Context: an optimization exercise on an open-source flow, tuned for small area. The choices shown serve that exercise and are no tape-out recipe. In this exercise RTL edits were held to simulation tests only and were not proved equivalent to the original. The series may have gaps, and a smaller design here may also do less where the tests do not look. The flow treats the clock pin as an ideal source, which a real chip does not have. Power figures rest on the tool's default switching activity, not on a simulated workload.

==> run.sh <==
#!/bin/bash
# synth_recipe.tcl (not shown) runs the flow's synth.tcl, then flattens the netlist and writes it again
# the make line also repeats each setting of config.mk as NAME=value (left out here)
make -C /OpenROAD-flow-scripts/flow DESIGN_CONFIG=/design/flow/config.mk WORK_HOME=/design/flow/orfs CLKGATE_MAP_FILE= SYNTH_SCRIPT=/design/flow/synth_recipe.tcl finish
==> config.mk <==
export PLATFORM = sky130hd
export DESIGN_NAME = top
export DESIGN_NICKNAME = top
export VERILOG_FILES = /design/flow/design.v
export SDC_FILE = /design/flow/constraint.sdc
export NUM_CORES = 4
export LEC_CHECK = 0
export CAP_MARGIN = 20
export CORE_MARGIN = 2
export CORE_UTILIZATION = 40
export SLEW_MARGIN = 20
==> constraint.sdc <==
create_clock -name core_clock -period 10.0 [get_ports {clk}]
set_input_delay 2.0000 -clock core_clock [delete_from_list [all_inputs] [get_ports {clk}]]
set_output_delay 2.0000 -clock core_clock [all_outputs]
set_load 0.01 [all_outputs]
==> design.v <==
module stability_detector (  
    input   logic   clk,
    input   logic   data_in,
    output  logic   data_out
);
    logic[2:0] data_buffer;
    always_ff @ (posedge clk) begin
        data_buffer <= {data_buffer[1:0], data_in};
    end
    always_ff @ (posedge clk) begin
        if (data_buffer == 3'b111) begin
            data_out <= 1'b1;
        end else if (data_buffer == 3'b000) begin
            data_out <= 1'b0;
        end
    end
endmodule
module params (
    input   logic       clk,
    input   logic       reset_n,
    input   logic       write_en,
    input   logic       address,
    input   logic[7:0]  param,
    output  logic[7:0]  p,
    output  logic[7:0]  setpoint
);  
    always_ff @ (posedge clk) begin
        if (~reset_n) begin
            p        <= 16;
            setpoint <= 127;
        end else begin
            if (write_en) begin
                case (address)
                    0: p        <= param;
                    1: setpoint <= param;
                endcase
            end
        end
    end
endmodule
module spi_mcp3202_interface (
    input   logic       sys_clk,
    input   logic       sys_reset_n,
    output  logic       spi_clk,
    input   logic       spi_miso,
    output  logic       spi_mosi,
    output  logic       spi_cs_n,
    output  logic[11:0] sensor_reading,
    output  logic       reading_valid
);
    typedef enum {IDLE, START, SGL, SIGN, MSBF, NULL,
                  DATA11, DATA10, DATA9, DATA8, DATA7, DATA6, DATA5, DATA4, DATA3, DATA2, DATA1, DATA0,
                  DONENC, DONE, DONEW} controller_state;     
    controller_state state;
    controller_state next_state;
    logic[4:0] counter;
    logic[8:0] done_counter;
    always_ff @ (posedge sys_clk) begin
        if (~sys_reset_n) begin
            counter <= '0;
            done_counter <= '0;
            state <= IDLE;
        end else begin
            counter <= counter + 1;
            if (state == DONE) begin
                done_counter <= '0;
            end else begin
                done_counter <= done_counter + 1;
            end
            state <= next_state;
        end
    end
    always_ff @ (posedge sys_clk) begin
        spi_clk <= (next_state == IDLE || next_state == DONEW) ? 1'b0 : counter[4];
        spi_cs_n <= (next_state == IDLE || next_state == DONEW);
    end
    always_ff @ (posedge sys_clk) begin
        if (next_state == START) begin
            spi_mosi <= 1'b1;
        end else if (next_state == SGL) begin
            spi_mosi <= 1'b1;
        end else if (next_state == SIGN) begin
            spi_mosi <= 1'b0;
        end else if (next_state == MSBF) begin
            spi_mosi <= 1'b1;
        end else begin
            spi_mosi <= 1'b0;
        end
    end
    always_ff @ (posedge sys_clk) begin
        if (counter == 5'b10000) begin
            if (next_state == DATA11) begin
                sensor_reading[11] <= spi_miso;
            end else if (next_state == DATA10) begin
                sensor_reading[10] <= spi_miso;
            end else if (next_state == DATA9) begin
                sensor_reading[9] <= spi_miso;
            end else if (next_state == DATA8) begin
                sensor_reading[8] <= spi_miso;
            end else if (next_state == DATA7) begin
                sensor_reading[7] <= spi_miso;
            end else if (next_state == DATA6) begin
                sensor_reading[6] <= spi_miso;
            end else if (next_state == DATA5) begin
                sensor_reading[5] <= spi_miso;
            end else if (next_state == DATA4) begin
                sensor_reading[4] <= spi_miso;
            end else if (next_state == DATA3) begin
                sensor_reading[3] <= spi_miso;
            end else if (next_state == DATA2) begin
                sensor_reading[2] <= spi_miso;
            end else if (next_state == DATA1) begin
                sensor_reading[1] <= spi_miso;
            end else if (next_state == DATA0) begin
                sensor_reading[0] <= spi_miso;
            end else if (next_state == DONENC) begin
                reading_valid <= 1'b1;
            end
        end else begin
            reading_valid <= 1'b0;
        end
    end
    always_comb begin
        next_state = state;
        if (counter == 5'b00000) begin
            case (state)
                IDLE:   next_state = START;
                START:  next_state = SGL;
                SGL:    next_state = SIGN;
                SIGN:   next_state = MSBF;
                MSBF:   next_state = NULL;
                NULL:   next_state = DATA11;
                DATA11: next_state = DATA10;
                DATA10: next_state = DATA9;
                DATA9:  next_state = DATA8;
                DATA8:  next_state = DATA7;
                DATA7:  next_state = DATA6;
                DATA6:  next_state = DATA5;
                DATA5:  next_state = DATA4;
                DATA4:  next_state = DATA3;
                DATA3:  next_state = DATA2;
                DATA2:  next_state = DATA1;
                DATA1:  next_state = DATA0;
                DATA0:  next_state = DONENC;
                DONENC: next_state = DONE;
                DONE:   next_state = DONEW;
                DONEW:  next_state = (&done_counter) ? IDLE : DONEW;
            endcase 
        end
    end
endmodule
module p_controller (
    input   logic               clk,
    input   logic               reset_n,
    input   logic[11:0]         sensor_reading,
    input   logic[7:0]          setpoint,
    input   logic[7:0]          p,
    output  logic signed[7:0]   output_setpoint
);
    logic[7:0]          round_reading;
    logic signed[8:0]   error;
    logic signed[17:0]  internal_output_setpoint;
    always_ff @ (posedge clk) begin
        if (sensor_reading[3] == 1'b1 && sensor_reading[11:4] != '1) begin
            round_reading <= sensor_reading[11:4] + 1;
        end else begin
            round_reading <= sensor_reading[11:4];
        end
    end
    always_ff @ (posedge clk) begin
        error <= $signed(setpoint) - $signed(round_reading);
    end
    always_ff @ (posedge clk) begin
        internal_output_setpoint <= error * $signed({1'b0, p});
    end
    always_ff @ (posedge clk) begin
        output_setpoint <= (internal_output_setpoint >>> 10);
    end
endmodule
module pwm (
    input   logic       clk,
    input   logic       reset_n,
    input   logic[7:0]  duty_cycle,
    output  logic       pwm_out
);
    logic[9:0] counter;
    logic[9:0] switch_threshold;
    assign switch_threshold = {duty_cycle, 2'b00};
    always_ff @ (posedge clk) begin
        if (~reset_n) begin
            counter <= '0;
        end else begin
            counter <= counter + 1;
        end
    end
    always_ff @ (posedge clk) begin
        if (counter > switch_threshold) begin
            pwm_out <= 1'b0;
        end else begin
            pwm_out <= 1'b1;
        end
    end
endmodule
`default_nettype none
module motor_driver (
    input   logic               clk,
    input   logic               reset_n,
    input   logic signed[7:0]   setpoint,
    output  logic               pwm_a,
    output  logic               pwm_b
);
    logic[7:0] motor_a_duty_cycle;
    logic[7:0] motor_b_duty_cycle;
    always_ff @ (posedge clk) begin
        if (~reset_n) begin
            motor_a_duty_cycle <= 8'd127;
            motor_b_duty_cycle <= 8'd127;
        end else begin
            motor_a_duty_cycle <= $signed(8'd127) + setpoint;
            motor_b_duty_cycle <= $signed(8'd127) - setpoint;
        end
    end
    pwm a (
        .clk        (clk),
        .reset_n    (reset_n),
        .duty_cycle (motor_a_duty_cycle),
        .pwm_out    (pwm_a)
    );
    pwm b (
        .clk        (clk),
        .reset_n    (reset_n),
        .duty_cycle (motor_b_duty_cycle),
        .pwm_out    (pwm_b)
    );
endmodule
module spi_mosi_interface # (
    parameter WIDTH = 16
) (
    input   logic                   sys_clk,
    input   logic                   sys_reset_n,
    input   logic                   spi_clk,
    input   logic                   spi_mosi,
    input   logic                   spi_cs_n,
    output  logic[WIDTH-1:0]        mosi_buffer,
    output  logic                   mosi_buffer_valid
);
    logic sync_spi_clk;
    logic sync_spi_mosi;
    logic sync_spi_cs_n;
    logic sync_spi_cs_n_del;
    logic internal_reset_n;
    logic[$clog2(WIDTH):0] mosi_buffer_counter;
    always_ff @ (posedge sys_clk) begin
        if (~sys_reset_n) begin
            internal_reset_n <= 1'b0;
            sync_spi_cs_n_del <= 1'b1;
        end else begin
            if (sync_spi_cs_n == 1'b0 && sync_spi_cs_n_del == 1'b1) begin
                internal_reset_n <= 1'b0;
            end else begin
                internal_reset_n <= 1'b1;
            end
            sync_spi_cs_n_del <= sync_spi_cs_n;
        end
    end
    logic sync_spi_clk_del;
    always_ff @ (posedge sys_clk) begin
        sync_spi_clk_del <= sync_spi_clk;
    end
    always_ff @ (posedge sys_clk) begin
        if (~sys_reset_n || ~internal_reset_n) begin
            mosi_buffer_counter <= '0;
            mosi_buffer <= '0;
        end else if (sync_spi_clk && ~sync_spi_clk_del) begin
            mosi_buffer <= {mosi_buffer[WIDTH-2:0], sync_spi_mosi};
            mosi_buffer_counter <= mosi_buffer_counter + 1'b1;
        end
    end
    assign mosi_buffer_valid = (mosi_buffer_counter == WIDTH);
    stability_detector clk (sys_clk, spi_clk, sync_spi_clk);
    stability_detector mosi (sys_clk, spi_mosi, sync_spi_mosi);
    stability_detector cs_n (sys_clk, spi_cs_n, sync_spi_cs_n);
endmodule
`default_nettype none
module top (
    input   logic       clk,
    input   logic       reset_n,
    input   logic       input_spi_clk,
    input   logic       input_spi_mosi,
    input   logic       input_spi_cs_n,
    output  logic       adc_spi_clk,
    input   logic       adc_spi_miso,
    output  logic       adc_spi_mosi,
    output  logic       adc_spi_cs_n,
    output  logic       pwm_a,
    output  logic       pwm_b
);
    logic[15:0] input_mosi_buffer;
    logic       input_mosi_buffer_valid;
    logic       param_address;
    logic[7:0]  param_value;
    logic[7:0]  p;
    logic[7:0]  setpoint;
    logic[11:0] sensor_reading;
    logic[11:0] sensor_reading_captured;
    logic       sensor_reading_valid;
    logic signed[7:0] motor_setpoint;
    assign param_address = input_mosi_buffer[8];
    assign param_value = input_mosi_buffer[7:0];
    always_ff @ (posedge clk) begin
        if (sensor_reading_valid) begin
            sensor_reading_captured <= sensor_reading;
        end
    end
    spi_mosi_interface # (16) input_spi_interface (
        .sys_clk            (clk),
        .sys_reset_n        (reset_n),
        .spi_clk            (input_spi_clk),
        .spi_mosi           (input_spi_mosi),
        .spi_cs_n           (input_spi_cs_n),
        .mosi_buffer        (input_mosi_buffer),
        .mosi_buffer_valid  (input_mosi_buffer_valid)
    );
    params p_setpoint_storage (
        .clk                (clk),
        .reset_n            (reset_n),
        .write_en           (input_mosi_buffer_valid),
        .address            (param_address),
        .param              (param_value),
        .p                  (p),
        .setpoint           (setpoint)
    );
    spi_mcp3202_interface mcp3202 (
        .sys_clk            (clk),
        .sys_reset_n        (reset_n),
        .spi_clk            (adc_spi_clk),
        .spi_miso           (adc_spi_miso),
        .spi_mosi           (adc_spi_mosi),
        .spi_cs_n           (adc_spi_cs_n),
        .sensor_reading     (sensor_reading),
        .reading_valid      (sensor_reading_valid)
    );
    p_controller p_cont (
        .clk                (clk),
        .reset_n            (reset_n),
        .sensor_reading     (sensor_reading_captured),
        .setpoint           (setpoint),
        .p                  (p),
        .output_setpoint    (motor_setpoint)  
    );
    motor_driver driver (
        .clk                (clk),
        .reset_n            (reset_n),
        .setpoint           (motor_setpoint),
        .pwm_a              (pwm_a),
        .pwm_b              (pwm_b)
    );
endmodule
==> out/results.ini, run 1 <==
[setup_path]
path_max_fanout = 10
rrSetupSlack_ns = 5.02
critical_path_required_ns = 10.30
start_kind = flip-flop
cp_data_arrival_time_ns = 5.28

[sta]
fin_skew_ns = 0.02574
post-route-period-util = 0.4977
worst_pin_slew_ns = 0.8974
relSlewSlack = 0.4005
max_freq_mhz = 200.9
finalHoldViolations = 0
fin_setup_tns_ns = 0
rsz0062_at_grt = false
slew_violations = 0

[logic_synthesis]
yosysWarnings = 8
synth_seq_area_share = 0.4110
postSynth.asyncResetShare = 0
syn_inst = 961
synth-simple-area-share = 0.1806
synth_xor_area_frac = 0.05900
synth_compound_area_frac = 0.04536
syn_area_per_cell_um2 = 9.731
synth_nets = 1095
ys_ff_latch = 183
synth-edff-count = 18
synth.distinct_cells = 48
synth_fa_ha_area_frac = 0.2194
synth-main-ff-cell = dfxtp_1
syn_area_mm2 = 0.009351
synthMuxAreaShare = 0.01833

[finish]
syn2layout_area_growth_pct = 11.16
n_antenna_cell = 0
drive_gt1_frac = 0.04281
stdcell_area_mm2 = 0.01040
final_net_count = 1102

[pwr]
cellPowerDensity_mw_per_mm2 = 148.7
clkPwrFrac = 0.461
power.leakage_nw = 4.775
p_sw_uw = 409.2
p_int_mw = 1.137
p_total_mw = 1.546
comb_power_share = 0.043
p_sw_frac = 0.2647

[die]
core_mm2 = 0.02278
io_pins = 11
die_area_mm2 = 0.02462
dieWidth_um = 156.9
rows = 55
initial_core_util = 0.4105
die_height_um = 156.9

[cts]
cts.path.max_buffers = 2
cts_buffers = 17
clk_pin_slew_worst_paths_ns = 0.08
cts_resized = 0
hold_buffers = 0
ctsRootBufferMaster = clkbuf_16
clk_latency_ns = 0.44
htreeDepth = 4
cts_tree = done
cts_sinks = 183
post_cts_buffers = 0

[drt]
drt_iter0_markers = 258
totalWireLength_mm = 15.65
drt_first_pass_iters = 4
viasPerCell = 4.566
route.vias.total = 5908
drc = 0
ant_nets = 0

[global_routing]
grt_remaining_overflow = 0
grt_max_degree = 60
grt_pass1_vias = 5967
grt_pass1_wl_mm = 27.92
antenna_found_initial = 0

[status]
status = complete, no violations

[place]
place_area_mm2 = 0.009752
dpl.hpwl_mm = 11.51
gp_congestion = 0.8179

[worst_hold_path]
hp-class = flip-flop to flip-flop

[run]
cap_viol_max_count = 0

## run 1: state kept, by name, indices dropped and copies added, names as in the netlist, 9 cells and up
register                         count
p_cont.error                         9
mcp3202.done_counter                 9
input_spi_interface.mosi_buffer      9
driver.b.counter                    10
mcp3202.sensor_reading               9
mcp3202.state                       32
sensor_reading_captured              9
driver.a.counter                    10
## run 1: logic make-up after synthesis
logic type      Yosys count
simple gates            338
flops                   183
buf+inv                 163
fa+ha+maj               128
compound gates           69
xor+xnor                 63
mux                      17
## run 1: cells in the mapped netlist, types with 9 or more instances
cell,n,area (um2)
a21oi_1,26,130.1
mux2i_1,16,160.2
xnor2_1,32,280.3
ha_1,68,850.8
nand2_1,93,349.1
xor2_1,31,271.5
and2_1,65,406.6
nor2_1,70,262.8
and3_1,15,93.84
fa_1,60,1201
inv_1,139,521.8
nand2b_1,9,56.30
nand4_1,16,100.1
nor3_1,13,65.06
dfxtp_1,165,3303
nand3_1,30,150.1
o21ai_0,17,85.08
clkbuf_1,17,63.81
edfxtp_1,18,540.5
## run 1: layer usage
metal  up-vias  track usage  wire length [um]
met1      2766       0.1860              7793
met5         -            0                 0
met4         0      0.04631               185
met3        11      0.02368               282
met2        41       0.2400              7391
li1       3090            -                 -
## run 1: cells in the final DEF (no fill, tap or decap), types with 2 or more instances in the layout
| cell | instances |
|---|---|
| ha_1 | 68 |
| clkbuf_16 | 17 |
| nand4_1 | 16 |
| o21ai_1 | 2 |
| nand2b_1 | 9 |
| nor3_1 | 13 |
| xor2_1 | 31 |
| nand3_1 | 30 |
| nor2b_1 | 8 |
| edfxtp_1 | 18 |
| inv_12 | 6 |
| a31oi_1 | 2 |
| and4_1 | 3 |
| dfxtp_1 | 165 |
| fa_1 | 60 |
| nor2_1 | 70 |
| o21a_1 | 3 |
| clkinv_8 | 3 |
| xnor2_1 | 32 |
| inv_1 | 139 |
| o21ai_0 | 17 |
| a21oi_1 | 26 |
| nor4_1 | 6 |
| and2_1 | 65 |
| nand2_1 | 93 |
| a21o_1 | 8 |
| o31a_1 | 2 |
| and3_1 | 15 |
| o22ai_1 | 2 |
| or4_1 | 2 |
| clkdlybuf4s50_1 | 9 |
| mux2i_1 | 16 |
| inv_8 | 3 |
## run 1: power groups by stage
stage                     Clock [mW]  Sequential [mW]  Combinational (mW)
after floorplan                    0            0.781              0.0486
after global placement             0            0.783              0.0673
after detailed placement           0            0.783              0.0675
after CTS                      0.736            0.766              0.0682
after global routing           0.765            0.769              0.0768
final                          0.713            0.766              0.0669
## run 1: worst paths after layout
kind | from | to | depth (start not counted)
worst max-delay path | p_setpoint_storage.p[1] | p_cont.internal_output_setpoint[17] | 15
worst min-delay path | p_cont.internal_output_setpoint[16] | p_cont.output_setpoint[6] | 0
worst max register to register | p_setpoint_storage.p[1] | p_cont.internal_output_setpoint[17] | 15
worst min register to register | p_cont.internal_output_setpoint[16] | p_cont.output_setpoint[6] | 0
## run 1: critical path, stage by stage (launching register included)
cell      delay (ns)
dfxtp_1         0.56
and2_1          0.26
fa_1            0.43
fa_1            0.48
fa_1            0.49
inv_1           0.05
fa_1            0.52
inv_1           0.04
ha_1            0.29
and3_1          0.20
a221o_1         0.33
a221oi_2        0.38
o21ai_1         0.22
o41ai_2         0.32
o21bai_1        0.12
xnor2_1         0.13
## run 1: layout make-up
class | instances | area [um2]
clock inverter | 15 | 217.7
fill | 2135 | 12380
sequential | 183 | 3844
timing repair buffer | 11 | 102.6
inverter | 140 | 525.5
clock buffer | 17 | 425.4
tap | 313 | 391.6
multi-input combinational | 615 | 4888
## run 1: per-stage QoR
| step | util | std cells | setup slack [ns] | hold WS (ns) |
|---|---|---|---|---|
| after global placement | 0.4281 | 1262 | 5.091 | 0.3102 |
| after CTS | 0.4564 | 1294 | 5.013 | 0.3209 |
| after global routing | 0.4564 | 1294 | 4.720 | 0.3411 |
| final | 0.4564 | 1294 | 5.023 | 0.3162 |
| after floorplan | - | 961 | 5.292 | 0.3096 |
| after detailed placement | 0.4281 | 1262 | 5.049 | 0.3121 |
==> run_1/gate_families.png <==
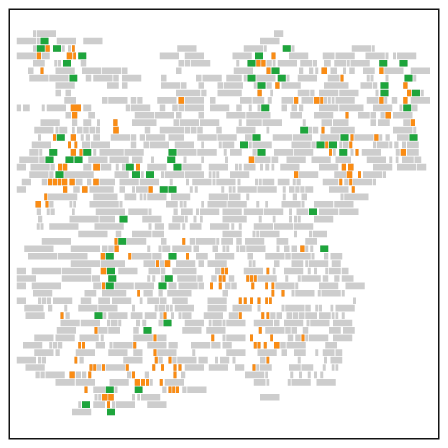
| colour | family | cells | most used |
|---|---|---|---|
| orange | NAND gates | 150 | nand2_1 |
| green | XOR/XNOR gates | 63 | xnor2_1 |

==> run_1/registers.png <==
Bar = 50 um. Other sequential cells in the stronger grey, the rest of the logic in the fainter grey.
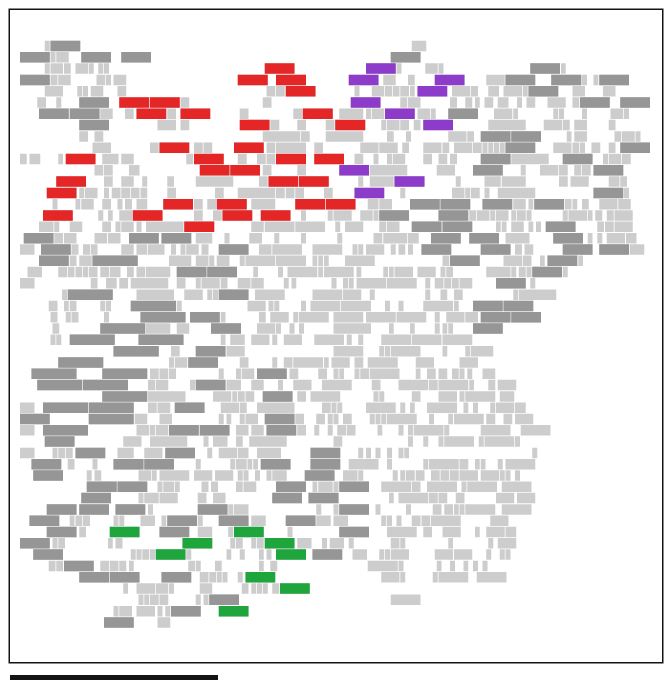
| colour | netlist name | flops |
|---|---|---|
| green | input_spi_interface.mosi_buffer | 9 |
| red | mcp3202.state | 32 |
| purple | driver.a.counter | 10 |

==> run_1/final_congestion.png <==
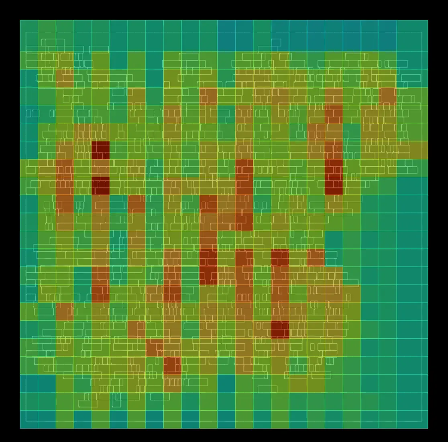
Final Util: 0.4564
wire length per cell: 12.10 um
gr usage total: 0.1422
met3 usage: 0.02368

==> run_1/port_nets.png <==
Bar = 50 um.
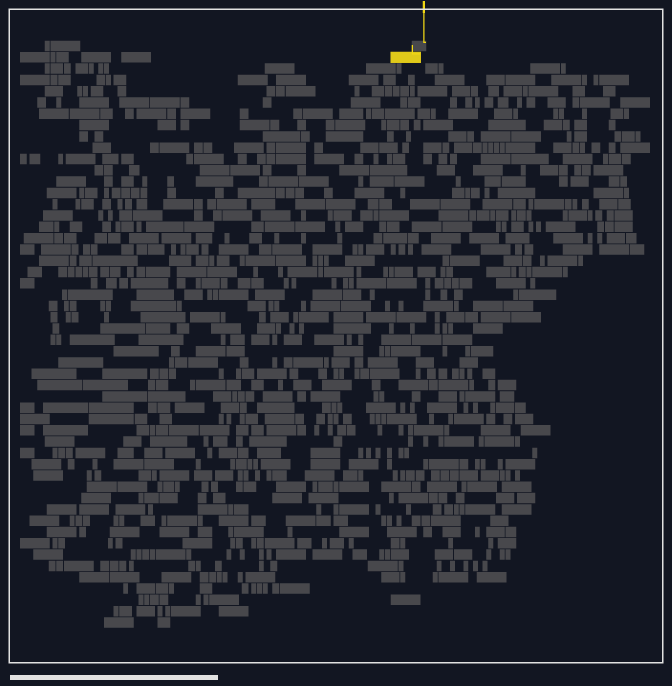
| colour | port | bits | direction | end cells | buffers | wire |
|---|---|---|---|---|---|---|
| yellow | pwm_a | 1 | output | 1 | 1 | 12.0 um |

==> run 2: changes to the inputs <==
==> design.v (replaced) <==
`default_nettype none
module top (
    input   logic       clk,
    input   logic       reset_n,
    input   logic       input_spi_clk,
    input   logic       input_spi_mosi,
    input   logic       input_spi_cs_n,
    output  logic       adc_spi_clk,
    input   logic       adc_spi_miso,
    output  logic       adc_spi_mosi,
    output  logic       adc_spi_cs_n,
    output  logic       pwm_a,
    output  logic       pwm_b
);
    logic [9:0] n;
    logic [5:0] s;
    always_ff @(posedge clk) begin
        if (~reset_n) begin
            n <= '1;
            s <= 6'd35;
        end else begin
            n <= n + 1'b1;
            if (&n[4:0])
                s <= (s == 6'd35) ? 6'd0 : s + 1'b1;
        end
    end
    assign adc_spi_cs_n = (s >= 6'd19);
    assign adc_spi_clk  = ~adc_spi_cs_n & n[4];
    assign adc_spi_mosi = (s == 6'd0) | (s == 6'd1) | (s == 6'd3);
    logic [8:0] sr;
    always_ff @(posedge clk) begin
        if (n[4:0] == 5'd15 && s >= 6'd5 && s <= 6'd13)
            sr <= {sr[7:0], adc_spi_miso};
    end
    logic [7:0] r8;
    logic       rx, rf;
    always_ff @(posedge clk) begin
        if (s == 6'd17 && n[4:0] == 5'd21) begin
            r8 <= sr[8:1];
            rf <= sr[0] & ~(&sr[8:1]);
            rx <= sr[8] | (sr[0] & (&sr[7:1]));
        end
    end
    logic       clk_q;
    logic [3:0] since;
    logic [4:0] bitcnt;
    logic [8:0] buffer;
    logic [7:0] p, setpoint;
    wire rise  = input_spi_clk & ~clk_q;
    wire shift = (since == 4'd1);
    wire valid = (bitcnt == 5'd16);
    always_ff @(posedge clk) begin
        clk_q <= input_spi_clk;
        if (rise)
            since <= 4'd0;
        else if (~since[3])
            since <= since + 1'b1;
        if (shift)
            buffer <= {buffer[7:0], input_spi_mosi};
    end
    always_ff @(posedge clk) begin
        if (~reset_n || input_spi_cs_n)
            bitcnt <= '0;
        else if (shift)
            bitcnt <= bitcnt + 1'b1;
    end
    always_ff @(posedge clk) begin
        if (~reset_n) begin
            p        <= 8'd16;
            setpoint <= 8'd127;
        end else if (valid) begin
            if (~buffer[8] && since == 4'd7)
                p <= buffer[7:0];
            if (buffer[8] && since[3])
                setpoint <= buffer[7:0];
        end
    end
    wire signed [8:0]  err  = $signed({setpoint[7], setpoint}) - $signed({rx, r8}) - $signed({8'd0, rf});
    wire signed [17:0] prod = err * $signed({1'b0, p});
    wire signed [7:0]  cmd  = prod[17:10];
    wire [7:0] duty_a = 8'd127 + cmd;
    wire [7:0] duty_b = 8'd127 - cmd;
    always_ff @(posedge clk) begin
        pwm_a <= (&n) | (n[9:2] < duty_a);
        pwm_b <= (&n) | (n[9:2] < duty_b);
    end
endmodule
==> run 2 against run 1 <==
Compared with the run above: clock-buffer cell count down 6; flip-flop and latch count down 111; die area down 30%; synthesized cell count down 30%; wire length down 21%; critical endpoint is now pwm_a; hold slack better by 0.13 ns; still clean; largest power group unchanged; cell area down 32%; combinational power up 150%; setup slack worse by 3.4 ns; total power down 45%; critical path depth up 17; final cell count down 30%.
==> out/results.ini, run 2 <==
[pwr]
cellPowerDensity_mw_per_mm2 = 120.6
clkPwrFrac = 0.334
power.leakage_nw = 3.341
p_sw_frac = 0.2922
p_int_uw = 601.8
comb_power_share = 0.193
p_sw_uw = 248.4
ir_drop_mv = 0.1072
pwr-share-seq = 0.473
p_total_uw = 850.2

[logic_synthesis]
synth_most_common_cell = inv_1
yosysTopAreaCell = fa_1
synth_area_leaders = fa_1 19%, ha_1 14%, dfxtp_1 14%
postSynth.asyncResetShare = 0
synth-edff-count = 28
synth-main-ff-cell = dfxtp_1
syn_area_per_cell_um2 = 9.560
synthMuxAreaShare = 0.01588
synth_nets = 816
synth_xor_area_frac = 0.06312
synth-simple-area-share = 0.1621
synth_compound_area_frac = 0.07764
synth_seq_area_share = 0.2664
synth_top_family_by_area = adder cells
yosysWarnings = 1
synth_top_area_frac = 0.1890
ys_top_cells_by_count = 127 x inv_1, 73 x ha_1, 73 x nand2_1
ys_ff_latch = 72
syn_area_mm2 = 0.006462
syn_inst = 676
synth.distinct_cells = 55
synth_fa_ha_area_frac = 0.3303

[place]
gp_congestion = 0.8349
port_buffers = 10
dpl.hpwl_mm = 9.786

[sta]
fin_hold_ws_ns = 0.4470
relSlewSlack = 0.3603
fin_setup_tns_ns = 0
fin_skew_ns = 0.005217
max_freq_mhz = 118.8
slew_violations = 0
finalHoldViolations = 0
rsz0062_at_grt = false
post-route-period-util = 0.8416
worst_pin_slew_ns = 0.9527
fin_crit_ns = 8.416
setup_violations = 0

[setup_path]
end_kind = flip-flop
reg2reg_from = r8[0]
crit_end = pwm_a
start_kind = flip-flop
cp_data_arrival_time_ns = 8.67
r2r-end = pwm_a
critical_path_class = flip-flop to flip-flop
reg2reg_depth = 32
rrSetupSlack_ns = 1.58
max_stage_delay_ns = 0.69
critical_path_required_ns = 10.25
crit_slowest_cell = xnor2_1
cp-startpoint = r8[0]
crit_top_cell = fa_1
path_max_fanout = 12

[cts]
clk_pin_slew_worst_paths_ns = 0.05
clk_latency_ns = 0.32
post_cts_buffers = 0
hold_buffers = 0
cts_buffers = 9
htreeDepth = 3
cts_tree = done
cts_resized = 0
ctsRootBufferMaster = clkbuf_16
cts_sinks = 72
cts.path.max_buffers = 2

[status]
status = complete, no violations

[global_routing]
antenna_found_initial = 0
grt_pass1_vias = 4722
grt_remaining_overflow = 0
grt_pass1_wl_mm = 22.31
grt_max_degree = 34
track_usage = 0.1557

[die]
rows = 46
dieWidth_um = 131.1
initial_core_util = 0.4083
io_pins = 11
die_height_um = 131.1
die_area_mm2 = 0.01719
core_mm2 = 0.01583

[finish]
top_register = n
largest_reg_flops = 10
drive_gt1_frac = 0.04221
final_util = 0.4454
final_cell_mix = 127 x inv_1, 73 x nand2_1, 73 x ha_1
syn2layout_area_growth_pct = 9.080
fillers = 1497
final_common_cell = inv_1
n_antenna_cell = 0
final_net_count = 822
largestRegisters = n (10), buffer (9), sr (9)

[run]
cap_viol_max_count = 0

[drt]
route.vias.total = 4385
wl_per_cell_um = 13.71
ant_nets = 0
drt_first_pass_iters = 4
totalWireLength_mm = 12.38
viasPerCell = 4.856
drc = 0
drt_iter0_markers = 173

[worst_hold_path]
hp-class = flip-flop to flip-flop

==> run 2: changes by cell type after synthesis, moves of 9 or more <==
cell / before / now
o21ai_0: 17 / 6
edfxtp_1: 18 / 28
xor2_1: 31 / 15
nand2_1: 93 / 73
nor2_1: 70 / 25
and2_1: 65 / 30
inv_1: 139 / 127
nand3_1: 30 / 12
dfxtp_1: 165 / 44
a21oi_1: 26 / 17
nand4_1: 16 / 5
==> run 2: worst min path at each step <==
stage	from	endpoint	slack, ns	cells past startpoint
5_1_grt	n[0]	n[0]	0.48	1
2_1_floorplan	n[0]	n[0]	0.41	1
3_5_place_dp	n[0]	n[0]	0.43	1
6_report	n[0]	n[0]	0.45	1
4_1_cts	n[0]	n[0]	0.45	1
3_3_place_gp	n[0]	n[0]	0.43	1
==> run 2: kinds of logic after synthesis <==
kind of cell    after synthesis
buf+inv                     145
mux                           9
fa+ha+maj                   134
simple gates                202
xor+xnor                     45
flops                        72
compound gates               69
==> run 2: layout make-up <==
type	instances	area, um2	share of cell area
clock buffers	11	232.7	0.03301
well taps	216	270.3	0.03834
repair buffers	13	117.6	0.01668
inverters	127	476.7	0.06763
flip-flops and latches	72	1722	0.2442
multi-input cells	459	4199	0.5957
clock inverters	5	31.28	0.004437
==> run 2: metal layers <==
| layer | up-vias | routed length, um | global-route usage |
|---|---|---|---|
| li1 | 2191 | - | - |
| met1 | 2111 | 5840 | 0.2000 |
| met2 | 59 | 6005 | 0.2699 |
| met3 | 24 | 300 | 0.02315 |
| met4 | 0 | 233 | 0.05133 |
| met5 | - | 0 | 0 |
==> run 2: metrics by stage <==
| stage | cells | cell area [um2] | setup slack, ns |
|---|---|---|---|
| floorplan | 676 | 6462 | 2.255 |
| global placement | 887 | 6790 | 1.872 |
| detailed placement | 887 | 6785 | 1.575 |
| CTS | 903 | 7049 | 1.550 |
| global route | 903 | 7049 | 1.035 |
| finish | 903 | 7049 | 1.584 |
==> run 2: worst max-delay path: cells and delay by family (launching register included) <==
kind                       cells  cell delay (ns)
adders and majority gates      8             3.32
and+or+nand+nor                8             1.71
buffers and inverters          5             0.28
DFF                            1             0.36
xor gates and xnor gates       1             0.69
AOI/OAI and AO/OA             10             1.97
==> run 2: power groups by stage <==
stage / registers [mW] / logic (mW) / clock network [mW]
4_1_cts: 0.403 / 0.166 / 0.291
3_5_place_dp: 0.409 / 0.164 / 0
5_1_grt: 0.410 / 0.190 / 0.303
3_3_place_gp: 0.406 / 0.157 / 0
2_1_floorplan: 0.391 / 0.120 / 0
6_report: 0.403 / 0.164 / 0.284
==> run_2/gate_families.png <==
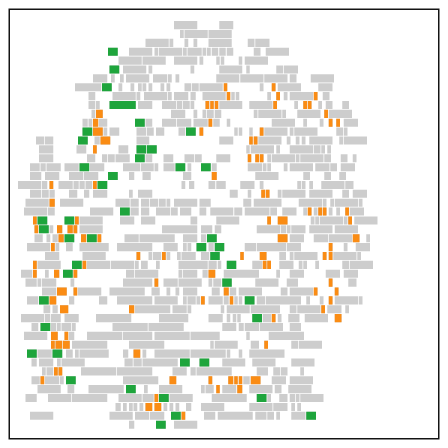
| colour | family | cells | most used |
|---|---|---|---|
| green | XOR/XNOR gates | 45 | xnor2_1 |
| orange | NAND gates | 105 | nand2_1 |

==> run_2/registers.png <==
Bar = 50 um. Other sequential cells in the stronger grey, the rest of the logic in the fainter grey.
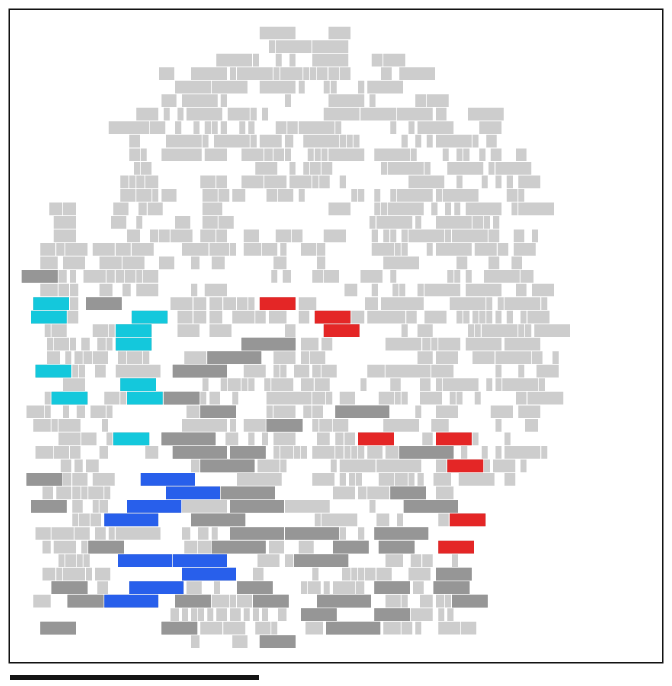
| colour | netlist name | flops |
|---|---|---|
| red | p | 8 |
| blue | sr | 9 |
| cyan | n | 10 |
not coloured: 45

==> run 3: changes to the inputs <==
--- a/config.mk
+++ b/config.mk
@@ -5,6 +5,7 @@
 export SDC_FILE = /design/flow/constraint.sdc
 export NUM_CORES = 4
 export LEC_CHECK = 0
+export ABC_AREA = 1
 export CAP_MARGIN = 20
 export CORE_MARGIN = 2
 export CORE_UTILIZATION = 40
==> run 3 against run 2 <==
Compared with the run above: cell area increased by 2.4%; total power shrank 3.0%; sequential share of layout area decreased by 0.58 points; wire length rose by 2.1%; sequential power decreased by 5.5%; flip-flop and latch count unchanged; utilization rose by 0.58 points; clock skew up 0.0051 ns; critical path type unchanged.
==> out/results.ini, run 3 <==
[finish]
largestRegisters = n (10), buffer (9), sr (9)
drive_gt1_frac = 0.06090
stdcell_area_mm2 = 0.007219
fillers = 1618
final_net_count = 956
final_cell_mix = 186 x inv_1, 142 x nand2_1, 73 x ha_1
seq_area_mm2 = 0.001722
n_antenna_cell = 0
syn2layout_area_growth_pct = 9.612
final_common_cell = inv_1
multi_input_area_mm2 = 0.004101
top_register = n
largest_reg_flops = 10

[logic_synthesis]
synth_seq_area_share = 0.2614
synth_area_leaders = fa_1 19%, ha_1 14%, dfxtp_1 13%
syn_area_per_cell_um2 = 8.223
syn_inst = 801
yosysTopAreaCell = fa_1
synth-main-ff-cell = dfxtp_1
synth.distinct_cells = 45
postSynth.asyncResetShare = 0
synth_top_area_frac = 0.1854
synth_most_common_cell = inv_1
ys_top_cells_by_count = 186 x inv_1, 142 x nand2_1, 73 x ha_1
synth_nets = 941
ys_ff_latch = 72
synth-edff-count = 28
yosysWarnings = 1
syn_area_mm2 = 0.006586

[worst_hold_path]
hp-class = flip-flop to flip-flop
hold_depth = 1

[drt]
drc = 0
route.vias.total = 4885
ant_nets = 0
viasPerCell = 4.711
totalWireLength_mm = 12.63
wl_per_cell_um = 12.18
drt_first_pass_iters = 4
drt_iter0_markers = 269

[cts]
post_cts_buffers = 0
htreeDepth = 3
cts_sinks = 72
ctsRootBufferMaster = clkbuf_16
cts_buffers = 9
clk_pin_slew_worst_paths_ns = 0.07
cts.path.max_buffers = 2
clk_latency_ns = 0.34
cts_tree = done
cts_resized = 0
hold_buffers = 0

[sta]
finalHoldViolations = 0
worst_pin_slew_ns = 0.7409
fin_skew_ns = 0.01034
fin_hold_ws_ns = 0.4360
relSlewSlack = 0.5042
worst_slack_ns = 2.837
max_freq_mhz = 139.6
rsz0062_at_grt = false
fin_setup_tns_ns = 0
fin_crit_ns = 7.163
setup_violations = 0
post-route-period-util = 0.7163
slew_violations = 0

[pwr]
cellPowerDensity_mw_per_mm2 = 114.2
ir_drop_mv = 0.1436
power.leakage_nw = 3.631
p_total_uw = 824.7

[place]
dpl.hpwl_mm = 10.54
gp_congestion = 0.8357
port_buffers = 10
place_area_mm2 = 0.006925
dp_slack_ns = 2.849

[die]
dieWidth_um = 132.3
core_mm2 = 0.01600
die_height_um = 132.3
rows = 46
die_area_mm2 = 0.01751
initial_core_util = 0.4116
io_pins = 11

[setup_path]
reg2reg_depth = 39
end_kind = flip-flop
start_kind = flip-flop
path_max_fanout = 7
critical_path_class = flip-flop to flip-flop
max_stage_delay_ns = 0.58
rrSetupSlack_ns = 2.84
crit_top_cell = nand2_1
crit_slowest_cell = fa_1
critical_path_required_ns = 10.29
cp_data_arrival_time_ns = 7.45

[global_routing]
grt_max_degree = 21
grt_remaining_overflow = 0
grt_pass1_wl_mm = 22.75
track_usage = 0.1587
antenna_found_initial = 0
grt_pass1_vias = 4848

[run]
cap_viol_max_count = 0

[status]
status = complete, no violations

==> run 3: cell count changes after synthesis, sizes merged, moves of 20 or more <==
cell	change
inv	+62
o21ai	+26
a21oi	+32
xnor2	-20
and2	-29
nor2	+41
nand2	+82
==> run 3: metal layers <==
layer	share of wire	wire length (um)	vias to the layer above	track usage
li1	-	-	2517	-
met1	0.52	6607	2297	0.2271
met2	0.44	5503	59	0.2504
met3	0.027	341	12	0.02461
met4	0.014	181	0	0.04241
met5	0	0	-	0
==> run 3: logic make-up after synthesis <==
logic type | share of synthesized area
and+or+nand+nor | 0.1886
buffers and inverters | 0.1159
adders and majority gates | 0.3241
AOI/OAI and AO/OA | 0.08359
DFF | 0.2614
xor gates and xnor gates | 0.02641
==> run 3: critical path: cells and delay by family, from the launching register on <==
kind	cells	cell delay, ns
AOI/OAI and AO/OA	6	0.86
and+or+nand+nor	17	1.57
buffers and inverters	6	0.38
xor gates and xnor gates	1	0.32
adders and majority gates	9	3.63
DFF	1	0.37
==> run 3: metrics by stage <==
step,utilization,std cells
after global placement,0.4328,1021
final,0.4512,1037
after CTS,0.4512,1037
after floorplan,-,801
after global routing,0.4512,1037
after detailed placement,0.4328,1021
==> run 3: cell type report <==
cell class,instances,area share
inverter,191,0.09931
tap,216,0.03744
clock buffer,9,0.03120
multi-input combinational,530,0.5681
clock inverter,7,0.009532
sequential,72,0.2385
timing repair buffer,12,0.01594
==> run 3: path summary, 6_finish.rpt <==
kind | start | end
worst max-delay path | r8[0] | pwm_a
worst max register to register | r8[0] | pwm_a
worst min-delay path | n[0] | n[0]
worst min register to register | n[0] | n[0]
==> run 3: power by group <==
| part | internal, mW | total, mW | switching, mW | leakage, nW |
|---|---|---|---|---|
| sequential | 0.346 | 0.381 | 0.0350 | 0.614 |
| combinational | 0.0533 | 0.129 | 0.0755 | 2.87 |
| clock | 0.176 | 0.315 | 0.138 | 0.147 |
==> run_3/port_nets.png <==
Bar = 50 um.
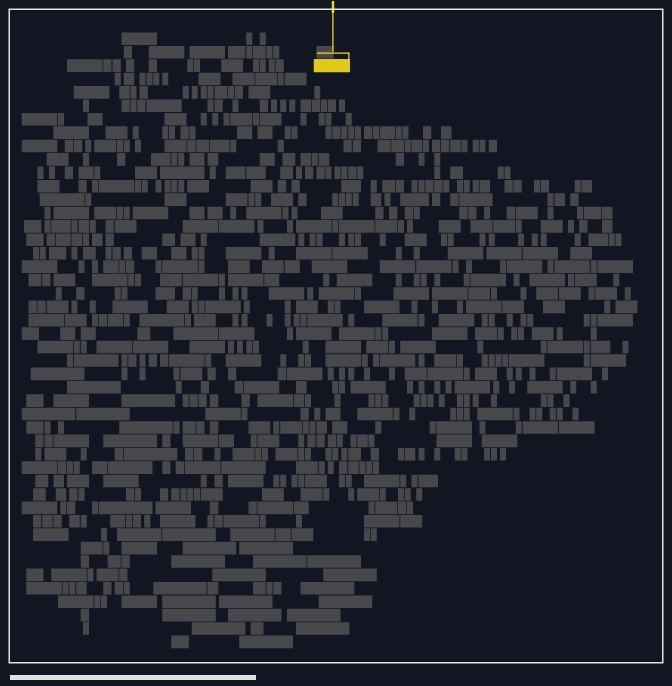
| colour | port | bits | direction | end cells | buffers | wire |
|---|---|---|---|---|---|---|
| yellow | pwm_a | 1 | output | 1 | 1 | 16.3 um |

==> run_3/met1.png <==
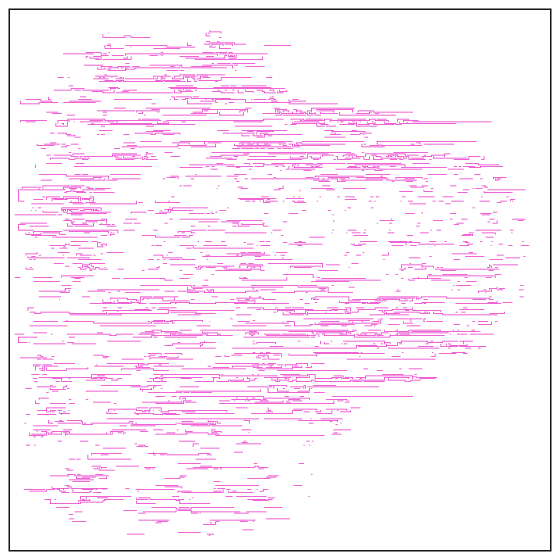
longest straight run: 37.3 um
nets with wire on the layer: 904

## Run 4: files that changed since run 3, shown whole
==> design.v <==
module p_mul (
    input  logic [8:0] en,
    input  logic [7:0] pn,
    output logic [6:0] cmd
);
    wire e8 = ~en[8];
    wire pp1 = ~(en[0] | pn[0]);
    wire pp2 = ~(en[0] | pn[1]);
    wire pp3 = ~(en[0] | pn[2]);
    wire pp4 = ~(en[0] | pn[3]);
    wire pp5 = ~(en[0] | pn[4]);
    wire pp6 = ~(en[0] | pn[5]);
    wire pp7 = ~(en[0] | pn[6]);
    wire pp8 = ~(en[0] | pn[7]);
    wire pp9 = ~(en[1] | pn[0]);
    wire pp10 = ~(en[1] | pn[1]);
    wire pp11 = ~(en[1] | pn[2]);
    wire pp12 = ~(en[1] | pn[3]);
    wire pp13 = ~(en[1] | pn[4]);
    wire pp14 = ~(en[1] | pn[5]);
    wire pp15 = ~(en[1] | pn[6]);
    wire pp16 = ~(en[1] | pn[7]);
    wire pp17 = ~(en[2] | pn[0]);
    wire pp18 = ~(en[2] | pn[1]);
    wire pp19 = ~(en[2] | pn[2]);
    wire pp20 = ~(en[2] | pn[3]);
    wire pp21 = ~(en[2] | pn[4]);
    wire pp22 = ~(en[2] | pn[5]);
    wire pp23 = ~(en[2] | pn[6]);
    wire pp24 = ~(en[2] | pn[7]);
    wire pp25 = ~(en[3] | pn[0]);
    wire pp26 = ~(en[3] | pn[1]);
    wire pp27 = ~(en[3] | pn[2]);
    wire pp28 = ~(en[3] | pn[3]);
    wire pp29 = ~(en[3] | pn[4]);
    wire pp30 = ~(en[3] | pn[5]);
    wire pp31 = ~(en[3] | pn[6]);
    wire pp32 = ~(en[3] | pn[7]);
    wire pp33 = ~(en[4] | pn[0]);
    wire pp34 = ~(en[4] | pn[1]);
    wire pp35 = ~(en[4] | pn[2]);
    wire pp36 = ~(en[4] | pn[3]);
    wire pp37 = ~(en[4] | pn[4]);
    wire pp38 = ~(en[4] | pn[5]);
    wire pp39 = ~(en[4] | pn[6]);
    wire pp40 = ~(en[4] | pn[7]);
    wire pp41 = ~(en[5] | pn[0]);
    wire pp42 = ~(en[5] | pn[1]);
    wire pp43 = ~(en[5] | pn[2]);
    wire pp44 = ~(en[5] | pn[3]);
    wire pp45 = ~(en[5] | pn[4]);
    wire pp46 = ~(en[5] | pn[5]);
    wire pp47 = ~(en[5] | pn[6]);
    wire pp48 = ~(en[5] | pn[7]);
    wire pp49 = ~(en[6] | pn[0]);
    wire pp50 = ~(en[6] | pn[1]);
    wire pp51 = ~(en[6] | pn[2]);
    wire pp52 = ~(en[6] | pn[3]);
    wire pp53 = ~(en[6] | pn[4]);
    wire pp54 = ~(en[6] | pn[5]);
    wire pp55 = ~(en[6] | pn[6]);
    wire pp56 = ~(en[6] | pn[7]);
    wire pp57 = ~(en[7] | pn[0]);
    wire pp58 = ~(en[7] | pn[1]);
    wire pp59 = ~(en[7] | pn[2]);
    wire pp60 = ~(en[7] | pn[3]);
    wire pp61 = ~(en[7] | pn[4]);
    wire pp62 = ~(en[7] | pn[5]);
    wire pp63 = ~(en[7] | pn[6]);
    wire pp64 = ~(en[7] | pn[7]);
    wire pp65 = e8 & pn[0];
    wire pp66 = e8 & pn[1];
    wire pp67 = e8 & pn[2];
    wire pp68 = e8 & pn[3];
    wire pp69 = e8 & pn[4];
    wire pp70 = e8 & pn[5];
    wire pp71 = e8 & pn[6];
    wire pp72 = e8 & pn[7];
    wire s73, c74;
    p_ha us73 (.a(pp7), .b(pp14), .s(s73), .co(c74));
    wire s75, c76;
    p_fa us75 (.a(pp8), .b(pp15), .c(pp22), .s(s75), .co(c76));
    wire s77, c78;
    p_ha us77 (.a(pp29), .b(pp36), .s(s77), .co(c78));
    wire s79, c80;
    p_fa us79 (.a(pp16), .b(pp23), .c(pp30), .s(s79), .co(c80));
    wire s81, c82;
    p_fa us81 (.a(pp37), .b(pp44), .c(pp51), .s(s81), .co(c82));
    wire s83, c84;
    p_ha us83 (.a(pp58), .b(pp65), .s(s83), .co(c84));
    wire s85, c86;
    p_fa us85 (.a(pp24), .b(pp31), .c(pp38), .s(s85), .co(c86));
    wire s87, c88;
    p_fa us87 (.a(pp45), .b(pp52), .c(pp59), .s(s87), .co(c88));
    wire s89, c90;
    p_fa us89 (.a(pp32), .b(pp39), .c(pp46), .s(s89), .co(c90));
    wire s91, c92;
    p_ha us91 (.a(pp5), .b(pp12), .s(s91), .co(c92));
    wire s93, c94;
    p_fa us93 (.a(pp6), .b(pp13), .c(pp20), .s(s93), .co(c94));
    wire s95, c96;
    p_ha us95 (.a(pp27), .b(pp34), .s(s95), .co(c96));
    wire s97, c98;
    p_fa us97 (.a(s73), .b(pp21), .c(pp28), .s(s97), .co(c98));
    wire s99, c100;
    p_fa us99 (.a(pp35), .b(pp42), .c(pp49), .s(s99), .co(c100));
    wire s101, c102;
    p_fa us101 (.a(s75), .b(s77), .c(pp43), .s(s101), .co(c102));
    wire s103, c104;
    p_fa us103 (.a(pp50), .b(pp57), .c(c74), .s(s103), .co(c104));
    wire s105, c106;
    p_fa us105 (.a(s79), .b(s81), .c(s83), .s(s105), .co(c106));
    wire s107, c108;
    p_fa us107 (.a(e8), .b(c76), .c(c78), .s(s107), .co(c108));
    wire s109, c110;
    p_fa us109 (.a(s85), .b(s87), .c(pp66), .s(s109), .co(c110));
    wire s111, c112;
    p_fa us111 (.a(c80), .b(c82), .c(c84), .s(s111), .co(c112));
    wire s113, c114;
    p_fa us113 (.a(s89), .b(pp53), .c(pp60), .s(s113), .co(c114));
    wire s115, c116;
    p_fa us115 (.a(pp67), .b(c86), .c(c88), .s(s115), .co(c116));
    wire s117, c118;
    p_fa us117 (.a(pp40), .b(pp47), .c(pp54), .s(s117), .co(c118));
    wire s119, c120;
    p_fa us119 (.a(pp61), .b(pp68), .c(c90), .s(s119), .co(c120));
    wire s121, c122;
    p_fa us121 (.a(pp48), .b(pp55), .c(pp62), .s(s121), .co(c122));
    wire s123, c124;
    p_ha us123 (.a(pp4), .b(pp11), .s(s123), .co(c124));
    wire s125, c126;
    p_fa us125 (.a(s91), .b(pp19), .c(pp26), .s(s125), .co(c126));
    wire s127, c128;
    p_fa us127 (.a(s93), .b(s95), .c(pp41), .s(s127), .co(c128));
    wire s129, c130;
    p_fa us129 (.a(s97), .b(s99), .c(c94), .s(s129), .co(c130));
    wire s131, c132;
    p_fa us131 (.a(s101), .b(s103), .c(c98), .s(s131), .co(c132));
    wire s133, c134;
    p_fa us133 (.a(s105), .b(s107), .c(c102), .s(s133), .co(c134));
    wire s135, c136;
    p_fa us135 (.a(s109), .b(s111), .c(c106), .s(s135), .co(c136));
    wire s137, c138;
    p_fa us137 (.a(s113), .b(s115), .c(c110), .s(s137), .co(c138));
    wire s139, c140;
    p_fa us139 (.a(s117), .b(s119), .c(c114), .s(s139), .co(c140));
    wire s141, c142;
    p_fa us141 (.a(s121), .b(pp69), .c(c118), .s(s141), .co(c142));
    wire s143, c144;
    p_fa us143 (.a(pp56), .b(pp63), .c(pp70), .s(s143), .co(c144));
    wire s145, c146;
    p_ha us145 (.a(pp3), .b(pp10), .s(s145), .co(c146));
    wire s147, c148;
    p_fa us147 (.a(s123), .b(pp18), .c(pp25), .s(s147), .co(c148));
    wire s149, c150;
    p_fa us149 (.a(s125), .b(pp33), .c(c124), .s(s149), .co(c150));
    wire s151, c152;
    p_fa us151 (.a(s127), .b(c92), .c(c126), .s(s151), .co(c152));
    wire s153, c154;
    p_fa us153 (.a(s129), .b(c96), .c(c128), .s(s153), .co(c154));
    wire s155, c156;
    p_fa us155 (.a(s131), .b(c100), .c(c130), .s(s155), .co(c156));
    wire s157, c158;
    p_fa us157 (.a(s133), .b(c104), .c(c132), .s(s157), .co(c158));
    wire s159, c160;
    p_fa us159 (.a(s135), .b(c108), .c(c134), .s(s159), .co(c160));
    wire s161, c162;
    p_fa us161 (.a(s137), .b(c112), .c(c136), .s(s161), .co(c162));
    wire s163, c164;
    p_fa us163 (.a(s139), .b(c116), .c(c138), .s(s163), .co(c164));
    wire s165, c166;
    p_fa us165 (.a(s141), .b(c120), .c(c140), .s(s165), .co(c166));
    wire s167, c168;
    p_fa us167 (.a(s143), .b(c122), .c(c142), .s(s167), .co(c168));
    wire s169, c170;
    p_fa us169 (.a(pp64), .b(pp71), .c(c144), .s(s169), .co(c170));
    wire c171 = pp2 & pp9;
    wire c172 = (s145 & pp17) | (s145 & c171) | (pp17 & c171);
    wire c173 = (s147 & c146) | (s147 & c172) | (c146 & c172);
    wire c174 = (s149 & c148) | (s149 & c173) | (c148 & c173);
    wire c175 = (s151 & c150) | (s151 & c174) | (c150 & c174);
    wire c176 = (s153 & c152) | (s153 & c175) | (c152 & c175);
    wire c177 = (s155 & c154) | (s155 & c176) | (c154 & c176);
    wire c178 = (s157 & c156) | (s157 & c177) | (c156 & c177);
    wire c179 = (s159 & c158) | (s159 & c178) | (c158 & c178);
    wire s180, c181;
    p_fa us180 (.a(s161), .b(c160), .c(c179), .s(s180), .co(c181));
    assign cmd[0] = s180;
    wire s182, c183;
    p_fa us182 (.a(s163), .b(c162), .c(c181), .s(s182), .co(c183));
    assign cmd[1] = s182;
    wire s184, c185;
    p_fa us184 (.a(s165), .b(c164), .c(c183), .s(s184), .co(c185));
    assign cmd[2] = s184;
    wire s186, c187;
    p_fa us186 (.a(s167), .b(c166), .c(c185), .s(s186), .co(c187));
    assign cmd[3] = s186;
    wire s188, c189;
    p_fa us188 (.a(s169), .b(c168), .c(c187), .s(s188), .co(c189));
    assign cmd[4] = s188;
    wire s190, c191;
    p_fa us190 (.a(pp72), .b(c170), .c(c189), .s(s190), .co(c191));
    assign cmd[5] = s190;
    wire s192, c193;
    p_ha us192 (.a(e8), .b(c191), .s(s192), .co(c193));
    assign cmd[6] = s192;
endmodule
module p_fa (input logic a, input logic b, input logic c, output logic s, output logic co);
    assign s  = a ^ b ^ c;
    assign co = (a & b) | (a & c) | (b & c);
endmodule
module p_ha (input logic a, input logic b, output logic s, output logic co);
    assign s  = a ^ b;
    assign co = a & b;
endmodule
`default_nettype none
module top (
    input   logic       clk,
    input   logic       reset_n,
    input   logic       input_spi_clk,
    input   logic       input_spi_mosi,
    input   logic       input_spi_cs_n,
    output  logic       adc_spi_clk,
    input   logic       adc_spi_miso,
    output  logic       adc_spi_mosi,
    output  logic       adc_spi_cs_n,
    output  logic       pwm_a,
    output  logic       pwm_b
);
    logic [9:0]  n;
    logic [5:0]  s;
    logic [9:0]  n_inc;      
    logic [10:0] t;          
    assign t[0] = 1'b1;
    genvar gi;
    generate for (gi = 0; gi < 10; gi = gi + 1) begin : g_n
        assign n_inc[gi] = n[gi] ^ t[gi];
        assign t[gi+1]   = n[gi] & t[gi];
    end endgenerate
    always_ff @(posedge clk) begin
        if (~reset_n) begin
            n <= '1;
            s <= 6'd35;
        end else begin
            n <= n_inc;
            if (t[5])
                s <= (s == 6'd35) ? 6'd0 : s + 1'b1;
        end
    end
    assign adc_spi_cs_n = (s >= 6'd19);
    assign adc_spi_clk  = ~adc_spi_cs_n & n[4];
    assign adc_spi_mosi = (s == 6'd0) | (s == 6'd1) | (s == 6'd3);
    logic [8:0] sr;
    always_ff @(posedge clk) begin
        if (n[4:0] == 5'd15 && s >= 6'd5 && s <= 6'd13)
            sr <= {sr[7:0], adc_spi_miso};
    end
    logic [7:0] r8;
    logic       rx, rf;
    always_ff @(posedge clk) begin
        if (s == 6'd17 && n[4:0] == 5'd21) begin
            r8 <= sr[8:1];
            rf <= sr[0] & ~(&sr[8:1]);
            rx <= sr[8] | (sr[0] & (&sr[7:1]));
        end
    end
    logic       clk_q;
    logic [3:0] since;       
    logic [4:0] bitcnt;
    logic [8:0] bufn;        
    logic [7:0] pn, spn;     
    wire shift = (since == 4'd1);
    wire valid = (bitcnt == 5'd16);
    always_ff @(posedge clk) begin
        clk_q <= input_spi_clk;
        if (input_spi_clk & ~clk_q)
            since <= 4'd0;
        else if (~since[3])
            since <= since + 1'b1;
        if (shift)
            bufn <= {bufn[7:0], ~input_spi_mosi};
    end
    always_ff @(posedge clk) begin
        if (~reset_n || input_spi_cs_n)
            bitcnt <= '0;
        else if (shift)
            bitcnt <= bitcnt + 1'b1;
    end
    always_ff @(posedge clk) begin
        if (~reset_n) begin
            pn  <= ~8'd16;
            spn <= ~8'd127;
        end else if (valid) begin
            if (bufn[8] && since == 4'd7)
                pn <= bufn[7:0];
            if (~bufn[8] && since[3])
                spn <= bufn[7:0];
        end
    end
    logic [8:0] en;
    logic [8:0] ec;
    assign ec[0] = rf;
    generate for (gi = 0; gi < 8; gi = gi + 1) begin : g_en
        p_fa fa_en (.a(r8[gi]), .b(spn[gi]), .c(ec[gi]), .s(en[gi]), .co(ec[gi+1]));
    end endgenerate
    assign en[8] = rx ^ spn[7] ^ ec[8];
    logic [6:0] cmd;
    p_mul mul (.en(en), .pn(pn), .cmd(cmd));
    logic [6:0] bz;          
    logic [7:0] duty_a, duty_b;
    assign bz[0] = 1'b1;
    generate for (gi = 0; gi < 6; gi = gi + 1) begin : g_dec
        assign duty_a[gi] = cmd[gi] ^ bz[gi];
        assign bz[gi+1]   = bz[gi] & ~cmd[gi];
    end endgenerate
    assign duty_a[6] = cmd[6] ^ bz[6];
    assign duty_a[7] = ~cmd[6] & ~bz[6];
    assign duty_b    = {cmd[6], ~cmd[6], ~cmd[5:0]};
    logic [8:0] lta, ltb;
    assign lta[0] = t[2];    
    assign ltb[0] = t[2];
    generate for (gi = 0; gi < 8; gi = gi + 1) begin : g_cmp
        assign lta[gi+1] = (~n_inc[gi+2] & duty_a[gi]) | (~n_inc[gi+2] & lta[gi]) | (duty_a[gi] & lta[gi]);
        assign ltb[gi+1] = (~n_inc[gi+2] & duty_b[gi]) | (~n_inc[gi+2] & ltb[gi]) | (duty_b[gi] & ltb[gi]);
    end endgenerate
    always_ff @(posedge clk) begin
        pwm_a <= lta[8];
        pwm_b <= ltb[8];
    end
endmodule
==> config.mk <==
export PLATFORM = sky130hd
export DESIGN_NAME = top
export DESIGN_NICKNAME = top
export VERILOG_FILES = /design/flow/design.v
export SDC_FILE = /design/flow/constraint.sdc
export NUM_CORES = 4
export LEC_CHECK = 0
export CAP_MARGIN = 20
export CORE_MARGIN = 2
export CORE_UTILIZATION = 40
export CTS_BUF_LIST = sky130_fd_sc_hd__clkbuf_8
export CTS_CLUSTER_DIAMETER = 200
export CTS_CLUSTER_SIZE = 40
export SLEW_MARGIN = 20
export SYNTH_HIERARCHICAL = 1
export SYNTH_MINIMUM_KEEP_SIZE = 0
==> run 4 against run 3 <==
Compared with the run above: still clean on timing, DRC and antenna; synthesized area decreased by 28%; global-route usage down 1.0 points; combinational power rose by 36%; sequential power grew 2%; clock-buffer cell count increased by 2; first-iteration DRC count is 51% lower; via count is 39% lower.
==> out/results.ini, run 4 <==
[logic_synthesis]
ys_top_cells_by_count = 83 x nor2_1, 56 x fa_1, 44 x dfxtp_1
syn_area_per_cell_um2 = 11.01
synth-edff-count = 28
syn_inst = 432
ys_ff_latch = 72
postSynth.asyncResetShare = 0
synth_area_leaders = fa_1 24%, dfxtp_1 19%, edfxtp_1 18%
yosysWarnings = 7
synth_nets = 524
synth-main-ff-cell = dfxtp_1
synth_seq_area_share = 0.3619

[sta]
worst_slack_ns = 0.4041
fin_crit_ns = 9.596
rsz0062_at_grt = false
worst_pin_slew_ns = 0.9960
max_freq_mhz = 104.2
fin_skew_ns = 0.008259
relSlewSlack = 0.3305
finalHoldViolations = 0

[setup_path]
crit_cells = 31
reg2reg_from = rf
end_kind = flip-flop
crit_slowest_cell = fa_2
reg2reg_depth = 31
rrSetupSlack_ns = 0.40
cp_data_arrival_time_ns = 9.83
cpLargestDelayFamily = adder cells

[global_routing]
antenna_found_initial = 0
grt_pass1_vias = 3151
grt_remaining_overflow = 0
grt_max_degree = 33

[finish]
final_common_cell = nor2_1
fillers = 1083
largest_reg_flops = 10
multi_input_area_mm2 = 0.002887
top_register = n
final_cell_mix = 83 x nor2_1, 44 x dfxtp_1, 43 x fa_1
largestRegisters = n (10), bufn (9), sr (9)
final_net_count = 526
syn2layout_area_growth_pct = 9.679

[place]
dpl.hpwl_mm = 6.251
port_buffers = 10

[die]
dieWidth_um = 113.1
rows = 39
die_area_mm2 = 0.01278

[pwr]
cellPowerDensity_mw_per_mm2 = 149.9
power.leakage_nw = 2.177
p_total_uw = 781.9

[status]
status = complete, no violations

[drt]
viasPerCell = 5.084
drc = 0
wl_per_cell_um = 14.47
route.vias.total = 2959
drt_first_pass_iters = 6

[cts]
clk_pin_slew_worst_paths_ns = 0.08
cts_buffers = 9
cts_sinks = 72
clk_latency_ns = 0.35

[worst_hold_path]
hp-class = flip-flop to flip-flop

[run]
cap_viol_max_count = 0

==> run 4: cell count changes after synthesis, sizes merged, moves of 17 or more <==
cell,before,now
a21oi,49,8
ha,73,30
inv,189,19
nand2,155,20
nand3,23,1
nor2,66,83
nor2b,0,19
o21ai,32,8
==> run 4: kinds of logic (layout without fill, tap and decap cells) <==
logic type      Yosys count  after routing  synth area share
simple gates            154            154            0.1528
fa+ha+maj                92             92            0.3288
flops                    72             72            0.3619
buf+inv                  47             54           0.04524
compound gates           37             37           0.05181
mux                      16             16           0.03367
xor+xnor                 14             14           0.02578
==> run 4: worst min path at each step <==
stage               slack [ns]  endpoint  cells after the start  start
finish                    0.41      n[0]                      1   n[0]
detailed placement        0.39      n[0]                      1   n[0]
global route              0.45      n[0]                      1   n[0]
global placement          0.39      n[0]                      1   n[0]
CTS                       0.41      n[0]                      1   n[0]
floorplan                 0.38      n[0]                      1   n[0]
==> run 4: power breakdown <==
part	leakage (nW)	total [mW]	switching (mW)	internal, mW
clock network	0.0961	0.218	0.113	0.105
logic	1.47	0.176	0.0908	0.0856
registers	0.615	0.387	0.0360	0.351
==> run 4: area by class of cell <==
class / instances / share of cell area
Multi-Input combinational cell: 313 / 0.5532
Sequential cell: 72 / 0.3300
Timing Repair Buffer: 19 / 0.03213
Clock buffer: 11 / 0.02902
Inverter: 19 / 0.01367
Clock inverter: 5 / 0.007674
Tap cell: 143 / 0.03429
==> run 4: per-module statistics from Yosys, one instance, submodules excluded <==
module	copies in the design	cell area (um2)	cells	flip-flops and latches
p_fa	56	20.02	1	0
p_ha	8	12.51	1	0
p_mul	1	513.0	111	0
top	1	3023	257	72
==> run 4: repair_timing <==
action / 4_1_cts / 5_1_grt
pin swaps: 6 / 8
setup endpoints to repair: 1 / 1
setup buffers: 2 / 0
resized for setup: 7 / 8
endpoints found under the hold margin: 0 / 0
==> run 4: layer usage <==
| layer | track usage | routed length (um) |
|---|---|---|
| met1 | 0.1981 | 3929 |
| met2 | 0.2403 | 4046 |
| met4 | 0.05528 | 145 |
| met5 | 0 | 0 |
| met3 | 0.03107 | 299 |
==> run 4: per-stage QoR <==
step	instances	setup TNS, ns	hold WS, ns
final	582	0	0.4093
after CTS	582	0	0.4125
after global placement	564	-0.03292	0.3873
after floorplan	432	0	0.3797
after detailed placement	564	-0.1823	0.3949
after global routing	582	0	0.4469
==> run_4/registers.png <==
Bar = 20 um. Other sequential cells in the stronger grey, the rest of the logic in the fainter grey.
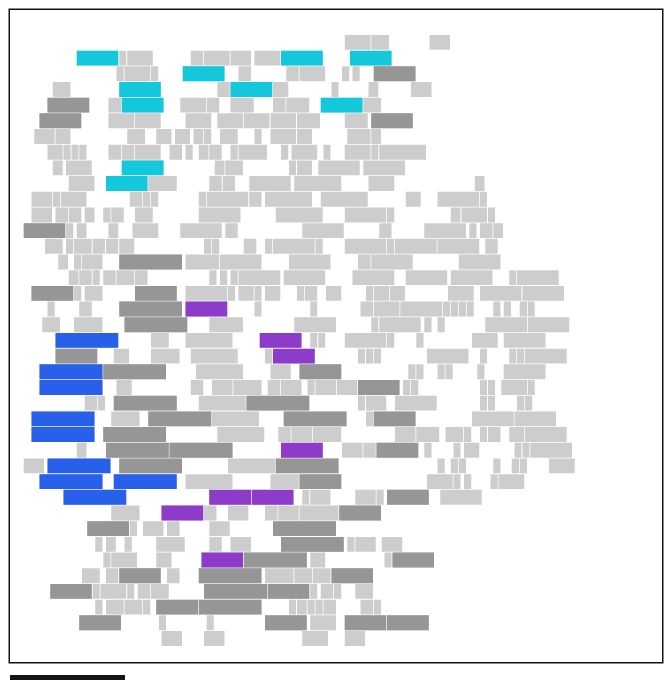
| colour | netlist name | flops |
|---|---|---|
| cyan | n | 10 |
| blue | sr | 9 |
| purple | spn | 8 |
not coloured: 45

==> run_4/met1.png <==
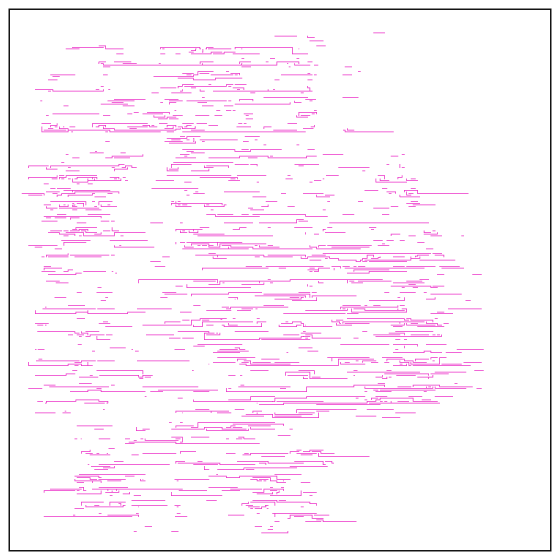
longest straight run: 36.3 um
main direction: horizontal
wire length on this layer: 3930 um
nets with wire on the layer: 478

==> run 5: changes to the inputs <==
==> config.mk (replaced) <==
export PLATFORM = sky130hd
export DESIGN_NAME = top
export DESIGN_NICKNAME = top
export VERILOG_FILES = /design/flow/design.v
export SDC_FILE = /design/flow/constraint.sdc
export NUM_CORES = 4
export LEC_CHECK = 0
export CAP_MARGIN = 20
export CORE_MARGIN = 2
export CORE_UTILIZATION = 60
export CTS_BUF_LIST = sky130_fd_sc_hd__clkbuf_4 sky130_fd_sc_hd__clkbuf_8
export CTS_CLUSTER_SIZE = 30
export SLEW_MARGIN = 20
export SYNTH_HIERARCHICAL = 1
export SYNTH_MINIMUM_KEEP_SIZE = 0
==> run 5 against run 4 <==
Compared with the run above: wire length fell by 1.5%; die area fell by 32%; clock power rose by 17%; sequential power barely moved; cell area fell by 0.46%; global-route usage rose by 6.7 points; critical path depth fell by 1; clock-buffer cell count fell by 1; final cell count fell by 7.4%.
==> out/results.ini, run 5 <==
[logic_synthesis]
synth-simple-area-share = 0.1528
ys_top_cells_by_count = 83 x nor2_1, 56 x fa_1, 44 x dfxtp_1
yosysWarnings = 7
synth_area_leaders = fa_1 24%, dfxtp_1 19%, edfxtp_1 18%
synthMuxAreaShare = 0.03367
synth_xor_area_frac = 0.02578
synth_top_family_by_area = adder cells
synth_top_area_frac = 0.2357
syn_area_per_cell_um2 = 11.01
yosysTopAreaCell = fa_1
ys_ff_latch = 72
synth_nets = 524
synth_seq_area_share = 0.3619
synth.distinct_cells = 47
synth-edff-count = 28
synth-main-ff-cell = dfxtp_1
postSynth.asyncResetShare = 0
syn_inst = 432
synth_fa_ha_area_frac = 0.3288
synth_compound_area_frac = 0.05181
synth_most_common_cell = nor2_1
syn_area_mm2 = 0.004757

[worst_hold_path]
min_to = n[0]
hold_start = n[0]
hp-class = flip-flop to flip-flop
hold_depth = 1

[finish]
fin_cells = 539
final_common_cell = nor2_1
fillers = 618
largest_reg_flops = 10
largestRegisters = n (10), bufn (9), sr (9)
final_net_count = 524
final_cell_mix = 82 x nor2_1, 45 x fa_1, 44 x dfxtp_1
n_antenna_cell = 0
top_register = n
drive_gt1_frac = 0.1213
syn2layout_area_growth_pct = 9.179

[setup_path]
path_max_fanout = 3
reg2reg_from = r8[0]
start_kind = flip-flop
critical_path_class = flip-flop to flip-flop
reg2reg_depth = 30
crit_top_cell = fa_2
end_kind = flip-flop
r2r-end = pwm_a
rrSetupSlack_ns = 0.18
critical_path_required_ns = 10.22
cp_data_arrival_time_ns = 10.05
crit_slowest_cell = fa_2
max_stage_delay_ns = 0.61

[pwr]
ir_drop_mv = 0.1513
power.leakage_nw = 2.188
p_total_uw = 815.2
cellPowerDensity_mw_per_mm2 = 157.0

[cts]
cts.path.max_buffers = 2
cts_buffers = 9
cts_tree = done
clk_latency_ns = 0.34
hold_buffers = 0
htreeDepth = 3
ctsRootBufferMaster = clkbuf_8
clk_pin_slew_worst_paths_ns = 0.09
cts_sinks = 72

[place]
dp_cells = 522
port_buffers = 10
gp_congestion = 0.8244
dpl.hpwl_mm = 6.256

[global_routing]
grt_max_degree = 33
grt_pass1_vias = 3043
track_usage = 0.2155
grt_remaining_overflow = 0
grt_pass1_wl_mm = 14.39
antenna_found_initial = 0

[drt]
drt_first_pass_iters = 4
viasPerCell = 5.488
route.vias.total = 2958
drt_iter0_markers = 149
wl_per_cell_um = 15.38
ant_nets = 0
drc = 0
totalWireLength_mm = 8.292

[die]
die_area_mm2 = 0.008656
die_height_um = 93.04
rows = 32
dieWidth_um = 93.04
core_mm2 = 0.007687
initial_core_util = 0.6188
io_pins = 11

[sta]
fin_hold_ws_ns = 0.4111
slew_violations = 0
relSlewSlack = 0.2802
worst_pin_slew_ns = 1.075
finalHoldViolations = 0
fin_crit_ns = 9.821
rsz0062_at_grt = true
setup_violations = 0
fin_skew_ns = 0.01339
max_freq_mhz = 101.8
post-route-period-util = 0.9821

[status]
status = complete, no violations

[run]
cap_viol_max_count = 0

[run 5: cell types whose count changed in the layout (fill, tap and decap cells not counted), moves of 2 or more]
cell	before	now
clkinv_4	3	0
buf_4	9	7
bufinv_16	0	2
clkbuf_8	11	9
fa_1	43	45
fa_2	13	11
inv_6	0	2
[run 5: worst max path at each step]
stage / start / slack (ns) / endpoint / cells after the start
floorplan: r8[0] / 0.02 / pwm_a / 33
global placement: r8[0] / 0.03 / pwm_a / 32
detailed placement: r8[0] / -0.21 / pwm_a / 32
CTS: r8[0] / 0.001 / pwm_a / 32
global route: r8[0] / -0.21 / pwm_a / 32
finish: r8[0] / 0.18 / pwm_a / 30
[run 5: power breakdown]
part	internal [mW]	total (mW)	switching [mW]
Clock	0.145	0.256	0.112
Combinational	0.0836	0.174	0.0904
Sequential	0.351	0.385	0.0338
Total	0.579	0.815	0.236
[run 5: what timing repair did]
action,CTS,global route
cloned,0,0
resized for setup,7,9
setup buffers,0,1
pin swaps,3,9
hold endpoints to repair,0,0
setup endpoints to repair,1,1
[run 5: layer usage]
layer,vias up,share of wire,GRT usage
met5,-,0,0
met4,0,0.022,0.06985
met3,13,0.030,0.04432
met2,40,0.48,0.3599
met1,1479,0.47,0.2842
li1,1426,-,-
[run 5: cell type report]
type                            instances  area, um2  share of cell area
Inverter                               19      71.32             0.01373
Clock buffer                           10      131.4             0.02530
Clock inverter                          6      90.09             0.01735
Sequential cell                        72       1722              0.3315
Multi-Input combinational cell        313       2899              0.5582
Tap cell                              102      127.6             0.02457
Timing Repair Buffer                   17      152.6             0.02939
[run 5: kinds of logic after synthesis]
logic type      after synthesis
compound gates               37
xor+xnor                     14
fa+ha+maj                    92
buf+inv                      47
flops                        72
mux                          16
simple gates                154
[run 5: worst max-delay path, delay by kind of cell (launching register included)]
| kind | cells | cell delay (ns) |
|---|---|---|
| flip-flops | 1 | 0.41 |
| AND/OR/NAND/NOR | 4 | 0.37 |
| adder cells (fa/ha/maj) | 21 | 8.39 |
| buffers and inverters | 1 | 0.05 |
| AO/OA/AOI/OAI | 4 | 0.46 |
[run 5: Yosys stat by module, one instance, submodules excluded]
module  times used  cell area [um2]
p_mul            1            513.0
p_fa            56            20.02
p_ha             8            12.51
top              1             3023
[run 5: stage by stage]
stage                     TNS [ns]  cell area (um2)  setup WS [ns]  utilization
after CTS                        0             5144       0.001263       0.6691
after global routing       -0.2089             5194        -0.2089       0.6756
final                            0             5194         0.1791       0.6756
after global placement           0             4900        0.02545       0.6374
after floorplan                  0             4765        0.02483            -
after detailed placement   -0.2080             4900        -0.2080       0.6374
==> run_5/port_nets.png <==
Bar = 20 um.
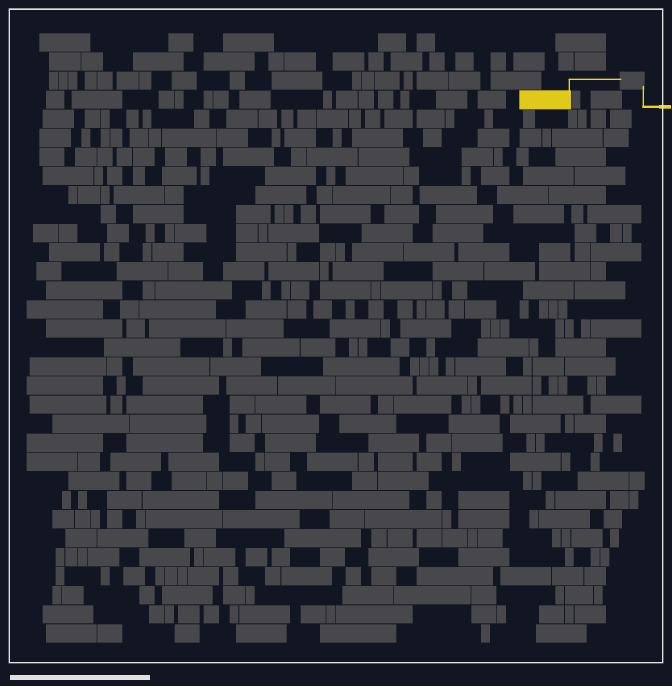
| colour | port | bits | direction | end cells | buffers | wire |
|---|---|---|---|---|---|---|
| yellow | pwm_a | 1 | output | 1 | 1 | 14.4 um |

==> run_5/met1.png <==
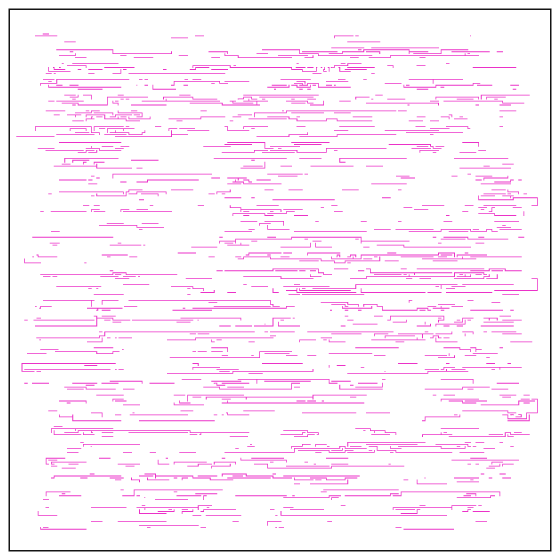
main direction: horizontal
wire length on this layer: 3920 um
share of all routed wire: 47%
nets with wire on the layer: 475
longest straight run: 28.5 um

==> run 6: changes to the inputs <==
--- a/design.v
+++ b/design.v
@@ -227,23 +227,15 @@
     output  logic       pwm_a,
     output  logic       pwm_b
 );
-    logic [9:0]  n;
-    logic [5:0]  s;
-    logic [9:0]  n_inc;      
-    logic [10:0] t;          
-    assign t[0] = 1'b1;
-    genvar gi;
-    generate for (gi = 0; gi < 10; gi = gi + 1) begin : g_n
-        assign n_inc[gi] = n[gi] ^ t[gi];
-        assign t[gi+1]   = n[gi] & t[gi];
-    end endgenerate
+    logic [9:0] n;
+    logic [5:0] s;
     always_ff @(posedge clk) begin
         if (~reset_n) begin
             n <= '1;
             s <= 6'd35;
         end else begin
-            n <= n_inc;
-            if (t[5])
+            n <= n + 1'b1;
+            if (&n[4:0])
                 s <= (s == 6'd35) ? 6'd0 : s + 1'b1;
         end
     end
@@ -300,6 +292,7 @@
     logic [8:0] en;
     logic [8:0] ec;
     assign ec[0] = rf;
+    genvar gi;
     generate for (gi = 0; gi < 8; gi = gi + 1) begin : g_en
         p_fa fa_en (.a(r8[gi]), .b(spn[gi]), .c(ec[gi]), .s(en[gi]), .co(ec[gi+1]));
     end endgenerate
@@ -317,14 +310,14 @@
     assign duty_a[7] = ~cmd[6] & ~bz[6];
     assign duty_b    = {cmd[6], ~cmd[6], ~cmd[5:0]};
     logic [8:0] lta, ltb;
-    assign lta[0] = t[2];    
-    assign ltb[0] = t[2];
+    assign lta[0] = 1'b0;
+    assign ltb[0] = 1'b0;
     generate for (gi = 0; gi < 8; gi = gi + 1) begin : g_cmp
-        assign lta[gi+1] = (~n_inc[gi+2] & duty_a[gi]) | (~n_inc[gi+2] & lta[gi]) | (duty_a[gi] & lta[gi]);
-        assign ltb[gi+1] = (~n_inc[gi+2] & duty_b[gi]) | (~n_inc[gi+2] & ltb[gi]) | (duty_b[gi] & ltb[gi]);
+        assign lta[gi+1] = (~n[gi+2] & duty_a[gi]) | (~(n[gi+2] ^ duty_a[gi]) & lta[gi]);
+        assign ltb[gi+1] = (~n[gi+2] & duty_b[gi]) | (~(n[gi+2] ^ duty_b[gi]) & ltb[gi]);
     end endgenerate
     always_ff @(posedge clk) begin
-        pwm_a <= lta[8];
-        pwm_b <= ltb[8];
+        pwm_a <= (&n) | lta[8];
+        pwm_b <= (&n) | ltb[8];
     end
 endmodule
--- a/config.mk
+++ b/config.mk
@@ -7,9 +7,7 @@
 export LEC_CHECK = 0
 export CAP_MARGIN = 20
 export CORE_MARGIN = 2
-export CORE_UTILIZATION = 60
-export CTS_BUF_LIST = sky130_fd_sc_hd__clkbuf_4 sky130_fd_sc_hd__clkbuf_8
-export CTS_CLUSTER_SIZE = 30
+export CORE_UTILIZATION = 40
 export SLEW_MARGIN = 20
 export SYNTH_HIERARCHICAL = 1
 export SYNTH_MINIMUM_KEEP_SIZE = 0
==> run 6 against run 5 <==
Compared with the run above: still clean on timing, DRC and antenna; combinational power decreased by 8%; flip-flop and latch count is the same; clock-buffer cell count stayed put; clock skew shrank 0.0092 ns; cell area up 5.9%; non-clock buffer count decreased by 2; total power grew 9.8%; hold slack improved by 0.020 ns; synthesized area rose by 4.2%; global-route usage decreased by 6.5 points; sequential share of layout area fell by 1.8 points; final cell count increased by 17%; critical path type unchanged.
==> out/results.ini, run 6 <==
[die]
core_mm2 = 0.01206
initial_core_util = 0.4111
dieWidth_um = 115.3
io_pins = 11
die_area_mm2 = 0.01330
die_height_um = 115.3
rows = 40

[setup_path]
r2r-end = pwm_a
crit_slowest_cell = fa_1
reg2reg_depth = 31
path_max_fanout = 3
critical_path_class = flip-flop to flip-flop
cp_data_arrival_time_ns = 9.84
crit_top_cell = fa_1
critical_path_required_ns = 10.22
end_kind = flip-flop
rrSetupSlack_ns = 0.38
max_stage_delay_ns = 0.55
cp.buffers_inverters = 1
cpLargestDelayFamily = adder cells
cp-startpoint = r8[0]
reg2reg_from = r8[0]
start_kind = flip-flop

[place]
port_buffers = 10
dp_slack_ns = -0.1618
dpl.hpwl_mm = 6.879
dp_cells = 613
gp_congestion = 0.8251

[drt]
totalWireLength_mm = 8.970
drc = 0
viasPerCell = 4.899
drt_first_pass_iters = 4
drt_iter0_markers = 118
ant_nets = 0
route.vias.total = 3091

[finish]
top_register = n
largestRegisters = n (10), bufn (9), sr (9)
final_net_count = 559
final_common_cell = nor2_1
fin_cells = 631
syn2layout_area_growth_pct = 10.88
largest_reg_flops = 10
drive_gt1_frac = 0.08639
n_antenna_cell = 0
fillers = 1125
final_cell_mix = 84 x nor2_1, 49 x fa_1, 44 x dfxtp_1

[logic_synthesis]
ys_ff_latch = 72
synth.distinct_cells = 49
synth_top_area_frac = 0.2261
syn_inst = 461
postSynth.asyncResetShare = 0
yosysTopAreaCell = fa_1
yosysWarnings = 7
ys_top_cells_by_count = 85 x nor2_1, 56 x fa_1, 44 x dfxtp_1
synth-edff-count = 28
syn_area_mm2 = 0.004959
synth_most_common_cell = nor2_1
synth_area_leaders = fa_1 23%, dfxtp_1 18%, edfxtp_1 17%
synth_seq_area_share = 0.3472
synth-main-ff-cell = dfxtp_1
syn_area_per_cell_um2 = 10.76
synth_nets = 562

[cts]
cts.path.max_buffers = 2
hold_buffers = 0
cts_buffers = 9
htreeDepth = 3
ctsRootBufferMaster = clkbuf_16
clk_pin_slew_worst_paths_ns = 0.06
clk_latency_ns = 0.33
cts_sinks = 72
cts_tree = done

[sta]
fin_skew_ns = 0.004167
rsz0062_at_grt = false
worst_pin_slew_ns = 0.7190
relSlewSlack = 0.5201
max_freq_mhz = 104.0
setup_violations = 0
post-route-period-util = 0.9618
fin_crit_ns = 9.618
worst_slack_ns = 0.3819
slew_violations = 0
finalHoldViolations = 0

[worst_hold_path]
hp-class = flip-flop to flip-flop
hold_depth = 1
hold_start = n[0]
min_to = n[0]

[pwr]
comb_power_share = 0.179
power.leakage_nw = 2.406
p_sw_uw = 247.8
pwr-share-seq = 0.439
cellPowerDensity_mw_per_mm2 = 162.8
p_total_uw = 895.3
p_sw_frac = 0.2767
p_int_uw = 647.5
clkPwrFrac = 0.382
ir_drop_mv = 0.1053

[global_routing]
grt_pass1_wl_mm = 15.74
antenna_found_initial = 0
track_usage = 0.1506
grt_max_degree = 34
grt_pass1_vias = 3296
grt_remaining_overflow = 0

[status]
status = complete, no violations

[run]
cap_viol_max_count = 0

-- run 6: cell count changes after synthesis, sizes merged, moves of 4 or more --
cell and change:
ha +9, maj3 -5, nand2 +8, xnor2 +7, nand3 +4, nand2b -7
inv +11
-- run 6: what timing repair did --
action	in CTS	in global routing
setup endpoints to repair	1	2
resized for setup	5	8
setup buffers	1	1
pin swaps	6	10
-- run 6: cells by family after synthesis --
| logic type | after synthesis | synth area share |
|---|---|---|
| muxes | 16 | 0.03230 |
| adders and majority gates | 96 | 0.3268 |
| buffers and inverters | 59 | 0.05703 |
| DFF | 72 | 0.3472 |
| and+or+nand+nor | 164 | 0.1580 |
| xor gates and xnor gates | 19 | 0.03356 |
| AOI/OAI and AO/OA | 35 | 0.04517 |
-- run 6: Yosys stat by module (local to each module, per instance) --
| module | copies in the design | area (um2) | cells inside |
|---|---|---|---|
| p_ha | 8 | 12.51 | 1 |
| p_mul | 1 | 513.0 | 111 |
| p_fa | 56 | 20.02 | 1 |
| top | 1 | 3224 | 286 |
-- run 6: worst max-delay path by stage --
stage,to,slack (ns),depth (start not counted)
5_1_grt,pwm_a,0.002,33
3_3_place_gp,pwm_a,0.06,33
4_1_cts,pwm_a,0.04,33
3_5_place_dp,pwm_a,-0.16,33
6_report,pwm_a,0.38,31
2_1_floorplan,pwm_a,0.10,34
-- run 6: routing by layer --
| metal | vias to the layer above | global-route usage | routed length [um] |
|---|---|---|---|
| li1 | 1510 | - | - |
| met1 | 1518 | 0.1944 | 4128 |
| met2 | 53 | 0.2538 | 4427 |
| met3 | 10 | 0.02056 | 269 |
| met4 | 0 | 0.06506 | 144 |
| met5 | - | 0 | 0 |
-- run 6: layout make-up --
type                            instances  area (um2)  share of cell area
Multi-Input combinational cell        330        2995              0.5448
Sequential cell                        72        1722              0.3132
Clock buffer                           10       229.0             0.04165
Tap cell                              168       210.2             0.03823
Timing Repair Buffer                   15       136.4             0.02481
Inverter                               30       112.6             0.02048
Clock inverter                          6       92.59             0.01684
-- run 6: stage by stage --
stage / hold WS, ns / setup TNS (ns) / instance area [um2] / util
2_1_floorplan: 0.4039 / 0 / 4966 / -
3_3_place_gp: 0.4168 / 0 / 5129 / 0.4252
3_5_place_dp: 0.4235 / -0.1618 / 5129 / 0.4252
4_1_cts: 0.4368 / 0 / 5474 / 0.4538
5_1_grt: 0.4591 / 0 / 5498 / 0.4558
6_report: 0.4310 / 0 / 5498 / 0.4558
-- run 6: worst register-to-register path: cells and delay by family (launching register included) --
family / cells / cell delay, ns
fa+ha+maj: 21 / 7.80
compound gates: 5 / 0.75
flops: 1 / 0.41
xor+xnor: 2 / 0.34
simple gates: 2 / 0.14
buf+inv: 1 / 0.06
-- run 6: power by group through the flow --
stage / clock network, mW / logic (mW) / registers [mW]
4_1_cts: 0.351 / 0.161 / 0.393
6_report: 0.342 / 0.160 / 0.393
5_1_grt: 0.363 / 0.186 / 0.399
3_5_place_dp: 0 / 0.159 / 0.399
2_1_floorplan: 0 / 0.124 / 0.384
3_3_place_gp: 0 / 0.155 / 0.398
==> run_6/final_congestion.png <==
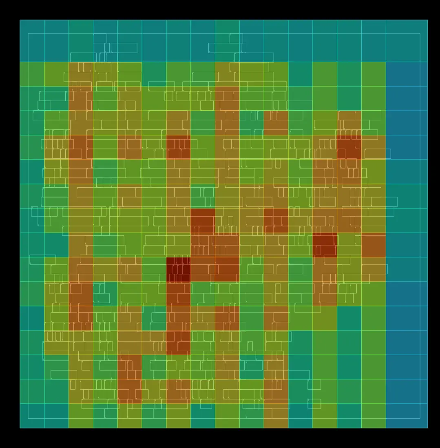
Top Usage Layer GRT: met2
met3 usage: 0.02056
met2 global-route usage: 0.2538
wire length per cell: 14.22 um
met1 usage: 0.1944

==> run_6/gate_families.png <==
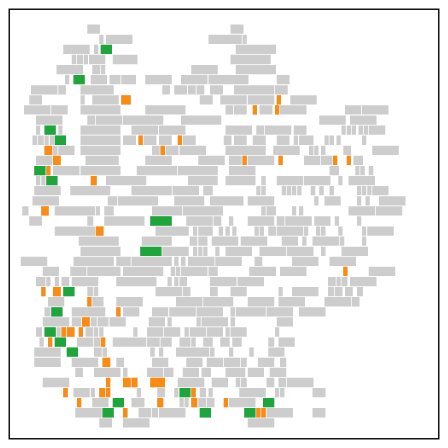
| colour | family | cells | most used |
|---|---|---|---|
| green | XOR/XNOR gates | 19 | xnor2_1 |
| orange | NAND gates | 44 | nand2_1 |

==> run 7: changes to the inputs <==
--- a/config.mk
+++ b/config.mk
@@ -8,6 +8,8 @@
 export CAP_MARGIN = 20
 export CORE_MARGIN = 2
 export CORE_UTILIZATION = 40
+export CTS_BUF_LIST = sky130_fd_sc_hd__clkbuf_4 sky130_fd_sc_hd__clkbuf_8
+export CTS_CLUSTER_SIZE = 30
 export SLEW_MARGIN = 20
 export SYNTH_HIERARCHICAL = 1
 export SYNTH_MINIMUM_KEEP_SIZE = 0
==> run 7 against run 6 <==
Compared with the run above: critical path depth did not move; critical endpoint unchanged; synthesized cell count is the same; wire length decreased by 0.64%; cell area down 1.7%; synthesized area is the same; via count is 0.23% higher; maximum frequency rose by 0.23%.
==> out/results.ini, run 7 <==
[status]
status = complete, no violations

[global_routing]
track_usage = 0.1489
globalRouteMet1Util = 0.1940
antenna_found_initial = 0
busiest_layer = met2
grt_pass1_vias = 3298
use_met3 = 0.02319
grt_max_degree = 34
grt_pass1_wl_mm = 15.65
grt_remaining_overflow = 0

[setup_path]
start_kind = flip-flop
cp_data_arrival_time_ns = 9.84
path_max_fanout = 3
end_kind = flip-flop
rrSetupSlack_ns = 0.40
critical_path_required_ns = 10.24
reg2reg_from = r8[0]
max_stage_delay_ns = 0.55
critical_path_class = flip-flop to flip-flop
crit_slowest_cell = fa_1
r2r-end = pwm_a
reg2reg_depth = 31
crit_top_cell = fa_1

[cts]
cts_sinks = 72
clk_latency_ns = 0.35
cts_tree = done
clk_pin_slew_worst_paths_ns = 0.08
htreeDepth = 3
ctsRootBufferMaster = clkbuf_8
cts.path.max_buffers = 2
cts_buffers = 9

[logic_synthesis]
synth_nets = 562
syn_inst = 461
synth_seq_area_share = 0.3472
synth-main-ff-cell = dfxtp_1
ys_top_cells_by_count = 85 x nor2_1, 56 x fa_1, 44 x dfxtp_1
synth_top_area_frac = 0.2261
syn_area_per_cell_um2 = 10.76
ys_ff_latch = 72
synth_most_common_cell = nor2_1
yosysWarnings = 7
postSynth.asyncResetShare = 0
synth_area_leaders = fa_1 23%, dfxtp_1 18%, edfxtp_1 17%
syn_area_mm2 = 0.004959
synth-edff-count = 28
synth.distinct_cells = 49
yosysTopAreaCell = fa_1

[pwr]
power.leakage_nw = 2.362
ir_drop_mv = 0.1028

[drt]
ant_nets = 0
viasPerCell = 4.910
wl_per_cell_um = 14.13
route.vias.total = 3098
drt_first_pass_iters = 4
totalWireLength_mm = 8.913
drc = 0
drt_iter0_markers = 112

[die]
dieWidth_um = 115.3
die_height_um = 115.3
core_mm2 = 0.01206
rows = 40
initial_core_util = 0.4111
io_pins = 11
die_area_mm2 = 0.01330

[sta]
rsz0062_at_grt = false
fin_crit_ns = 9.596
finalHoldViolations = 0
slew_violations = 0
worst_pin_slew_ns = 0.6953
setup_violations = 0
max_freq_mhz = 104.2
post-route-period-util = 0.9596
fin_skew_ns = 0.006679
relSlewSlack = 0.5360
fin_setup_tns_ns = 0

[finish]
largestRegisters = n (10), bufn (9), sr (9)
syn2layout_area_growth_pct = 8.958
final_cell_mix = 84 x nor2_1, 48 x fa_1, 44 x dfxtp_1
final_net_count = 559
fillers = 1142
final_common_cell = nor2_1
top_register = n
largest_reg_flops = 10
drive_gt1_frac = 0.09071
n_antenna_cell = 0

[place]
gp_congestion = 0.8251
dpl.hpwl_mm = 6.879
port_buffers = 10

[worst_hold_path]
min_to = n[0]
hold_start = n[0]
hp-class = flip-flop to flip-flop
hold_depth = 1

[run]
cap_viol_max_count = 0

==> run 7: worst max-delay path: cells and delay by family (launching register included) <==
kind	cells	cell delay, ns
AO/OA/AOI/OAI	5	0.75
XOR/XNOR	2	0.36
adder cells (fa/ha/maj)	21	7.76
buffers and inverters	1	0.06
flip-flops	1	0.42
AND/OR/NAND/NOR	2	0.14
==> run 7: worst max-delay path by stage <==
stage / from / endpoint / slack, ns / cells after the start
final: r8[0] / pwm_a / 0.40 / 31
after global routing: r8[0] / pwm_a / 0.01 / 33
after CTS: r8[0] / pwm_a / 0.04 / 33
after detailed placement: r8[0] / pwm_a / -0.16 / 33
after global placement: r8[0] / pwm_a / 0.06 / 33
after floorplan: r8[0] / pwm_a / 0.10 / 34
==> run 7: kinds of logic after synthesis <==
family,count (synthesis),share of synthesized area
AND/OR/NAND/NOR,164,0.1580
adder cells (fa/ha/maj),96,0.3268
flip-flops,72,0.3472
buffers and inverters,59,0.05703
AO/OA/AOI/OAI,35,0.04517
XOR/XNOR,19,0.03356
multiplexers,16,0.03230
==> run 7: per-module statistics from Yosys (local to each module, per instance) <==
module,flops+latches,times used
p_fa,0,56
p_mul,0,1
p_ha,0,8
top,72,1
==> run 7: what timing repair did <==
action                                 4_1_cts  5_1_grt
pin swaps                                    6       11
setup endpoints to repair                    1        2
cloned                                       0        0
setup buffers                                1        1
endpoints found under the hold margin        0        0
gates resized for setup                      5        9
==> run 7: final cells by class <==
| type | count | area [um2] | share of cell area |
|---|---|---|---|
| clock inverters | 6 | 92.59 | 0.01714 |
| repair buffers | 15 | 136.4 | 0.02524 |
| flip-flops and latches | 72 | 1722 | 0.3187 |
| inverters | 30 | 112.6 | 0.02084 |
| clock buffers | 10 | 131.4 | 0.02432 |
| well taps | 168 | 210.2 | 0.03891 |
| multi-input cells | 330 | 2998 | 0.5549 |
==> run 7: power breakdown <==
group | internal [mW] | leakage (nW) | switching [mW]
clock network | 0.145 | 0.112 | 0.111
registers | 0.351 | 0.615 | 0.0420
logic | 0.0764 | 1.64 | 0.0836
==> run 7: stage by stage <==
step / worst slack, ns / std cells / hold WS (ns) / instance area (um2)
after floorplan: 0.1026 / 461 / 0.4039 / 4966
after global placement: 0.06095 / 613 / 0.4168 / 5129
after detailed placement: -0.1618 / 613 / 0.4235 / 5129
after CTS: 0.04063 / 630 / 0.4416 / 5376
after global routing: 0.01113 / 631 / 0.4646 / 5403
final: 0.4042 / 631 / 0.4344 / 5403
==> run 7: metal layers <==
layer | vias up | share of wire
met4 | 0 | 0.017
li1 | 1508 | -
met5 | - | 0
met1 | 1532 | 0.46
met2 | 46 | 0.49
met3 | 12 | 0.033
==> run_7/final_congestion.png <==
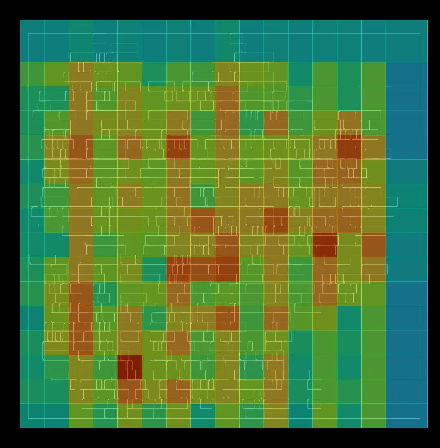
met2 global-route usage: 0.2511
Final Util: 0.4479

==> run_7/final_ir_drop.png <==
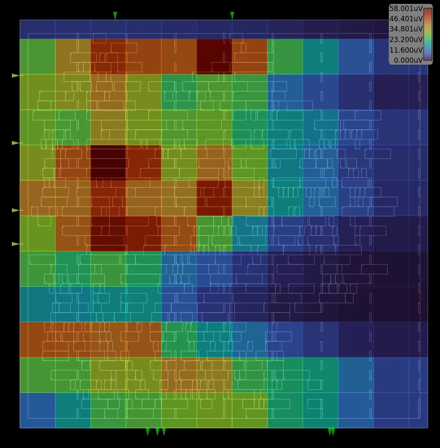
total power: 808.6 uW
Power Internal: 571.9 uW
power density cells: 149.7 mW/mm2
Sw Pwr: 236.7 uW

==> run 8: changes to the inputs <==
--- a/design.v
+++ b/design.v
@@ -227,30 +227,38 @@
     output  logic       pwm_a,
     output  logic       pwm_b
 );
-    logic [9:0] n;
-    logic [5:0] s;
+    logic [9:0]  m;
+    logic [5:0]  s;
+    logic [9:0]  m_inc;      
+    logic [10:0] t;          
+    assign t[0] = 1'b1;
+    genvar gi;
+    generate for (gi = 0; gi < 10; gi = gi + 1) begin : g_m
+        assign m_inc[gi] = m[gi] ^ t[gi];
+        assign t[gi+1]   = m[gi] & t[gi];
+    end endgenerate
     always_ff @(posedge clk) begin
         if (~reset_n) begin
-            n <= '1;
+            m <= 10'd2;
             s <= 6'd35;
         end else begin
-            n <= n + 1'b1;
-            if (&n[4:0])
+            m <= m_inc;
+            if (m[4:0] == 5'd2)
                 s <= (s == 6'd35) ? 6'd0 : s + 1'b1;
         end
     end
     assign adc_spi_cs_n = (s >= 6'd19);
-    assign adc_spi_clk  = ~adc_spi_cs_n & n[4];
+    assign adc_spi_clk  = ~adc_spi_cs_n & ((m[4:0] >= 5'd19) | (m[4:0] <= 5'd2));
     assign adc_spi_mosi = (s == 6'd0) | (s == 6'd1) | (s == 6'd3);
     logic [8:0] sr;
     always_ff @(posedge clk) begin
-        if (n[4:0] == 5'd15 && s >= 6'd5 && s <= 6'd13)
+        if (m[4:0] == 5'd18 && s >= 6'd5 && s <= 6'd13)
             sr <= {sr[7:0], adc_spi_miso};
     end
     logic [7:0] r8;
     logic       rx, rf;
     always_ff @(posedge clk) begin
-        if (s == 6'd17 && n[4:0] == 5'd21) begin
+        if (s == 6'd17 && m[4:0] == 5'd24) begin
             r8 <= sr[8:1];
             rf <= sr[0] & ~(&sr[8:1]);
             rx <= sr[8] | (sr[0] & (&sr[7:1]));
@@ -292,32 +300,25 @@
     logic [8:0] en;
     logic [8:0] ec;
     assign ec[0] = rf;
-    genvar gi;
     generate for (gi = 0; gi < 8; gi = gi + 1) begin : g_en
         p_fa fa_en (.a(r8[gi]), .b(spn[gi]), .c(ec[gi]), .s(en[gi]), .co(ec[gi+1]));
     end endgenerate
     assign en[8] = rx ^ spn[7] ^ ec[8];
     logic [6:0] cmd;
     p_mul mul (.en(en), .pn(pn), .cmd(cmd));
-    logic [6:0] bz;          
-    logic [7:0] duty_a, duty_b;
-    assign bz[0] = 1'b1;
-    generate for (gi = 0; gi < 6; gi = gi + 1) begin : g_dec
-        assign duty_a[gi] = cmd[gi] ^ bz[gi];
-        assign bz[gi+1]   = bz[gi] & ~cmd[gi];
-    end endgenerate
-    assign duty_a[6] = cmd[6] ^ bz[6];
-    assign duty_a[7] = ~cmd[6] & ~bz[6];
-    assign duty_b    = {cmd[6], ~cmd[6], ~cmd[5:0]};
+    logic [7:0] ya, yb;
+    assign ya = {~cmd[6], cmd[6], cmd[5:0]};
+    assign yb = ~ya;
+    wire ok = (|m_inc[9:2]) | (m_inc[1] & m_inc[0]);
     logic [8:0] lta, ltb;
     assign lta[0] = 1'b0;
-    assign ltb[0] = 1'b0;
+    assign ltb[0] = 1'b1;
     generate for (gi = 0; gi < 8; gi = gi + 1) begin : g_cmp
-        assign lta[gi+1] = (~n[gi+2] & duty_a[gi]) | (~(n[gi+2] ^ duty_a[gi]) & lta[gi]);
-        assign ltb[gi+1] = (~n[gi+2] & duty_b[gi]) | (~(n[gi+2] ^ duty_b[gi]) & ltb[gi]);
+        assign lta[gi+1] = (~m_inc[gi+2] & ya[gi]) | (~m_inc[gi+2] & lta[gi]) | (ya[gi] & lta[gi]);
+        assign ltb[gi+1] = (~m_inc[gi+2] & yb[gi]) | (~m_inc[gi+2] & ltb[gi]) | (yb[gi] & ltb[gi]);
     end endgenerate
     always_ff @(posedge clk) begin
-        pwm_a <= (&n) | lta[8];
-        pwm_b <= (&n) | ltb[8];
+        pwm_a <= ok & lta[8];
+        pwm_b <= ok & ltb[8];
     end
 endmodule
==> flow/run.sh (new file) <==
#!/bin/bash
# The standard layout, with clock tree synthesis run without dummy loads
# and with clkbuf_4 buffers. Each tool's output is in orfs/logs; the make
# output is in flow_make.log.
set -euo pipefail
export CTS_ARGS="-sink_clustering_enable -repair_clock_nets -dont_use_dummy_load -buf_list sky130_fd_sc_hd__clkbuf_4"
bash standard.sh > flow_make.log 2>&1
==> standard.sh (new file) <==
#!/bin/bash
# synth_recipe.tcl (not shown) runs the flow's synth.tcl, then flattens the netlist and writes it again
# the make line also repeats each setting of config.mk as NAME=value (left out here)
make -C /OpenROAD-flow-scripts/flow DESIGN_CONFIG=/design/flow/config.mk WORK_HOME=/design/flow/orfs CLKGATE_MAP_FILE= SYNTH_SCRIPT=/design/flow/synth_recipe.tcl "${@:-finish}"
--- a/config.mk
+++ b/config.mk
@@ -8,8 +8,6 @@
 export CAP_MARGIN = 20
 export CORE_MARGIN = 2
 export CORE_UTILIZATION = 40
-export CTS_BUF_LIST = sky130_fd_sc_hd__clkbuf_4 sky130_fd_sc_hd__clkbuf_8
-export CTS_CLUSTER_SIZE = 30
 export SLEW_MARGIN = 20
 export SYNTH_HIERARCHICAL = 1
 export SYNTH_MINIMUM_KEEP_SIZE = 0
removed: run.sh
==> run 8 against run 7 <==
Compared with the run above: combinational power is 42% lower; clock skew is 0.031 ns higher; utilization is 1.3 points lower; clock power is about 50% lower; hold slack better by 0.058 ns; setup slack worse by 0.053 ns; register-to-register slack worse by 0.05 ns; first-iteration DRC count is 12% lower; sequential power is 6.9% lower; synthesized area is 3.7% lower; critical endpoint unchanged; largest power group unchanged.
==> out/results.ini, run 8 <==
[status]
status = complete, no violations

[sta]
setup_violations = 0
fin_skew_ns = 0.03724
max_freq_mhz = 103.6
post-route-period-util = 0.9649
finalHoldViolations = 0
fin_hold_ws_ns = 0.4929
relSlewSlack = 0.5249
worst_pin_slew_ns = 0.7118
fin_crit_ns = 9.649
slew_violations = 0

[finish]
final_cell_mix = 82 x nor2_1, 56 x fa_1, 44 x dfxtp_1
largestRegisters = m (10), bufn (9), sr (9)
fillers = 1102
drive_gt1_frac = 0.05239
syn2layout_area_growth_pct = 5.005
fin_cells = 582
final_net_count = 529
n_antenna_cell = 0
largest_reg_flops = 10
top_register = m
final_common_cell = nor2_1

[worst_hold_path]
hp-class = flip-flop to flip-flop
min_to = sr[7]
hold_start = sr[6]
hold_depth = 0

[logic_synthesis]
synth_top_area_frac = 0.2348
syn_inst = 445
synth_area_leaders = fa_1 23%, dfxtp_1 18%, edfxtp_1 18%
postSynth.asyncResetShare = 0
synth_nets = 533
synth_seq_area_share = 0.3606
synth-edff-count = 28
synth.distinct_cells = 49
synth_most_common_cell = nor2_1
syn_area_per_cell_um2 = 10.73
synth-main-ff-cell = dfxtp_1
yosysWarnings = 7
yosysTopAreaCell = fa_1
syn_area_mm2 = 0.004775
ys_top_cells_by_count = 82 x nor2_1, 56 x fa_1, 44 x dfxtp_1
ys_ff_latch = 72

[setup_path]
cp_data_arrival_time_ns = 9.92
reg2reg_from = r8[0]
reg2reg_depth = 28
critical_path_required_ns = 10.27
max_stage_delay_ns = 0.66
path_max_fanout = 8
end_kind = flip-flop
r2r-end = pwm_a
start_kind = flip-flop
rrSetupSlack_ns = 0.35
crit_slowest_cell = fa_1
cp-startpoint = r8[0]
crit_top_cell = fa_1
critical_path_class = flip-flop to flip-flop

[drt]
drt_first_pass_iters = 4
viasPerCell = 5.137
route.vias.total = 2990
totalWireLength_mm = 8.307
drt_iter0_markers = 99
ant_nets = 0
drc = 0

[global_routing]
grt_max_degree = 34
track_usage = 0.1400
grt_pass1_wl_mm = 14.30
antenna_found_initial = 0
grt_pass1_vias = 2990
grt_remaining_overflow = 0

[cts]
htreeDepth = 3
cts.path.max_buffers = 2
clk_latency_ns = 0.41
hold_buffers = 0
cts_tree = done
cts_buffers = 9
cts_sinks = 72
clk_pin_slew_worst_paths_ns = 0.11
ctsRootBufferMaster = clkbuf_4

[place]
dpl.hpwl_mm = 6.308
dp_cells = 573
port_buffers = 10
gp_congestion = 0.8250

[pwr]
power.leakage_nw = 2.100
ir_drop_mv = 0.08428

[die]
dieWidth_um = 113.3
core_mm2 = 0.01152
die_height_um = 113.3
initial_core_util = 0.4146
rows = 39
io_pins = 11
die_area_mm2 = 0.01283

[run]
cap_viol_max_count = 0

run 8: cell count changes after synthesis, sizes merged, moves of 4 or more:
cell    delta
inv       -13
and2       +8
nand2b     +4
a21oi      +5
xnor2     -10
ha        -13
nor3       +6
run 8: repair_timing:
action,in CTS,in global routing
setup endpoints to repair,0,1
setup buffers,0,0
gates resized for setup,0,2
run 8: how the worst max path moves through the flow:
stage,endpoint,depth (start not counted)
finish,pwm_a,28
global route,pwm_a,29
CTS,pwm_a,27
detailed placement,pwm_a,27
global placement,pwm_a,29
floorplan,pwm_a,30
run 8: report_power, final:
part	internal, mW	leakage [nW]	switching (mW)
combinational	0.0439	1.45	0.0494
clock	0.0418	0.0414	0.0854
sequential	0.338	0.613	0.0278
total	0.424	2.10	0.163
run 8: kinds of logic (layout without fill, tap and decap cells):
kind of cell,count (synthesis),count (layout),share of synthesized area
AO/OA/AOI/OAI,44,44,0.05870
XOR/XNOR,10,10,0.01834
adder cells (fa/ha/maj),84,84,0.3074
buffers and inverters,44,38,0.04324
flip-flops,72,72,0.3606
multiplexers,16,16,0.03354
AND/OR/NAND/NOR,175,175,0.1782
run 8: worst max-delay path: cells and delay by family (launching register included):
kind / cells / cell delay [ns]
fa+ha+maj: 18 / 7.88
simple gates: 6 / 0.85
flops: 1 / 0.41
compound gates: 4 / 0.36
run 8: layout make-up:
class	instances	area [um2]	share of cell area
multi-input combinational	329	2872	0.5727
sequential	72	1722	0.3434
tap	143	178.9	0.03569
timing repair buffer	12	110.1	0.02196
clock buffer	9	67.56	0.01348
inverter	17	63.81	0.01273
run 8: per-stage QoR:
stage / setup TNS [ns] / worst slack, ns / cell area [um2] / total power [mW]
floorplan: 0 / 0.3799 / 4775 / 0.4336
global placement: 0 / 0.4970 / 4926 / 0.4620
detailed placement: 0 / 0.3499 / 4931 / 0.4641
CTS: 0 / 0.2989 / 4999 / 0.5943
global route: -0.004150 / -0.004150 / 5014 / 0.6254
finish: 0 / 0.3510 / 5014 / 0.5866
run 8: modules after synthesis, one instance, submodules excluded:
module | copies in the design | cell area [um2] | flops+latches | cells
p_fa | 56 | 20.02 | 0 | 1
p_mul | 1 | 513.0 | 0 | 111
top | 1 | 3040 | 72 | 270
p_ha | 8 | 12.51 | 0 | 1
run 8: layer usage:
layer / part of all wire / routed length, um / global-route usage
met1: 0.48 / 3998 / 0.1911
met2: 0.49 / 4034 / 0.2267
met3: 0.021 / 175 / 0.02892
met4: 0.012 / 99 / 0.04146
met5: 0 / 0 / 0
==> run_8/final_congestion.png <==
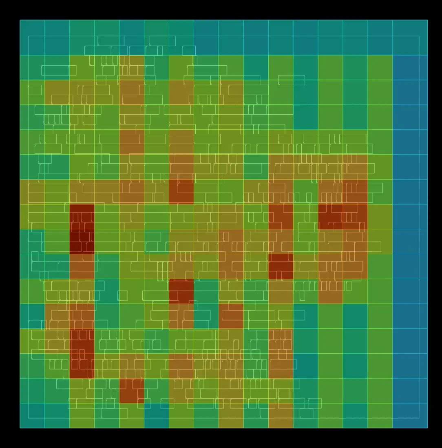
met2 global-route usage: 0.2267
met1 usage: 0.1911
wire length per cell: 14.27 um
Final Util: 0.4354
met3 usage: 0.02892

==> run_8/final_ir_drop.png <==
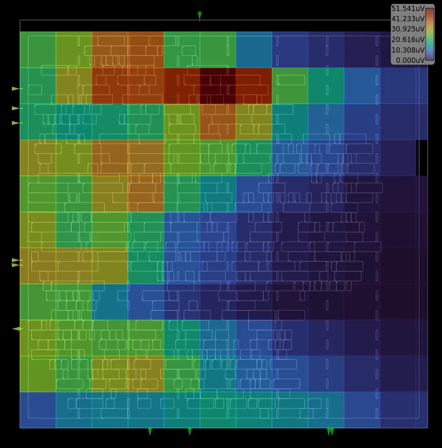
power density cells: 117.0 mW/mm2
total power: 586.6 uW

==> run 9: changes to the inputs <==
--- a/design.v
+++ b/design.v
@@ -237,28 +237,28 @@
         assign m_inc[gi] = m[gi] ^ t[gi];
         assign t[gi+1]   = m[gi] & t[gi];
     end endgenerate
+    wire [6:0] s_inc = {1'b0, s} + {6'd0, m[4:0] == 5'd2};
     always_ff @(posedge clk) begin
         if (~reset_n) begin
             m <= 10'd2;
-            s <= 6'd35;
+            s <= 6'd63;
         end else begin
             m <= m_inc;
-            if (m[4:0] == 5'd2)
-                s <= (s == 6'd35) ? 6'd0 : s + 1'b1;
+            s <= s_inc[5:0] | {1'b0, {3{s_inc[6]}}, 2'b00};
         end
     end
-    assign adc_spi_cs_n = (s >= 6'd19);
+    assign adc_spi_cs_n = (s >= 6'd47);
     assign adc_spi_clk  = ~adc_spi_cs_n & ((m[4:0] >= 5'd19) | (m[4:0] <= 5'd2));
-    assign adc_spi_mosi = (s == 6'd0) | (s == 6'd1) | (s == 6'd3);
+    assign adc_spi_mosi = (s == 6'd28) | (s == 6'd29) | (s == 6'd31);
     logic [8:0] sr;
     always_ff @(posedge clk) begin
-        if (m[4:0] == 5'd18 && s >= 6'd5 && s <= 6'd13)
+        if (m[4:0] == 5'd18 && s >= 6'd33 && s <= 6'd41)
             sr <= {sr[7:0], adc_spi_miso};
     end
     logic [7:0] r8;
     logic       rx, rf;
     always_ff @(posedge clk) begin
-        if (s == 6'd17 && m[4:0] == 5'd24) begin
+        if (s == 6'd45 && m[4:0] == 5'd24) begin
             r8 <= sr[8:1];
             rf <= sr[0] & ~(&sr[8:1]);
             rx <= sr[8] | (sr[0] & (&sr[7:1]));
==> run 9 against run 8 <==
Compared with the run above: still clean on timing, DRC and antenna; setup slack improved by 0.11 ns; first-iteration DRC count grew 55%; maximum frequency grew 1.2%; utilization fell by 0.37 points; synthesized cell count down 1.8%; sequential power rose by 3%; wire length up 3.5%; hold slack got worse by 0.0029 ns; via count down 1.5%; critical path type unchanged; critical endpoint unchanged; largest cell class unchanged; largest power group unchanged.
==> out/results.ini, run 9 <==
[status]
status = complete, no violations

[die]
die_height_um = 113.0
core_mm2 = 0.01152
rows = 39
die_area_mm2 = 0.01276
initial_core_util = 0.4125
dieWidth_um = 113.0
io_pins = 11

[logic_synthesis]
synth_seq_area_share = 0.3624
synth_area_leaders = fa_1 24%, dfxtp_1 19%, edfxtp_1 18%
synth-edff-count = 28
syn_inst = 437
syn_area_per_cell_um2 = 10.87
yosysTopAreaCell = fa_1
postSynth.asyncResetShare = 0
synth.distinct_cells = 51
yosysWarnings = 7
synth-main-ff-cell = dfxtp_1
synth_nets = 524
synth_top_area_frac = 0.2360
syn_area_mm2 = 0.004751
synth_most_common_cell = nor2_1
ys_top_cells_by_count = 84 x nor2_1, 56 x fa_1, 44 x dfxtp_1
ys_ff_latch = 72

[sta]
rsz0062_at_grt = false
worst_slack_ns = 0.4617
fin_skew_ns = 0.03855
slew_violations = 0
max_freq_mhz = 104.8
fin_setup_tns_ns = 0
relSlewSlack = 0.5246
finalHoldViolations = 0
post-route-period-util = 0.9538
setup_violations = 0
fin_crit_ns = 9.538
worst_pin_slew_ns = 0.7123
fin_hold_ws_ns = 0.4901

[setup_path]
cp.buffers_inverters = 0
reg2reg_depth = 27
cpLargestDelayFamily = adder cells
crit_slowest_cell = fa_2
cp_data_arrival_time_ns = 9.83
critical_path_required_ns = 10.29
cp-startpoint = r8[0]
crit_top_cell = fa_1
crit_cells = 27
max_stage_delay_ns = 0.64
crit_end = pwm_a
start_kind = flip-flop
end_kind = flip-flop
rrSetupSlack_ns = 0.46
reg2reg_from = r8[0]
path_max_fanout = 8
r2r-end = pwm_a
critical_path_class = flip-flop to flip-flop

[finish]
final_net_count = 518
largestRegisters = m (10), bufn (9), sr (9)
syn2layout_area_growth_pct = 4.635
largest_reg_flops = 10
n_antenna_cell = 0
top_register = m
final_common_cell = nor2_1
drive_gt1_frac = 0.05128
final_cell_mix = 84 x nor2_1, 55 x fa_1, 44 x dfxtp_1

[cts]
htreeDepth = 3
cts_buffers = 9
clk_latency_ns = 0.42
ctsRootBufferMaster = clkbuf_4
cts_tree = done
cts.path.max_buffers = 2
clk_pin_slew_worst_paths_ns = 0.10
cts_sinks = 72

[global_routing]
track_usage = 0.1501
grt_pass1_vias = 3106
grt_pass1_wl_mm = 14.99
grt_max_degree = 34
antenna_found_initial = 0
grt_remaining_overflow = 0

[pwr]
cellPowerDensity_mw_per_mm2 = 122.4
ir_drop_mv = 0.09573
power.leakage_nw = 2.066

[worst_hold_path]
hold_depth = 0
hp-class = flip-flop to flip-flop

[drt]
totalWireLength_mm = 8.596
wl_per_cell_um = 15.03
ant_nets = 0
drt_first_pass_iters = 4
route.vias.total = 2946
viasPerCell = 5.150
drc = 0
drt_iter0_markers = 153

[place]
gp_congestion = 0.7936
dp_slack_ns = 0.3788
dpl.hpwl_mm = 6.435
port_buffers = 10

[run]
cap_viol_max_count = 0

==> run 9: per-stage QoR <==
step | cells | instance area, um2 | power (mW) | util
after floorplan | 437 | 4751 | 0.4458 | -
after global placement | 563 | 4891 | 0.4765 | 0.4247
after detailed placement | 563 | 4891 | 0.4813 | 0.4247
after CTS | 572 | 4959 | 0.6124 | 0.4306
after global routing | 572 | 4971 | 0.6464 | 0.4317
final | 572 | 4971 | 0.6083 | 0.4317
==> run 9: how the worst min path moves through the flow <==
stage             to  start  slack [ns]
2_1_floorplan  pn[2]  pn[2]        0.44
6_report       sr[8]  sr[7]        0.49
4_1_cts        sr[8]  sr[7]        0.49
5_1_grt        r8[6]  sr[7]        0.51
3_5_place_dp   r8[4]  sr[5]        0.47
3_3_place_gp   sr[3]  sr[2]        0.47
==> run 9: cell type report <==
cell class              instances  area [um2]
clock buffers                   9       67.56
fillers                      1102        6545
inverters                      13       48.80
multi-input cells             323        2844
flip-flops and latches         72        1722
well taps                     143       178.9
repair buffers                 12       110.1
==> run 9: cell families after synthesis <==
group                      share of synthesized area
AOI/OAI and AO/OA                            0.05610
adders and majority gates                     0.3108
xor gates and xnor gates                     0.01843
DFF                                           0.3624
buffers and inverters                        0.04398
and+or+nand+nor                               0.1746
muxes                                        0.03371
==> run 9: report_power, final <==
| part | total, mW | internal (mW) | switching (mW) |
|---|---|---|---|
| combinational | 0.101 | 0.0489 | 0.0524 |
| clock | 0.129 | 0.0418 | 0.0874 |
| sequential | 0.378 | 0.341 | 0.0371 |
| total | 0.608 | 0.431 | 0.177 |
==> run 9: routing by layer <==
metal	routed length (um)	vias to the layer above	track usage
met5	0	-	0
met4	117	0	0.04878
met3	178	8	0.03214
met2	4264	30	0.2538
met1	4035	1471	0.1935
li1	-	1437	-
==> run 9: modules after synthesis, one instance, submodules excluded <==
| module | times used | area (um2) | flops+latches |
|---|---|---|---|
| p_fa | 56 | 20.02 | 0 |
| top | 1 | 3017 | 72 |
| p_ha | 8 | 12.51 | 0 |
| p_mul | 1 | 513.0 | 0 |
==> run 9: timing repair <==
item                       CTS  global route
gates resized for setup      0             1
setup endpoints to repair    0             1
hold buffers                 0             0
buffers inserted             0             0
==> run_9/port_nets.png <==
Bar = 20 um.
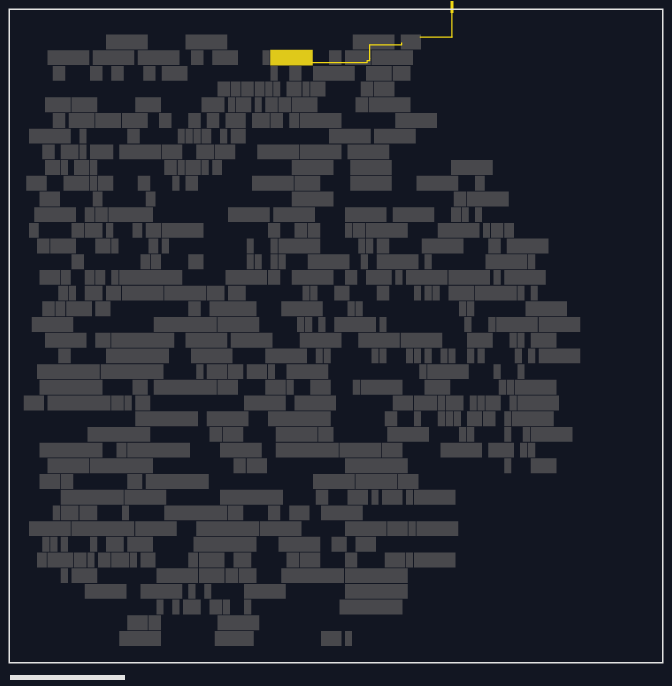
| colour | port | bits | direction | end cells | buffers | wire |
|---|---|---|---|---|---|---|
| yellow | pwm_a | 1 | output | 1 | 1 | 28.8 um |

==> run_9/gate_families.png <==
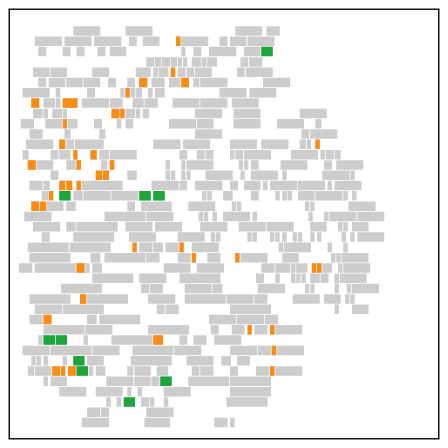
| colour | family | cells | most used |
|---|---|---|---|
| orange | NAND gates | 42 | nand2_1 |
| green | XOR/XNOR gates | 10 | xor2_1 |

==> run 10: changes to the inputs <==
==> flow/run.sh (replaced) <==
#!/bin/bash
# The standard layout with two changes: the port buffers are buf_1
# cells, and clock tree synthesis uses clkbuf_4 buffers without dummy loads.
# Each tool's output is in orfs/logs; the make output is in flow_make.log.
set -euo pipefail
export BUFFER_PORTS_ARGS="-buffer_cell sky130_fd_sc_hd__buf_1"
export CTS_ARGS="-sink_clustering_enable -repair_clock_nets -dont_use_dummy_load -buf_list sky130_fd_sc_hd__clkbuf_4"
bash standard.sh > flow_make.log 2>&1
==> run 10 against run 9 <==
Compared with the run above: maximum frequency is 0.23% lower; first-iteration DRC count is 22% higher; clock skew is 0.0011 ns higher; total power is 1.6% lower; clock-buffer cell count stayed put; critical path depth stayed put; non-clock buffer count is 1 higher; utilization is 0.43 points lower; critical endpoint unchanged; largest power group unchanged.
==> out/results.ini, run 10 <==
[drt]
route.vias.total = 2993
drc = 0
totalWireLength_mm = 8.403
viasPerCell = 5.223
drt_iter0_markers = 187
ant_nets = 0
wl_per_cell_um = 14.66
drt_first_pass_iters = 4

[finish]
seq_area_mm2 = 0.001722
fillers = 1116
drive_gt1_frac = 0.05116
n_antenna_cell = 0
final_cell_mix = 84 x nor2_1, 55 x fa_1, 44 x dfxtp_1
final_common_cell = nor2_1
largestRegisters = m (10), bufn (9), sr (9)
final_net_count = 519
multi_input_area_mm2 = 0.002844
largest_reg_flops = 10
syn2layout_area_growth_pct = 3.582
top_register = m

[logic_synthesis]
ys_top_cells_by_count = 84 x nor2_1, 56 x fa_1, 44 x dfxtp_1
postSynth.asyncResetShare = 0
synth-simple-area-share = 0.1746
synth-edff-count = 28
synth_area_leaders = fa_1 24%, dfxtp_1 19%, edfxtp_1 18%
yosysWarnings = 7
synth_top_family_by_area = adder cells
synthMuxAreaShare = 0.03371
synth_seq_area_share = 0.3624
syn_inst = 437
synth_top_area_frac = 0.2360
synth.distinct_cells = 51
syn_area_mm2 = 0.004751
yosysTopAreaCell = fa_1
synth_xor_area_frac = 0.01844
synth_compound_area_frac = 0.05610
ys_ff_latch = 72
synth-main-ff-cell = dfxtp_1
syn_area_per_cell_um2 = 10.87
synth_nets = 524
synth_fa_ha_area_frac = 0.3108
synth_most_common_cell = nor2_1

[sta]
finalHoldViolations = 0
rsz0062_at_grt = false
fin_setup_tns_ns = 0
post-route-period-util = 0.9561
relSlewSlack = 0.5286
fin_skew_ns = 0.03964
fin_crit_ns = 9.561
slew_violations = 0
worst_pin_slew_ns = 0.7019
setup_violations = 0
max_freq_mhz = 104.6

[cts]
cts_sinks = 72
cts_buffers = 9
cts.path.max_buffers = 2
post_cts_buffers = 0
cts_tree = done
ctsRootBufferMaster = clkbuf_4
clk_latency_ns = 0.42
htreeDepth = 3
clk_pin_slew_worst_paths_ns = 0.12

[setup_path]
crit_top_cell = fa_1
max_stage_delay_ns = 0.64
crit_slowest_cell = fa_2
critical_path_required_ns = 10.28
start_kind = flip-flop
path_max_fanout = 8
end_kind = flip-flop
cp_data_arrival_time_ns = 9.84
critical_path_class = flip-flop to flip-flop

[die]
die_height_um = 113.0
dieWidth_um = 113.0
io_pins = 11
die_area_mm2 = 0.01276
initial_core_util = 0.4125
core_mm2 = 0.01152
rows = 39

[global_routing]
track_usage = 0.1472
grt_pass1_wl_mm = 14.97
grt_pass1_vias = 3164
grt_remaining_overflow = 0
antenna_found_initial = 0
grt_max_degree = 23

[worst_hold_path]
hp-class = flip-flop to flip-flop

[run]
cap_viol_max_count = 0

[place]
port_buffers = 10
dpl.hpwl_mm = 6.446
gp_congestion = 0.7880

[status]
status = complete, no violations

[pwr]
cellPowerDensity_mw_per_mm2 = 121.7
ir_drop_mv = 0.09970
power.leakage_nw = 2.043

## run 10: where the power goes
part | total [mW] | switching, mW | internal (mW)
Combinational | 0.0944 | 0.0517 | 0.0427
Sequential | 0.376 | 0.0351 | 0.340
Clock | 0.129 | 0.0870 | 0.0418
## run 10: cell type report
class	instances	share of cell area
clock buffers	9	0.01373
inverters	13	0.009916
multi-input cells	323	0.5779
flip-flops and latches	72	0.3499
well taps	143	0.03636
repair buffers	13	0.01220
## run 10: worst max-delay path, delay by kind of cell (launching register included)
| kind | cells | cell delay [ns] |
|---|---|---|
| AO/OA/AOI/OAI | 3 | 0.39 |
| adder cells (fa/ha/maj) | 19 | 8.15 |
| AND/OR/NAND/NOR | 5 | 0.46 |
| flip-flops | 1 | 0.42 |
## run 10: what timing repair did
| item | in CTS | in global routing |
|---|---|---|
| hold buffers | 0 | 0 |
| gates resized for setup | 0 | 1 |
| setup endpoints to repair | 0 | 2 |
## run 10: path summary, 6_finish.rpt
path | from | to | slack [ns] | cells past startpoint
max reg2reg | r8[0] | pwm_a | 0.44 | 27
min | bufn[3] | bufn[4] | 0.48 | 0
min reg2reg | bufn[3] | bufn[4] | 0.48 | 0
max | r8[0] | pwm_a | 0.44 | 27
## run 10: layer usage
metal | global-route usage | wire length [um] | vias to the layer above
li1 | - | - | 1447
met1 | 0.1960 | 4013 | 1504
met2 | 0.2430 | 4066 | 30
met3 | 0.02464 | 202 | 12
met4 | 0.05610 | 121 | 0
met5 | 0 | 0 | -
## run 10: cell families (layout without fill, tap and decap cells)
group           count (synthesis)  in the layout
compound gates                 40             40
mux                            16             16
flops                          72             72
simple gates                  172            172
xor+xnor                       10             10
buf+inv                        42             35
fa+ha+maj                      85             85
## run 10: metrics by stage
stage	instances	area, um2	utilization	setup WS [ns]	hold WS (ns)
floorplan	437	4751	-	0.5754	0.4395
global placement	564	4836	0.4199	0.6603	0.4698
detailed placement	564	4836	0.4199	0.3704	0.4715
CTS	573	4903	0.4258	0.3404	0.4838
global route	573	4921	0.4273	0.05669	0.5103
finish	573	4921	0.4273	0.4393	0.4841
## run 10: per-module statistics from Yosys, one instance, submodules excluded
module	cells inside	copies in the design	flops+latches
top	262	1	72
p_mul	111	1	0
p_fa	1	56	0
p_ha	1	8	0
==> run_10/final_ir_drop.png <==
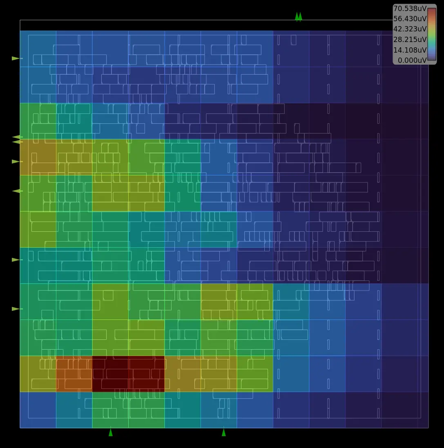
total power: 598.8 uW
Power Internal: 425.0 uW

==> run_10/port_nets.png <==
Bar = 20 um.
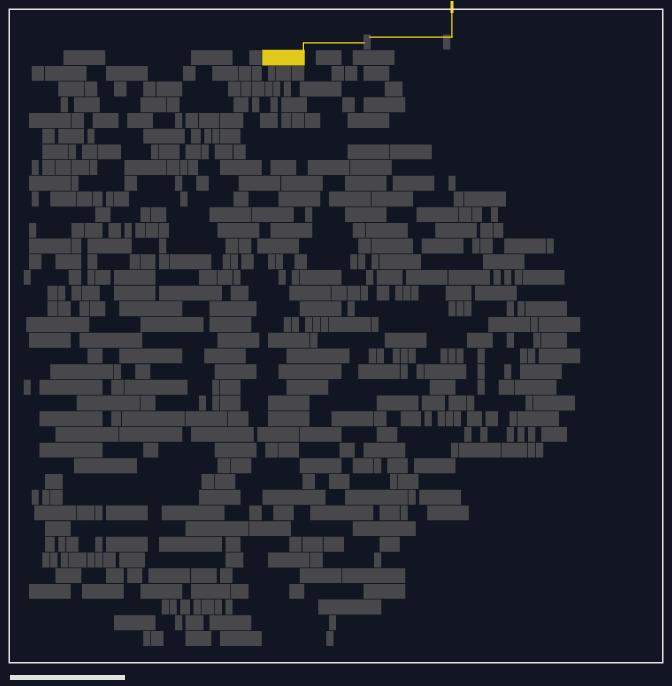
| colour | port | bits | direction | end cells | buffers | wire |
|---|---|---|---|---|---|---|
| yellow | pwm_a | 1 | output | 1 | 1 | 30.8 um |

==> run 11: changes to the inputs <==
--- a/design.v
+++ b/design.v
@@ -256,14 +256,14 @@
             sr <= {sr[7:0], adc_spi_miso};
     end
     logic [7:0] r8;
-    logic       rx, rf;
+    logic       rf;
     always_ff @(posedge clk) begin
         if (s == 6'd45 && m[4:0] == 5'd24) begin
             r8 <= sr[8:1];
             rf <= sr[0] & ~(&sr[8:1]);
-            rx <= sr[8] | (sr[0] & (&sr[7:1]));
         end
     end
+    wire rx = r8[7] | (rf & (&r8[6:0]));
     logic       clk_q;
     logic [3:0] since;       
     logic [4:0] bitcnt;
==> flow/run.sh (replaced) <==
#!/bin/bash
# The standard layout with three changes: the port buffers are buf_1
# cells; clock tree synthesis uses clkbuf_4 buffers without dummy loads; and
# after clock tree synthesis, flow/post_cts.tcl upsizes to clkbuf_8 each
# clock buffer whose flip-flops' clock slew is estimated over 100 ps.
# Each tool's output is in orfs/logs; the make output is in flow_make.log.
set -euo pipefail
here=$(cd "$(dirname "$0")" && pwd)
export BUFFER_PORTS_ARGS="-buffer_cell sky130_fd_sc_hd__buf_1"
export CTS_ARGS="-sink_clustering_enable -repair_clock_nets -dont_use_dummy_load -buf_list sky130_fd_sc_hd__clkbuf_4"
export POST_CTS_TCL="$here/post_cts.tcl"
bash standard.sh > flow_make.log 2>&1
==> flow/post_cts.tcl (new file) <==
estimate_parasitics -placement
set weak {}
foreach pin [all_registers -clock_pins -edge_triggered] {
  set worst 0
  foreach edge {rise fall} {
    foreach a {min max} {
      set s [get_property $pin slew_${a}_$edge]
      if {$s > $worst} { set worst $s }
    }
  }
  if {$worst > 0.100} {
    set net [get_nets -of_objects $pin]
    foreach drv [get_pins -of_objects $net -filter "direction==output"] {
      lappend weak [get_cells -of_objects $drv]
    }
  }
}
set done {}
foreach c $weak {
  set name [get_property $c full_name]
  if {[lsearch -exact $done $name] >= 0} { continue }
  lappend done $name
  if {[get_property [get_lib_cells -of_objects $c] name] eq "sky130_fd_sc_hd__clkbuf_4"} {
    puts "upsizing clock buffer $name"
    replace_cell $c sky130_fd_sc_hd__clkbuf_8
  }
}
if {[llength $done] > 0} {
  detailed_placement
  check_placement -verbose
  estimate_parasitics -placement
}
==> run 11 against run 10 <==
Compared with the run above: setup slack better by 0.053 ns; critical endpoint unchanged; largest cell class unchanged; wire length up 0.49%; synthesized area down 0.63%; clock skew down 0.016 ns; cell area about the same; sequential power down 1%; hold slack worse by 0.019 ns; via count down 1.5%; die area down 0.61%; combinational power down 1%; register-to-register slack better by 0.05 ns; critical path type unchanged; synthesized cell count up 0.69%.
==> out/results.ini, run 11 <==
[drt]
routed-wl-met2_mm = 4.032
drc = 0
dr_wl_met3_um = 160
wl_per_cell_um = 14.63
drt_first_pass_iters = 4
viasPerCell = 5.109
drt_iter0_markers = 142
route.vias.total = 2948
totalWireLength_mm = 8.444
ant_nets = 0
top_layer_used = met4
wl_met1_mm = 4.086

[die]
die_area_mm2 = 0.01269
initial_core_util = 0.4117
dieWidth_um = 112.6
core_mm2 = 0.01147
io_pins = 11
rows = 39
die_height_um = 112.6

[run]
cap_viol_max_count = 0

[setup_path]
reg2reg_from = r8[0]
crit_top_cell = fa_1
end_kind = flip-flop
r2r-end = pwm_a
start_kind = flip-flop
cp_data_arrival_time_ns = 9.82
critical_path_required_ns = 10.31
rrSetupSlack_ns = 0.49
max_stage_delay_ns = 0.53
crit_slowest_cell = fa_1
cp-startpoint = r8[0]
critical_path_class = flip-flop to flip-flop
reg2reg_depth = 29
path_max_fanout = 6

[finish]
largestRegisters = m (10), bufn (9), sr (9)
final_common_cell = nor2_1
final_net_count = 523
top_register = m
syn2layout_area_growth_pct = 4.320
final_cell_mix = 85 x nor2_1, 55 x fa_1, 44 x dfxtp_1
n_antenna_cell = 0
drive_gt1_frac = 0.05300
largest_reg_flops = 10
stdcell_area_mm2 = 0.004925
fillers = 1088
fin_cells = 577

[logic_synthesis]
syn_area_mm2 = 0.004721
syn_inst = 440
yosysTopAreaCell = fa_1
yosysWarnings = 7
synth_seq_area_share = 0.3583
synth-main-ff-cell = dfxtp_1
synth.distinct_cells = 47
synth_top_area_frac = 0.2375
ys_top_cells_by_count = 85 x nor2_1, 56 x fa_1, 44 x dfxtp_1
syn_area_per_cell_um2 = 10.73
synth_area_leaders = fa_1 24%, dfxtp_1 19%, edfxtp_1 17%
synth-edff-count = 27
synth_nets = 527
ys_ff_latch = 71
synth_most_common_cell = nor2_1
postSynth.asyncResetShare = 0

[global_routing]
grt_max_degree = 19
grt_remaining_overflow = 0
grt_pass1_vias = 3134
antenna_found_initial = 0
grt_pass1_wl_mm = 15.17

[pwr]
cellPowerDensity_mw_per_mm2 = 122.8
ir_drop_mv = 0.09622
power.leakage_nw = 2.057
p_total_uw = 604.8

[cts]
clk_pin_slew_worst_paths_ns = 0.09
cts_tree = done
clk_latency_ns = 0.41
cts_sinks = 71

[place]
dp_cells = 568
port_buffers = 10
place_area_mm2 = 0.004817
dp_slack_ns = 0.3706
gp_congestion = 0.8244
dpl.hpwl_mm = 6.482

[sta]
slew_violations = 0
max_freq_mhz = 105.2
fin_setup_tns_ns = 0
post-route-period-util = 0.9507
worst_slack_ns = 0.4927
worst_pin_slew_ns = 0.7046
relSlewSlack = 0.5298
finalHoldViolations = 0
fin_skew_ns = 0.02413
setup_violations = 0
fin_hold_ws_ns = 0.4649
fin_crit_ns = 9.507

[worst_hold_path]
hold_start = sr[0]
hp-class = flip-flop to flip-flop
min_to = sr[1]
hold_depth = 0

[status]
status = complete, no violations

[run 11: kinds of logic (layout without fill, tap and decap cells)]
group / after synthesis / after routing / share of synthesized area
AOI/OAI and AO/OA: 41 / 41 / 0.05645
xor gates and xnor gates: 10 / 10 / 0.01855
adders and majority gates: 85 / 85 / 0.3130
buffers and inverters: 42 / 36 / 0.04214
DFF: 71 / 71 / 0.3583
muxes: 16 / 16 / 0.03392
and+or+nand+nor: 175 / 175 / 0.1776
[run 11: per-module statistics from Yosys, one instance, submodules excluded]
module  copies in the design  cells inside  flops+latches
p_mul                      1           111              0
p_ha                       8             1              0
p_fa                      56             1              0
top                        1           265             71
[run 11: worst max-delay path by stage]
stage               endpoint  slack, ns  depth (start not counted)
finish                 pwm_a       0.49                         29
global route           pwm_a      -0.03                         29
detailed placement     pwm_a       0.37                         29
global placement       pwm_a       0.57                         29
floorplan              pwm_b       0.51                         31
[run 11: cell type report]
cell class | count | area [um2] | share of cell area
clock buffer | 9 | 86.33 | 0.01753
inverter | 13 | 48.80 | 0.009909
multi-input combinational | 327 | 2851 | 0.5790
sequential | 71 | 1692 | 0.3435
tap | 143 | 178.9 | 0.03633
timing repair buffer | 14 | 67.56 | 0.01372
[run 11: worst max-delay path: cells and delay by family (launching register included)]
family          cells  cell delay (ns)
flops               1             0.43
fa+ha+maj          18             7.43
compound gates      6             0.86
simple gates        3             0.33
xor+xnor            2             0.41
[run 11: layer usage]
| metal | global-route usage | vias up |
|---|---|---|
| li1 | - | 1454 |
| met1 | 0.1988 | 1452 |
| met2 | 0.2467 | 30 |
| met3 | 0.02862 | 12 |
| met4 | 0.05203 | 0 |
| met5 | 0 | - |
[run 11: power by group]
group          total, mW  switching [mW]  internal [mW]
registers          0.371          0.0342          0.336
clock network      0.141          0.0864         0.0544
logic             0.0933          0.0511         0.0422
==> run_11/met1.png <==
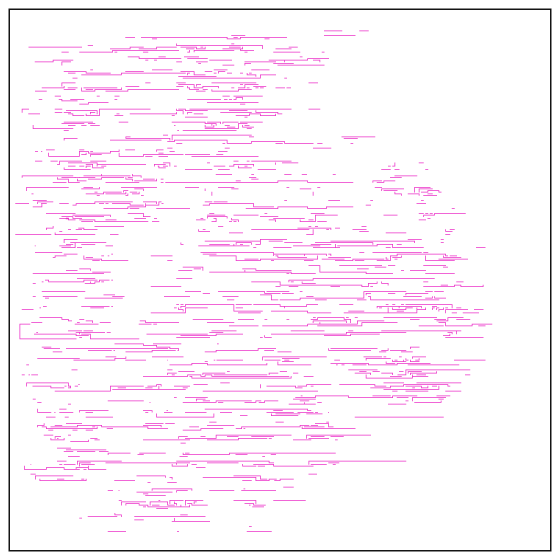
wire length on this layer: 4090 um
longest straight run: 25.3 um
share of all routed wire: 48%
nets with wire on the layer: 465
main direction: horizontal

==> run_11/final_congestion.png <==
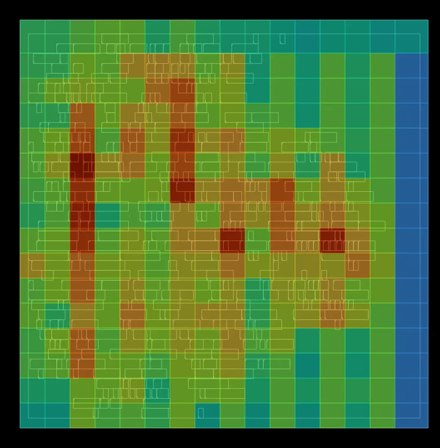
met2 global-route usage: 0.2467
met3 usage: 0.02862
Final Util: 0.4295
gr usage total: 0.1498

==> separate check: timing with driven ports <==
Ports are ideal in the flow. The routed layouts listed here were re-timed in OpenROAD.
Step 1, drivers: a clkbuf_16 drives clk and a buf_2 each remaining input, both assumed.
Step 2 times the ports against the registers' clock, not the clock port: input delays grow and output delays shrink by t, the midpoint of the rising clock arrivals with the driver on.
Slacks: no drivers / after step 1 / after step 2; pairs: no drivers / after step 1.
| run | t (ns) | setup slack, ns | latest minus earliest clock arrival (ns) | slew at the worst register clock pin (ns) |
|---|---|---|---|---|
| run 1 | 0.472 | 5.023 / 5.023 / 5.023 | 0.028 / 0.027 | 0.09 / 0.09 |
| run 2 | 0.358 | 1.584 / 1.584 / 1.584 | 0.005 / 0.005 | 0.06 / 0.06 |
| run 3 | 0.366 | 2.837 / 2.837 / 2.837 | 0.010 / 0.010 | 0.07 / 0.07 |
| run 4 | 0.379 | 0.404 / 0.404 / 0.404 | 0.011 / 0.012 | 0.08 / 0.08 |
| run 5 | 0.368 | 0.179 / 0.179 / 0.179 | 0.013 / 0.013 | 0.09 / 0.09 |
| run 6 | 0.363 | 0.382 / 0.382 / 0.382 | 0.004 / 0.004 | 0.06 / 0.06 |
| run 7 | 0.376 | 0.404 / 0.404 / 0.404 | 0.007 / 0.007 | 0.08 / 0.08 |
| run 8 | 0.416 | 0.351 / 0.351 / 0.351 | 0.038 / 0.037 | 0.11 / 0.11 |
| run 9 | 0.434 | 0.462 / 0.462 / 0.462 | 0.038 / 0.038 | 0.12 / 0.12 |
| run 10 | 0.427 | 0.439 / 0.439 / 0.439 | 0.040 / 0.040 | 0.12 / 0.12 |
| run 11 | 0.428 | 0.493 / 0.493 / 0.493 | 0.025 / 0.026 | 0.09 / 0.09 |
After both steps every run listed still meets setup and hold.
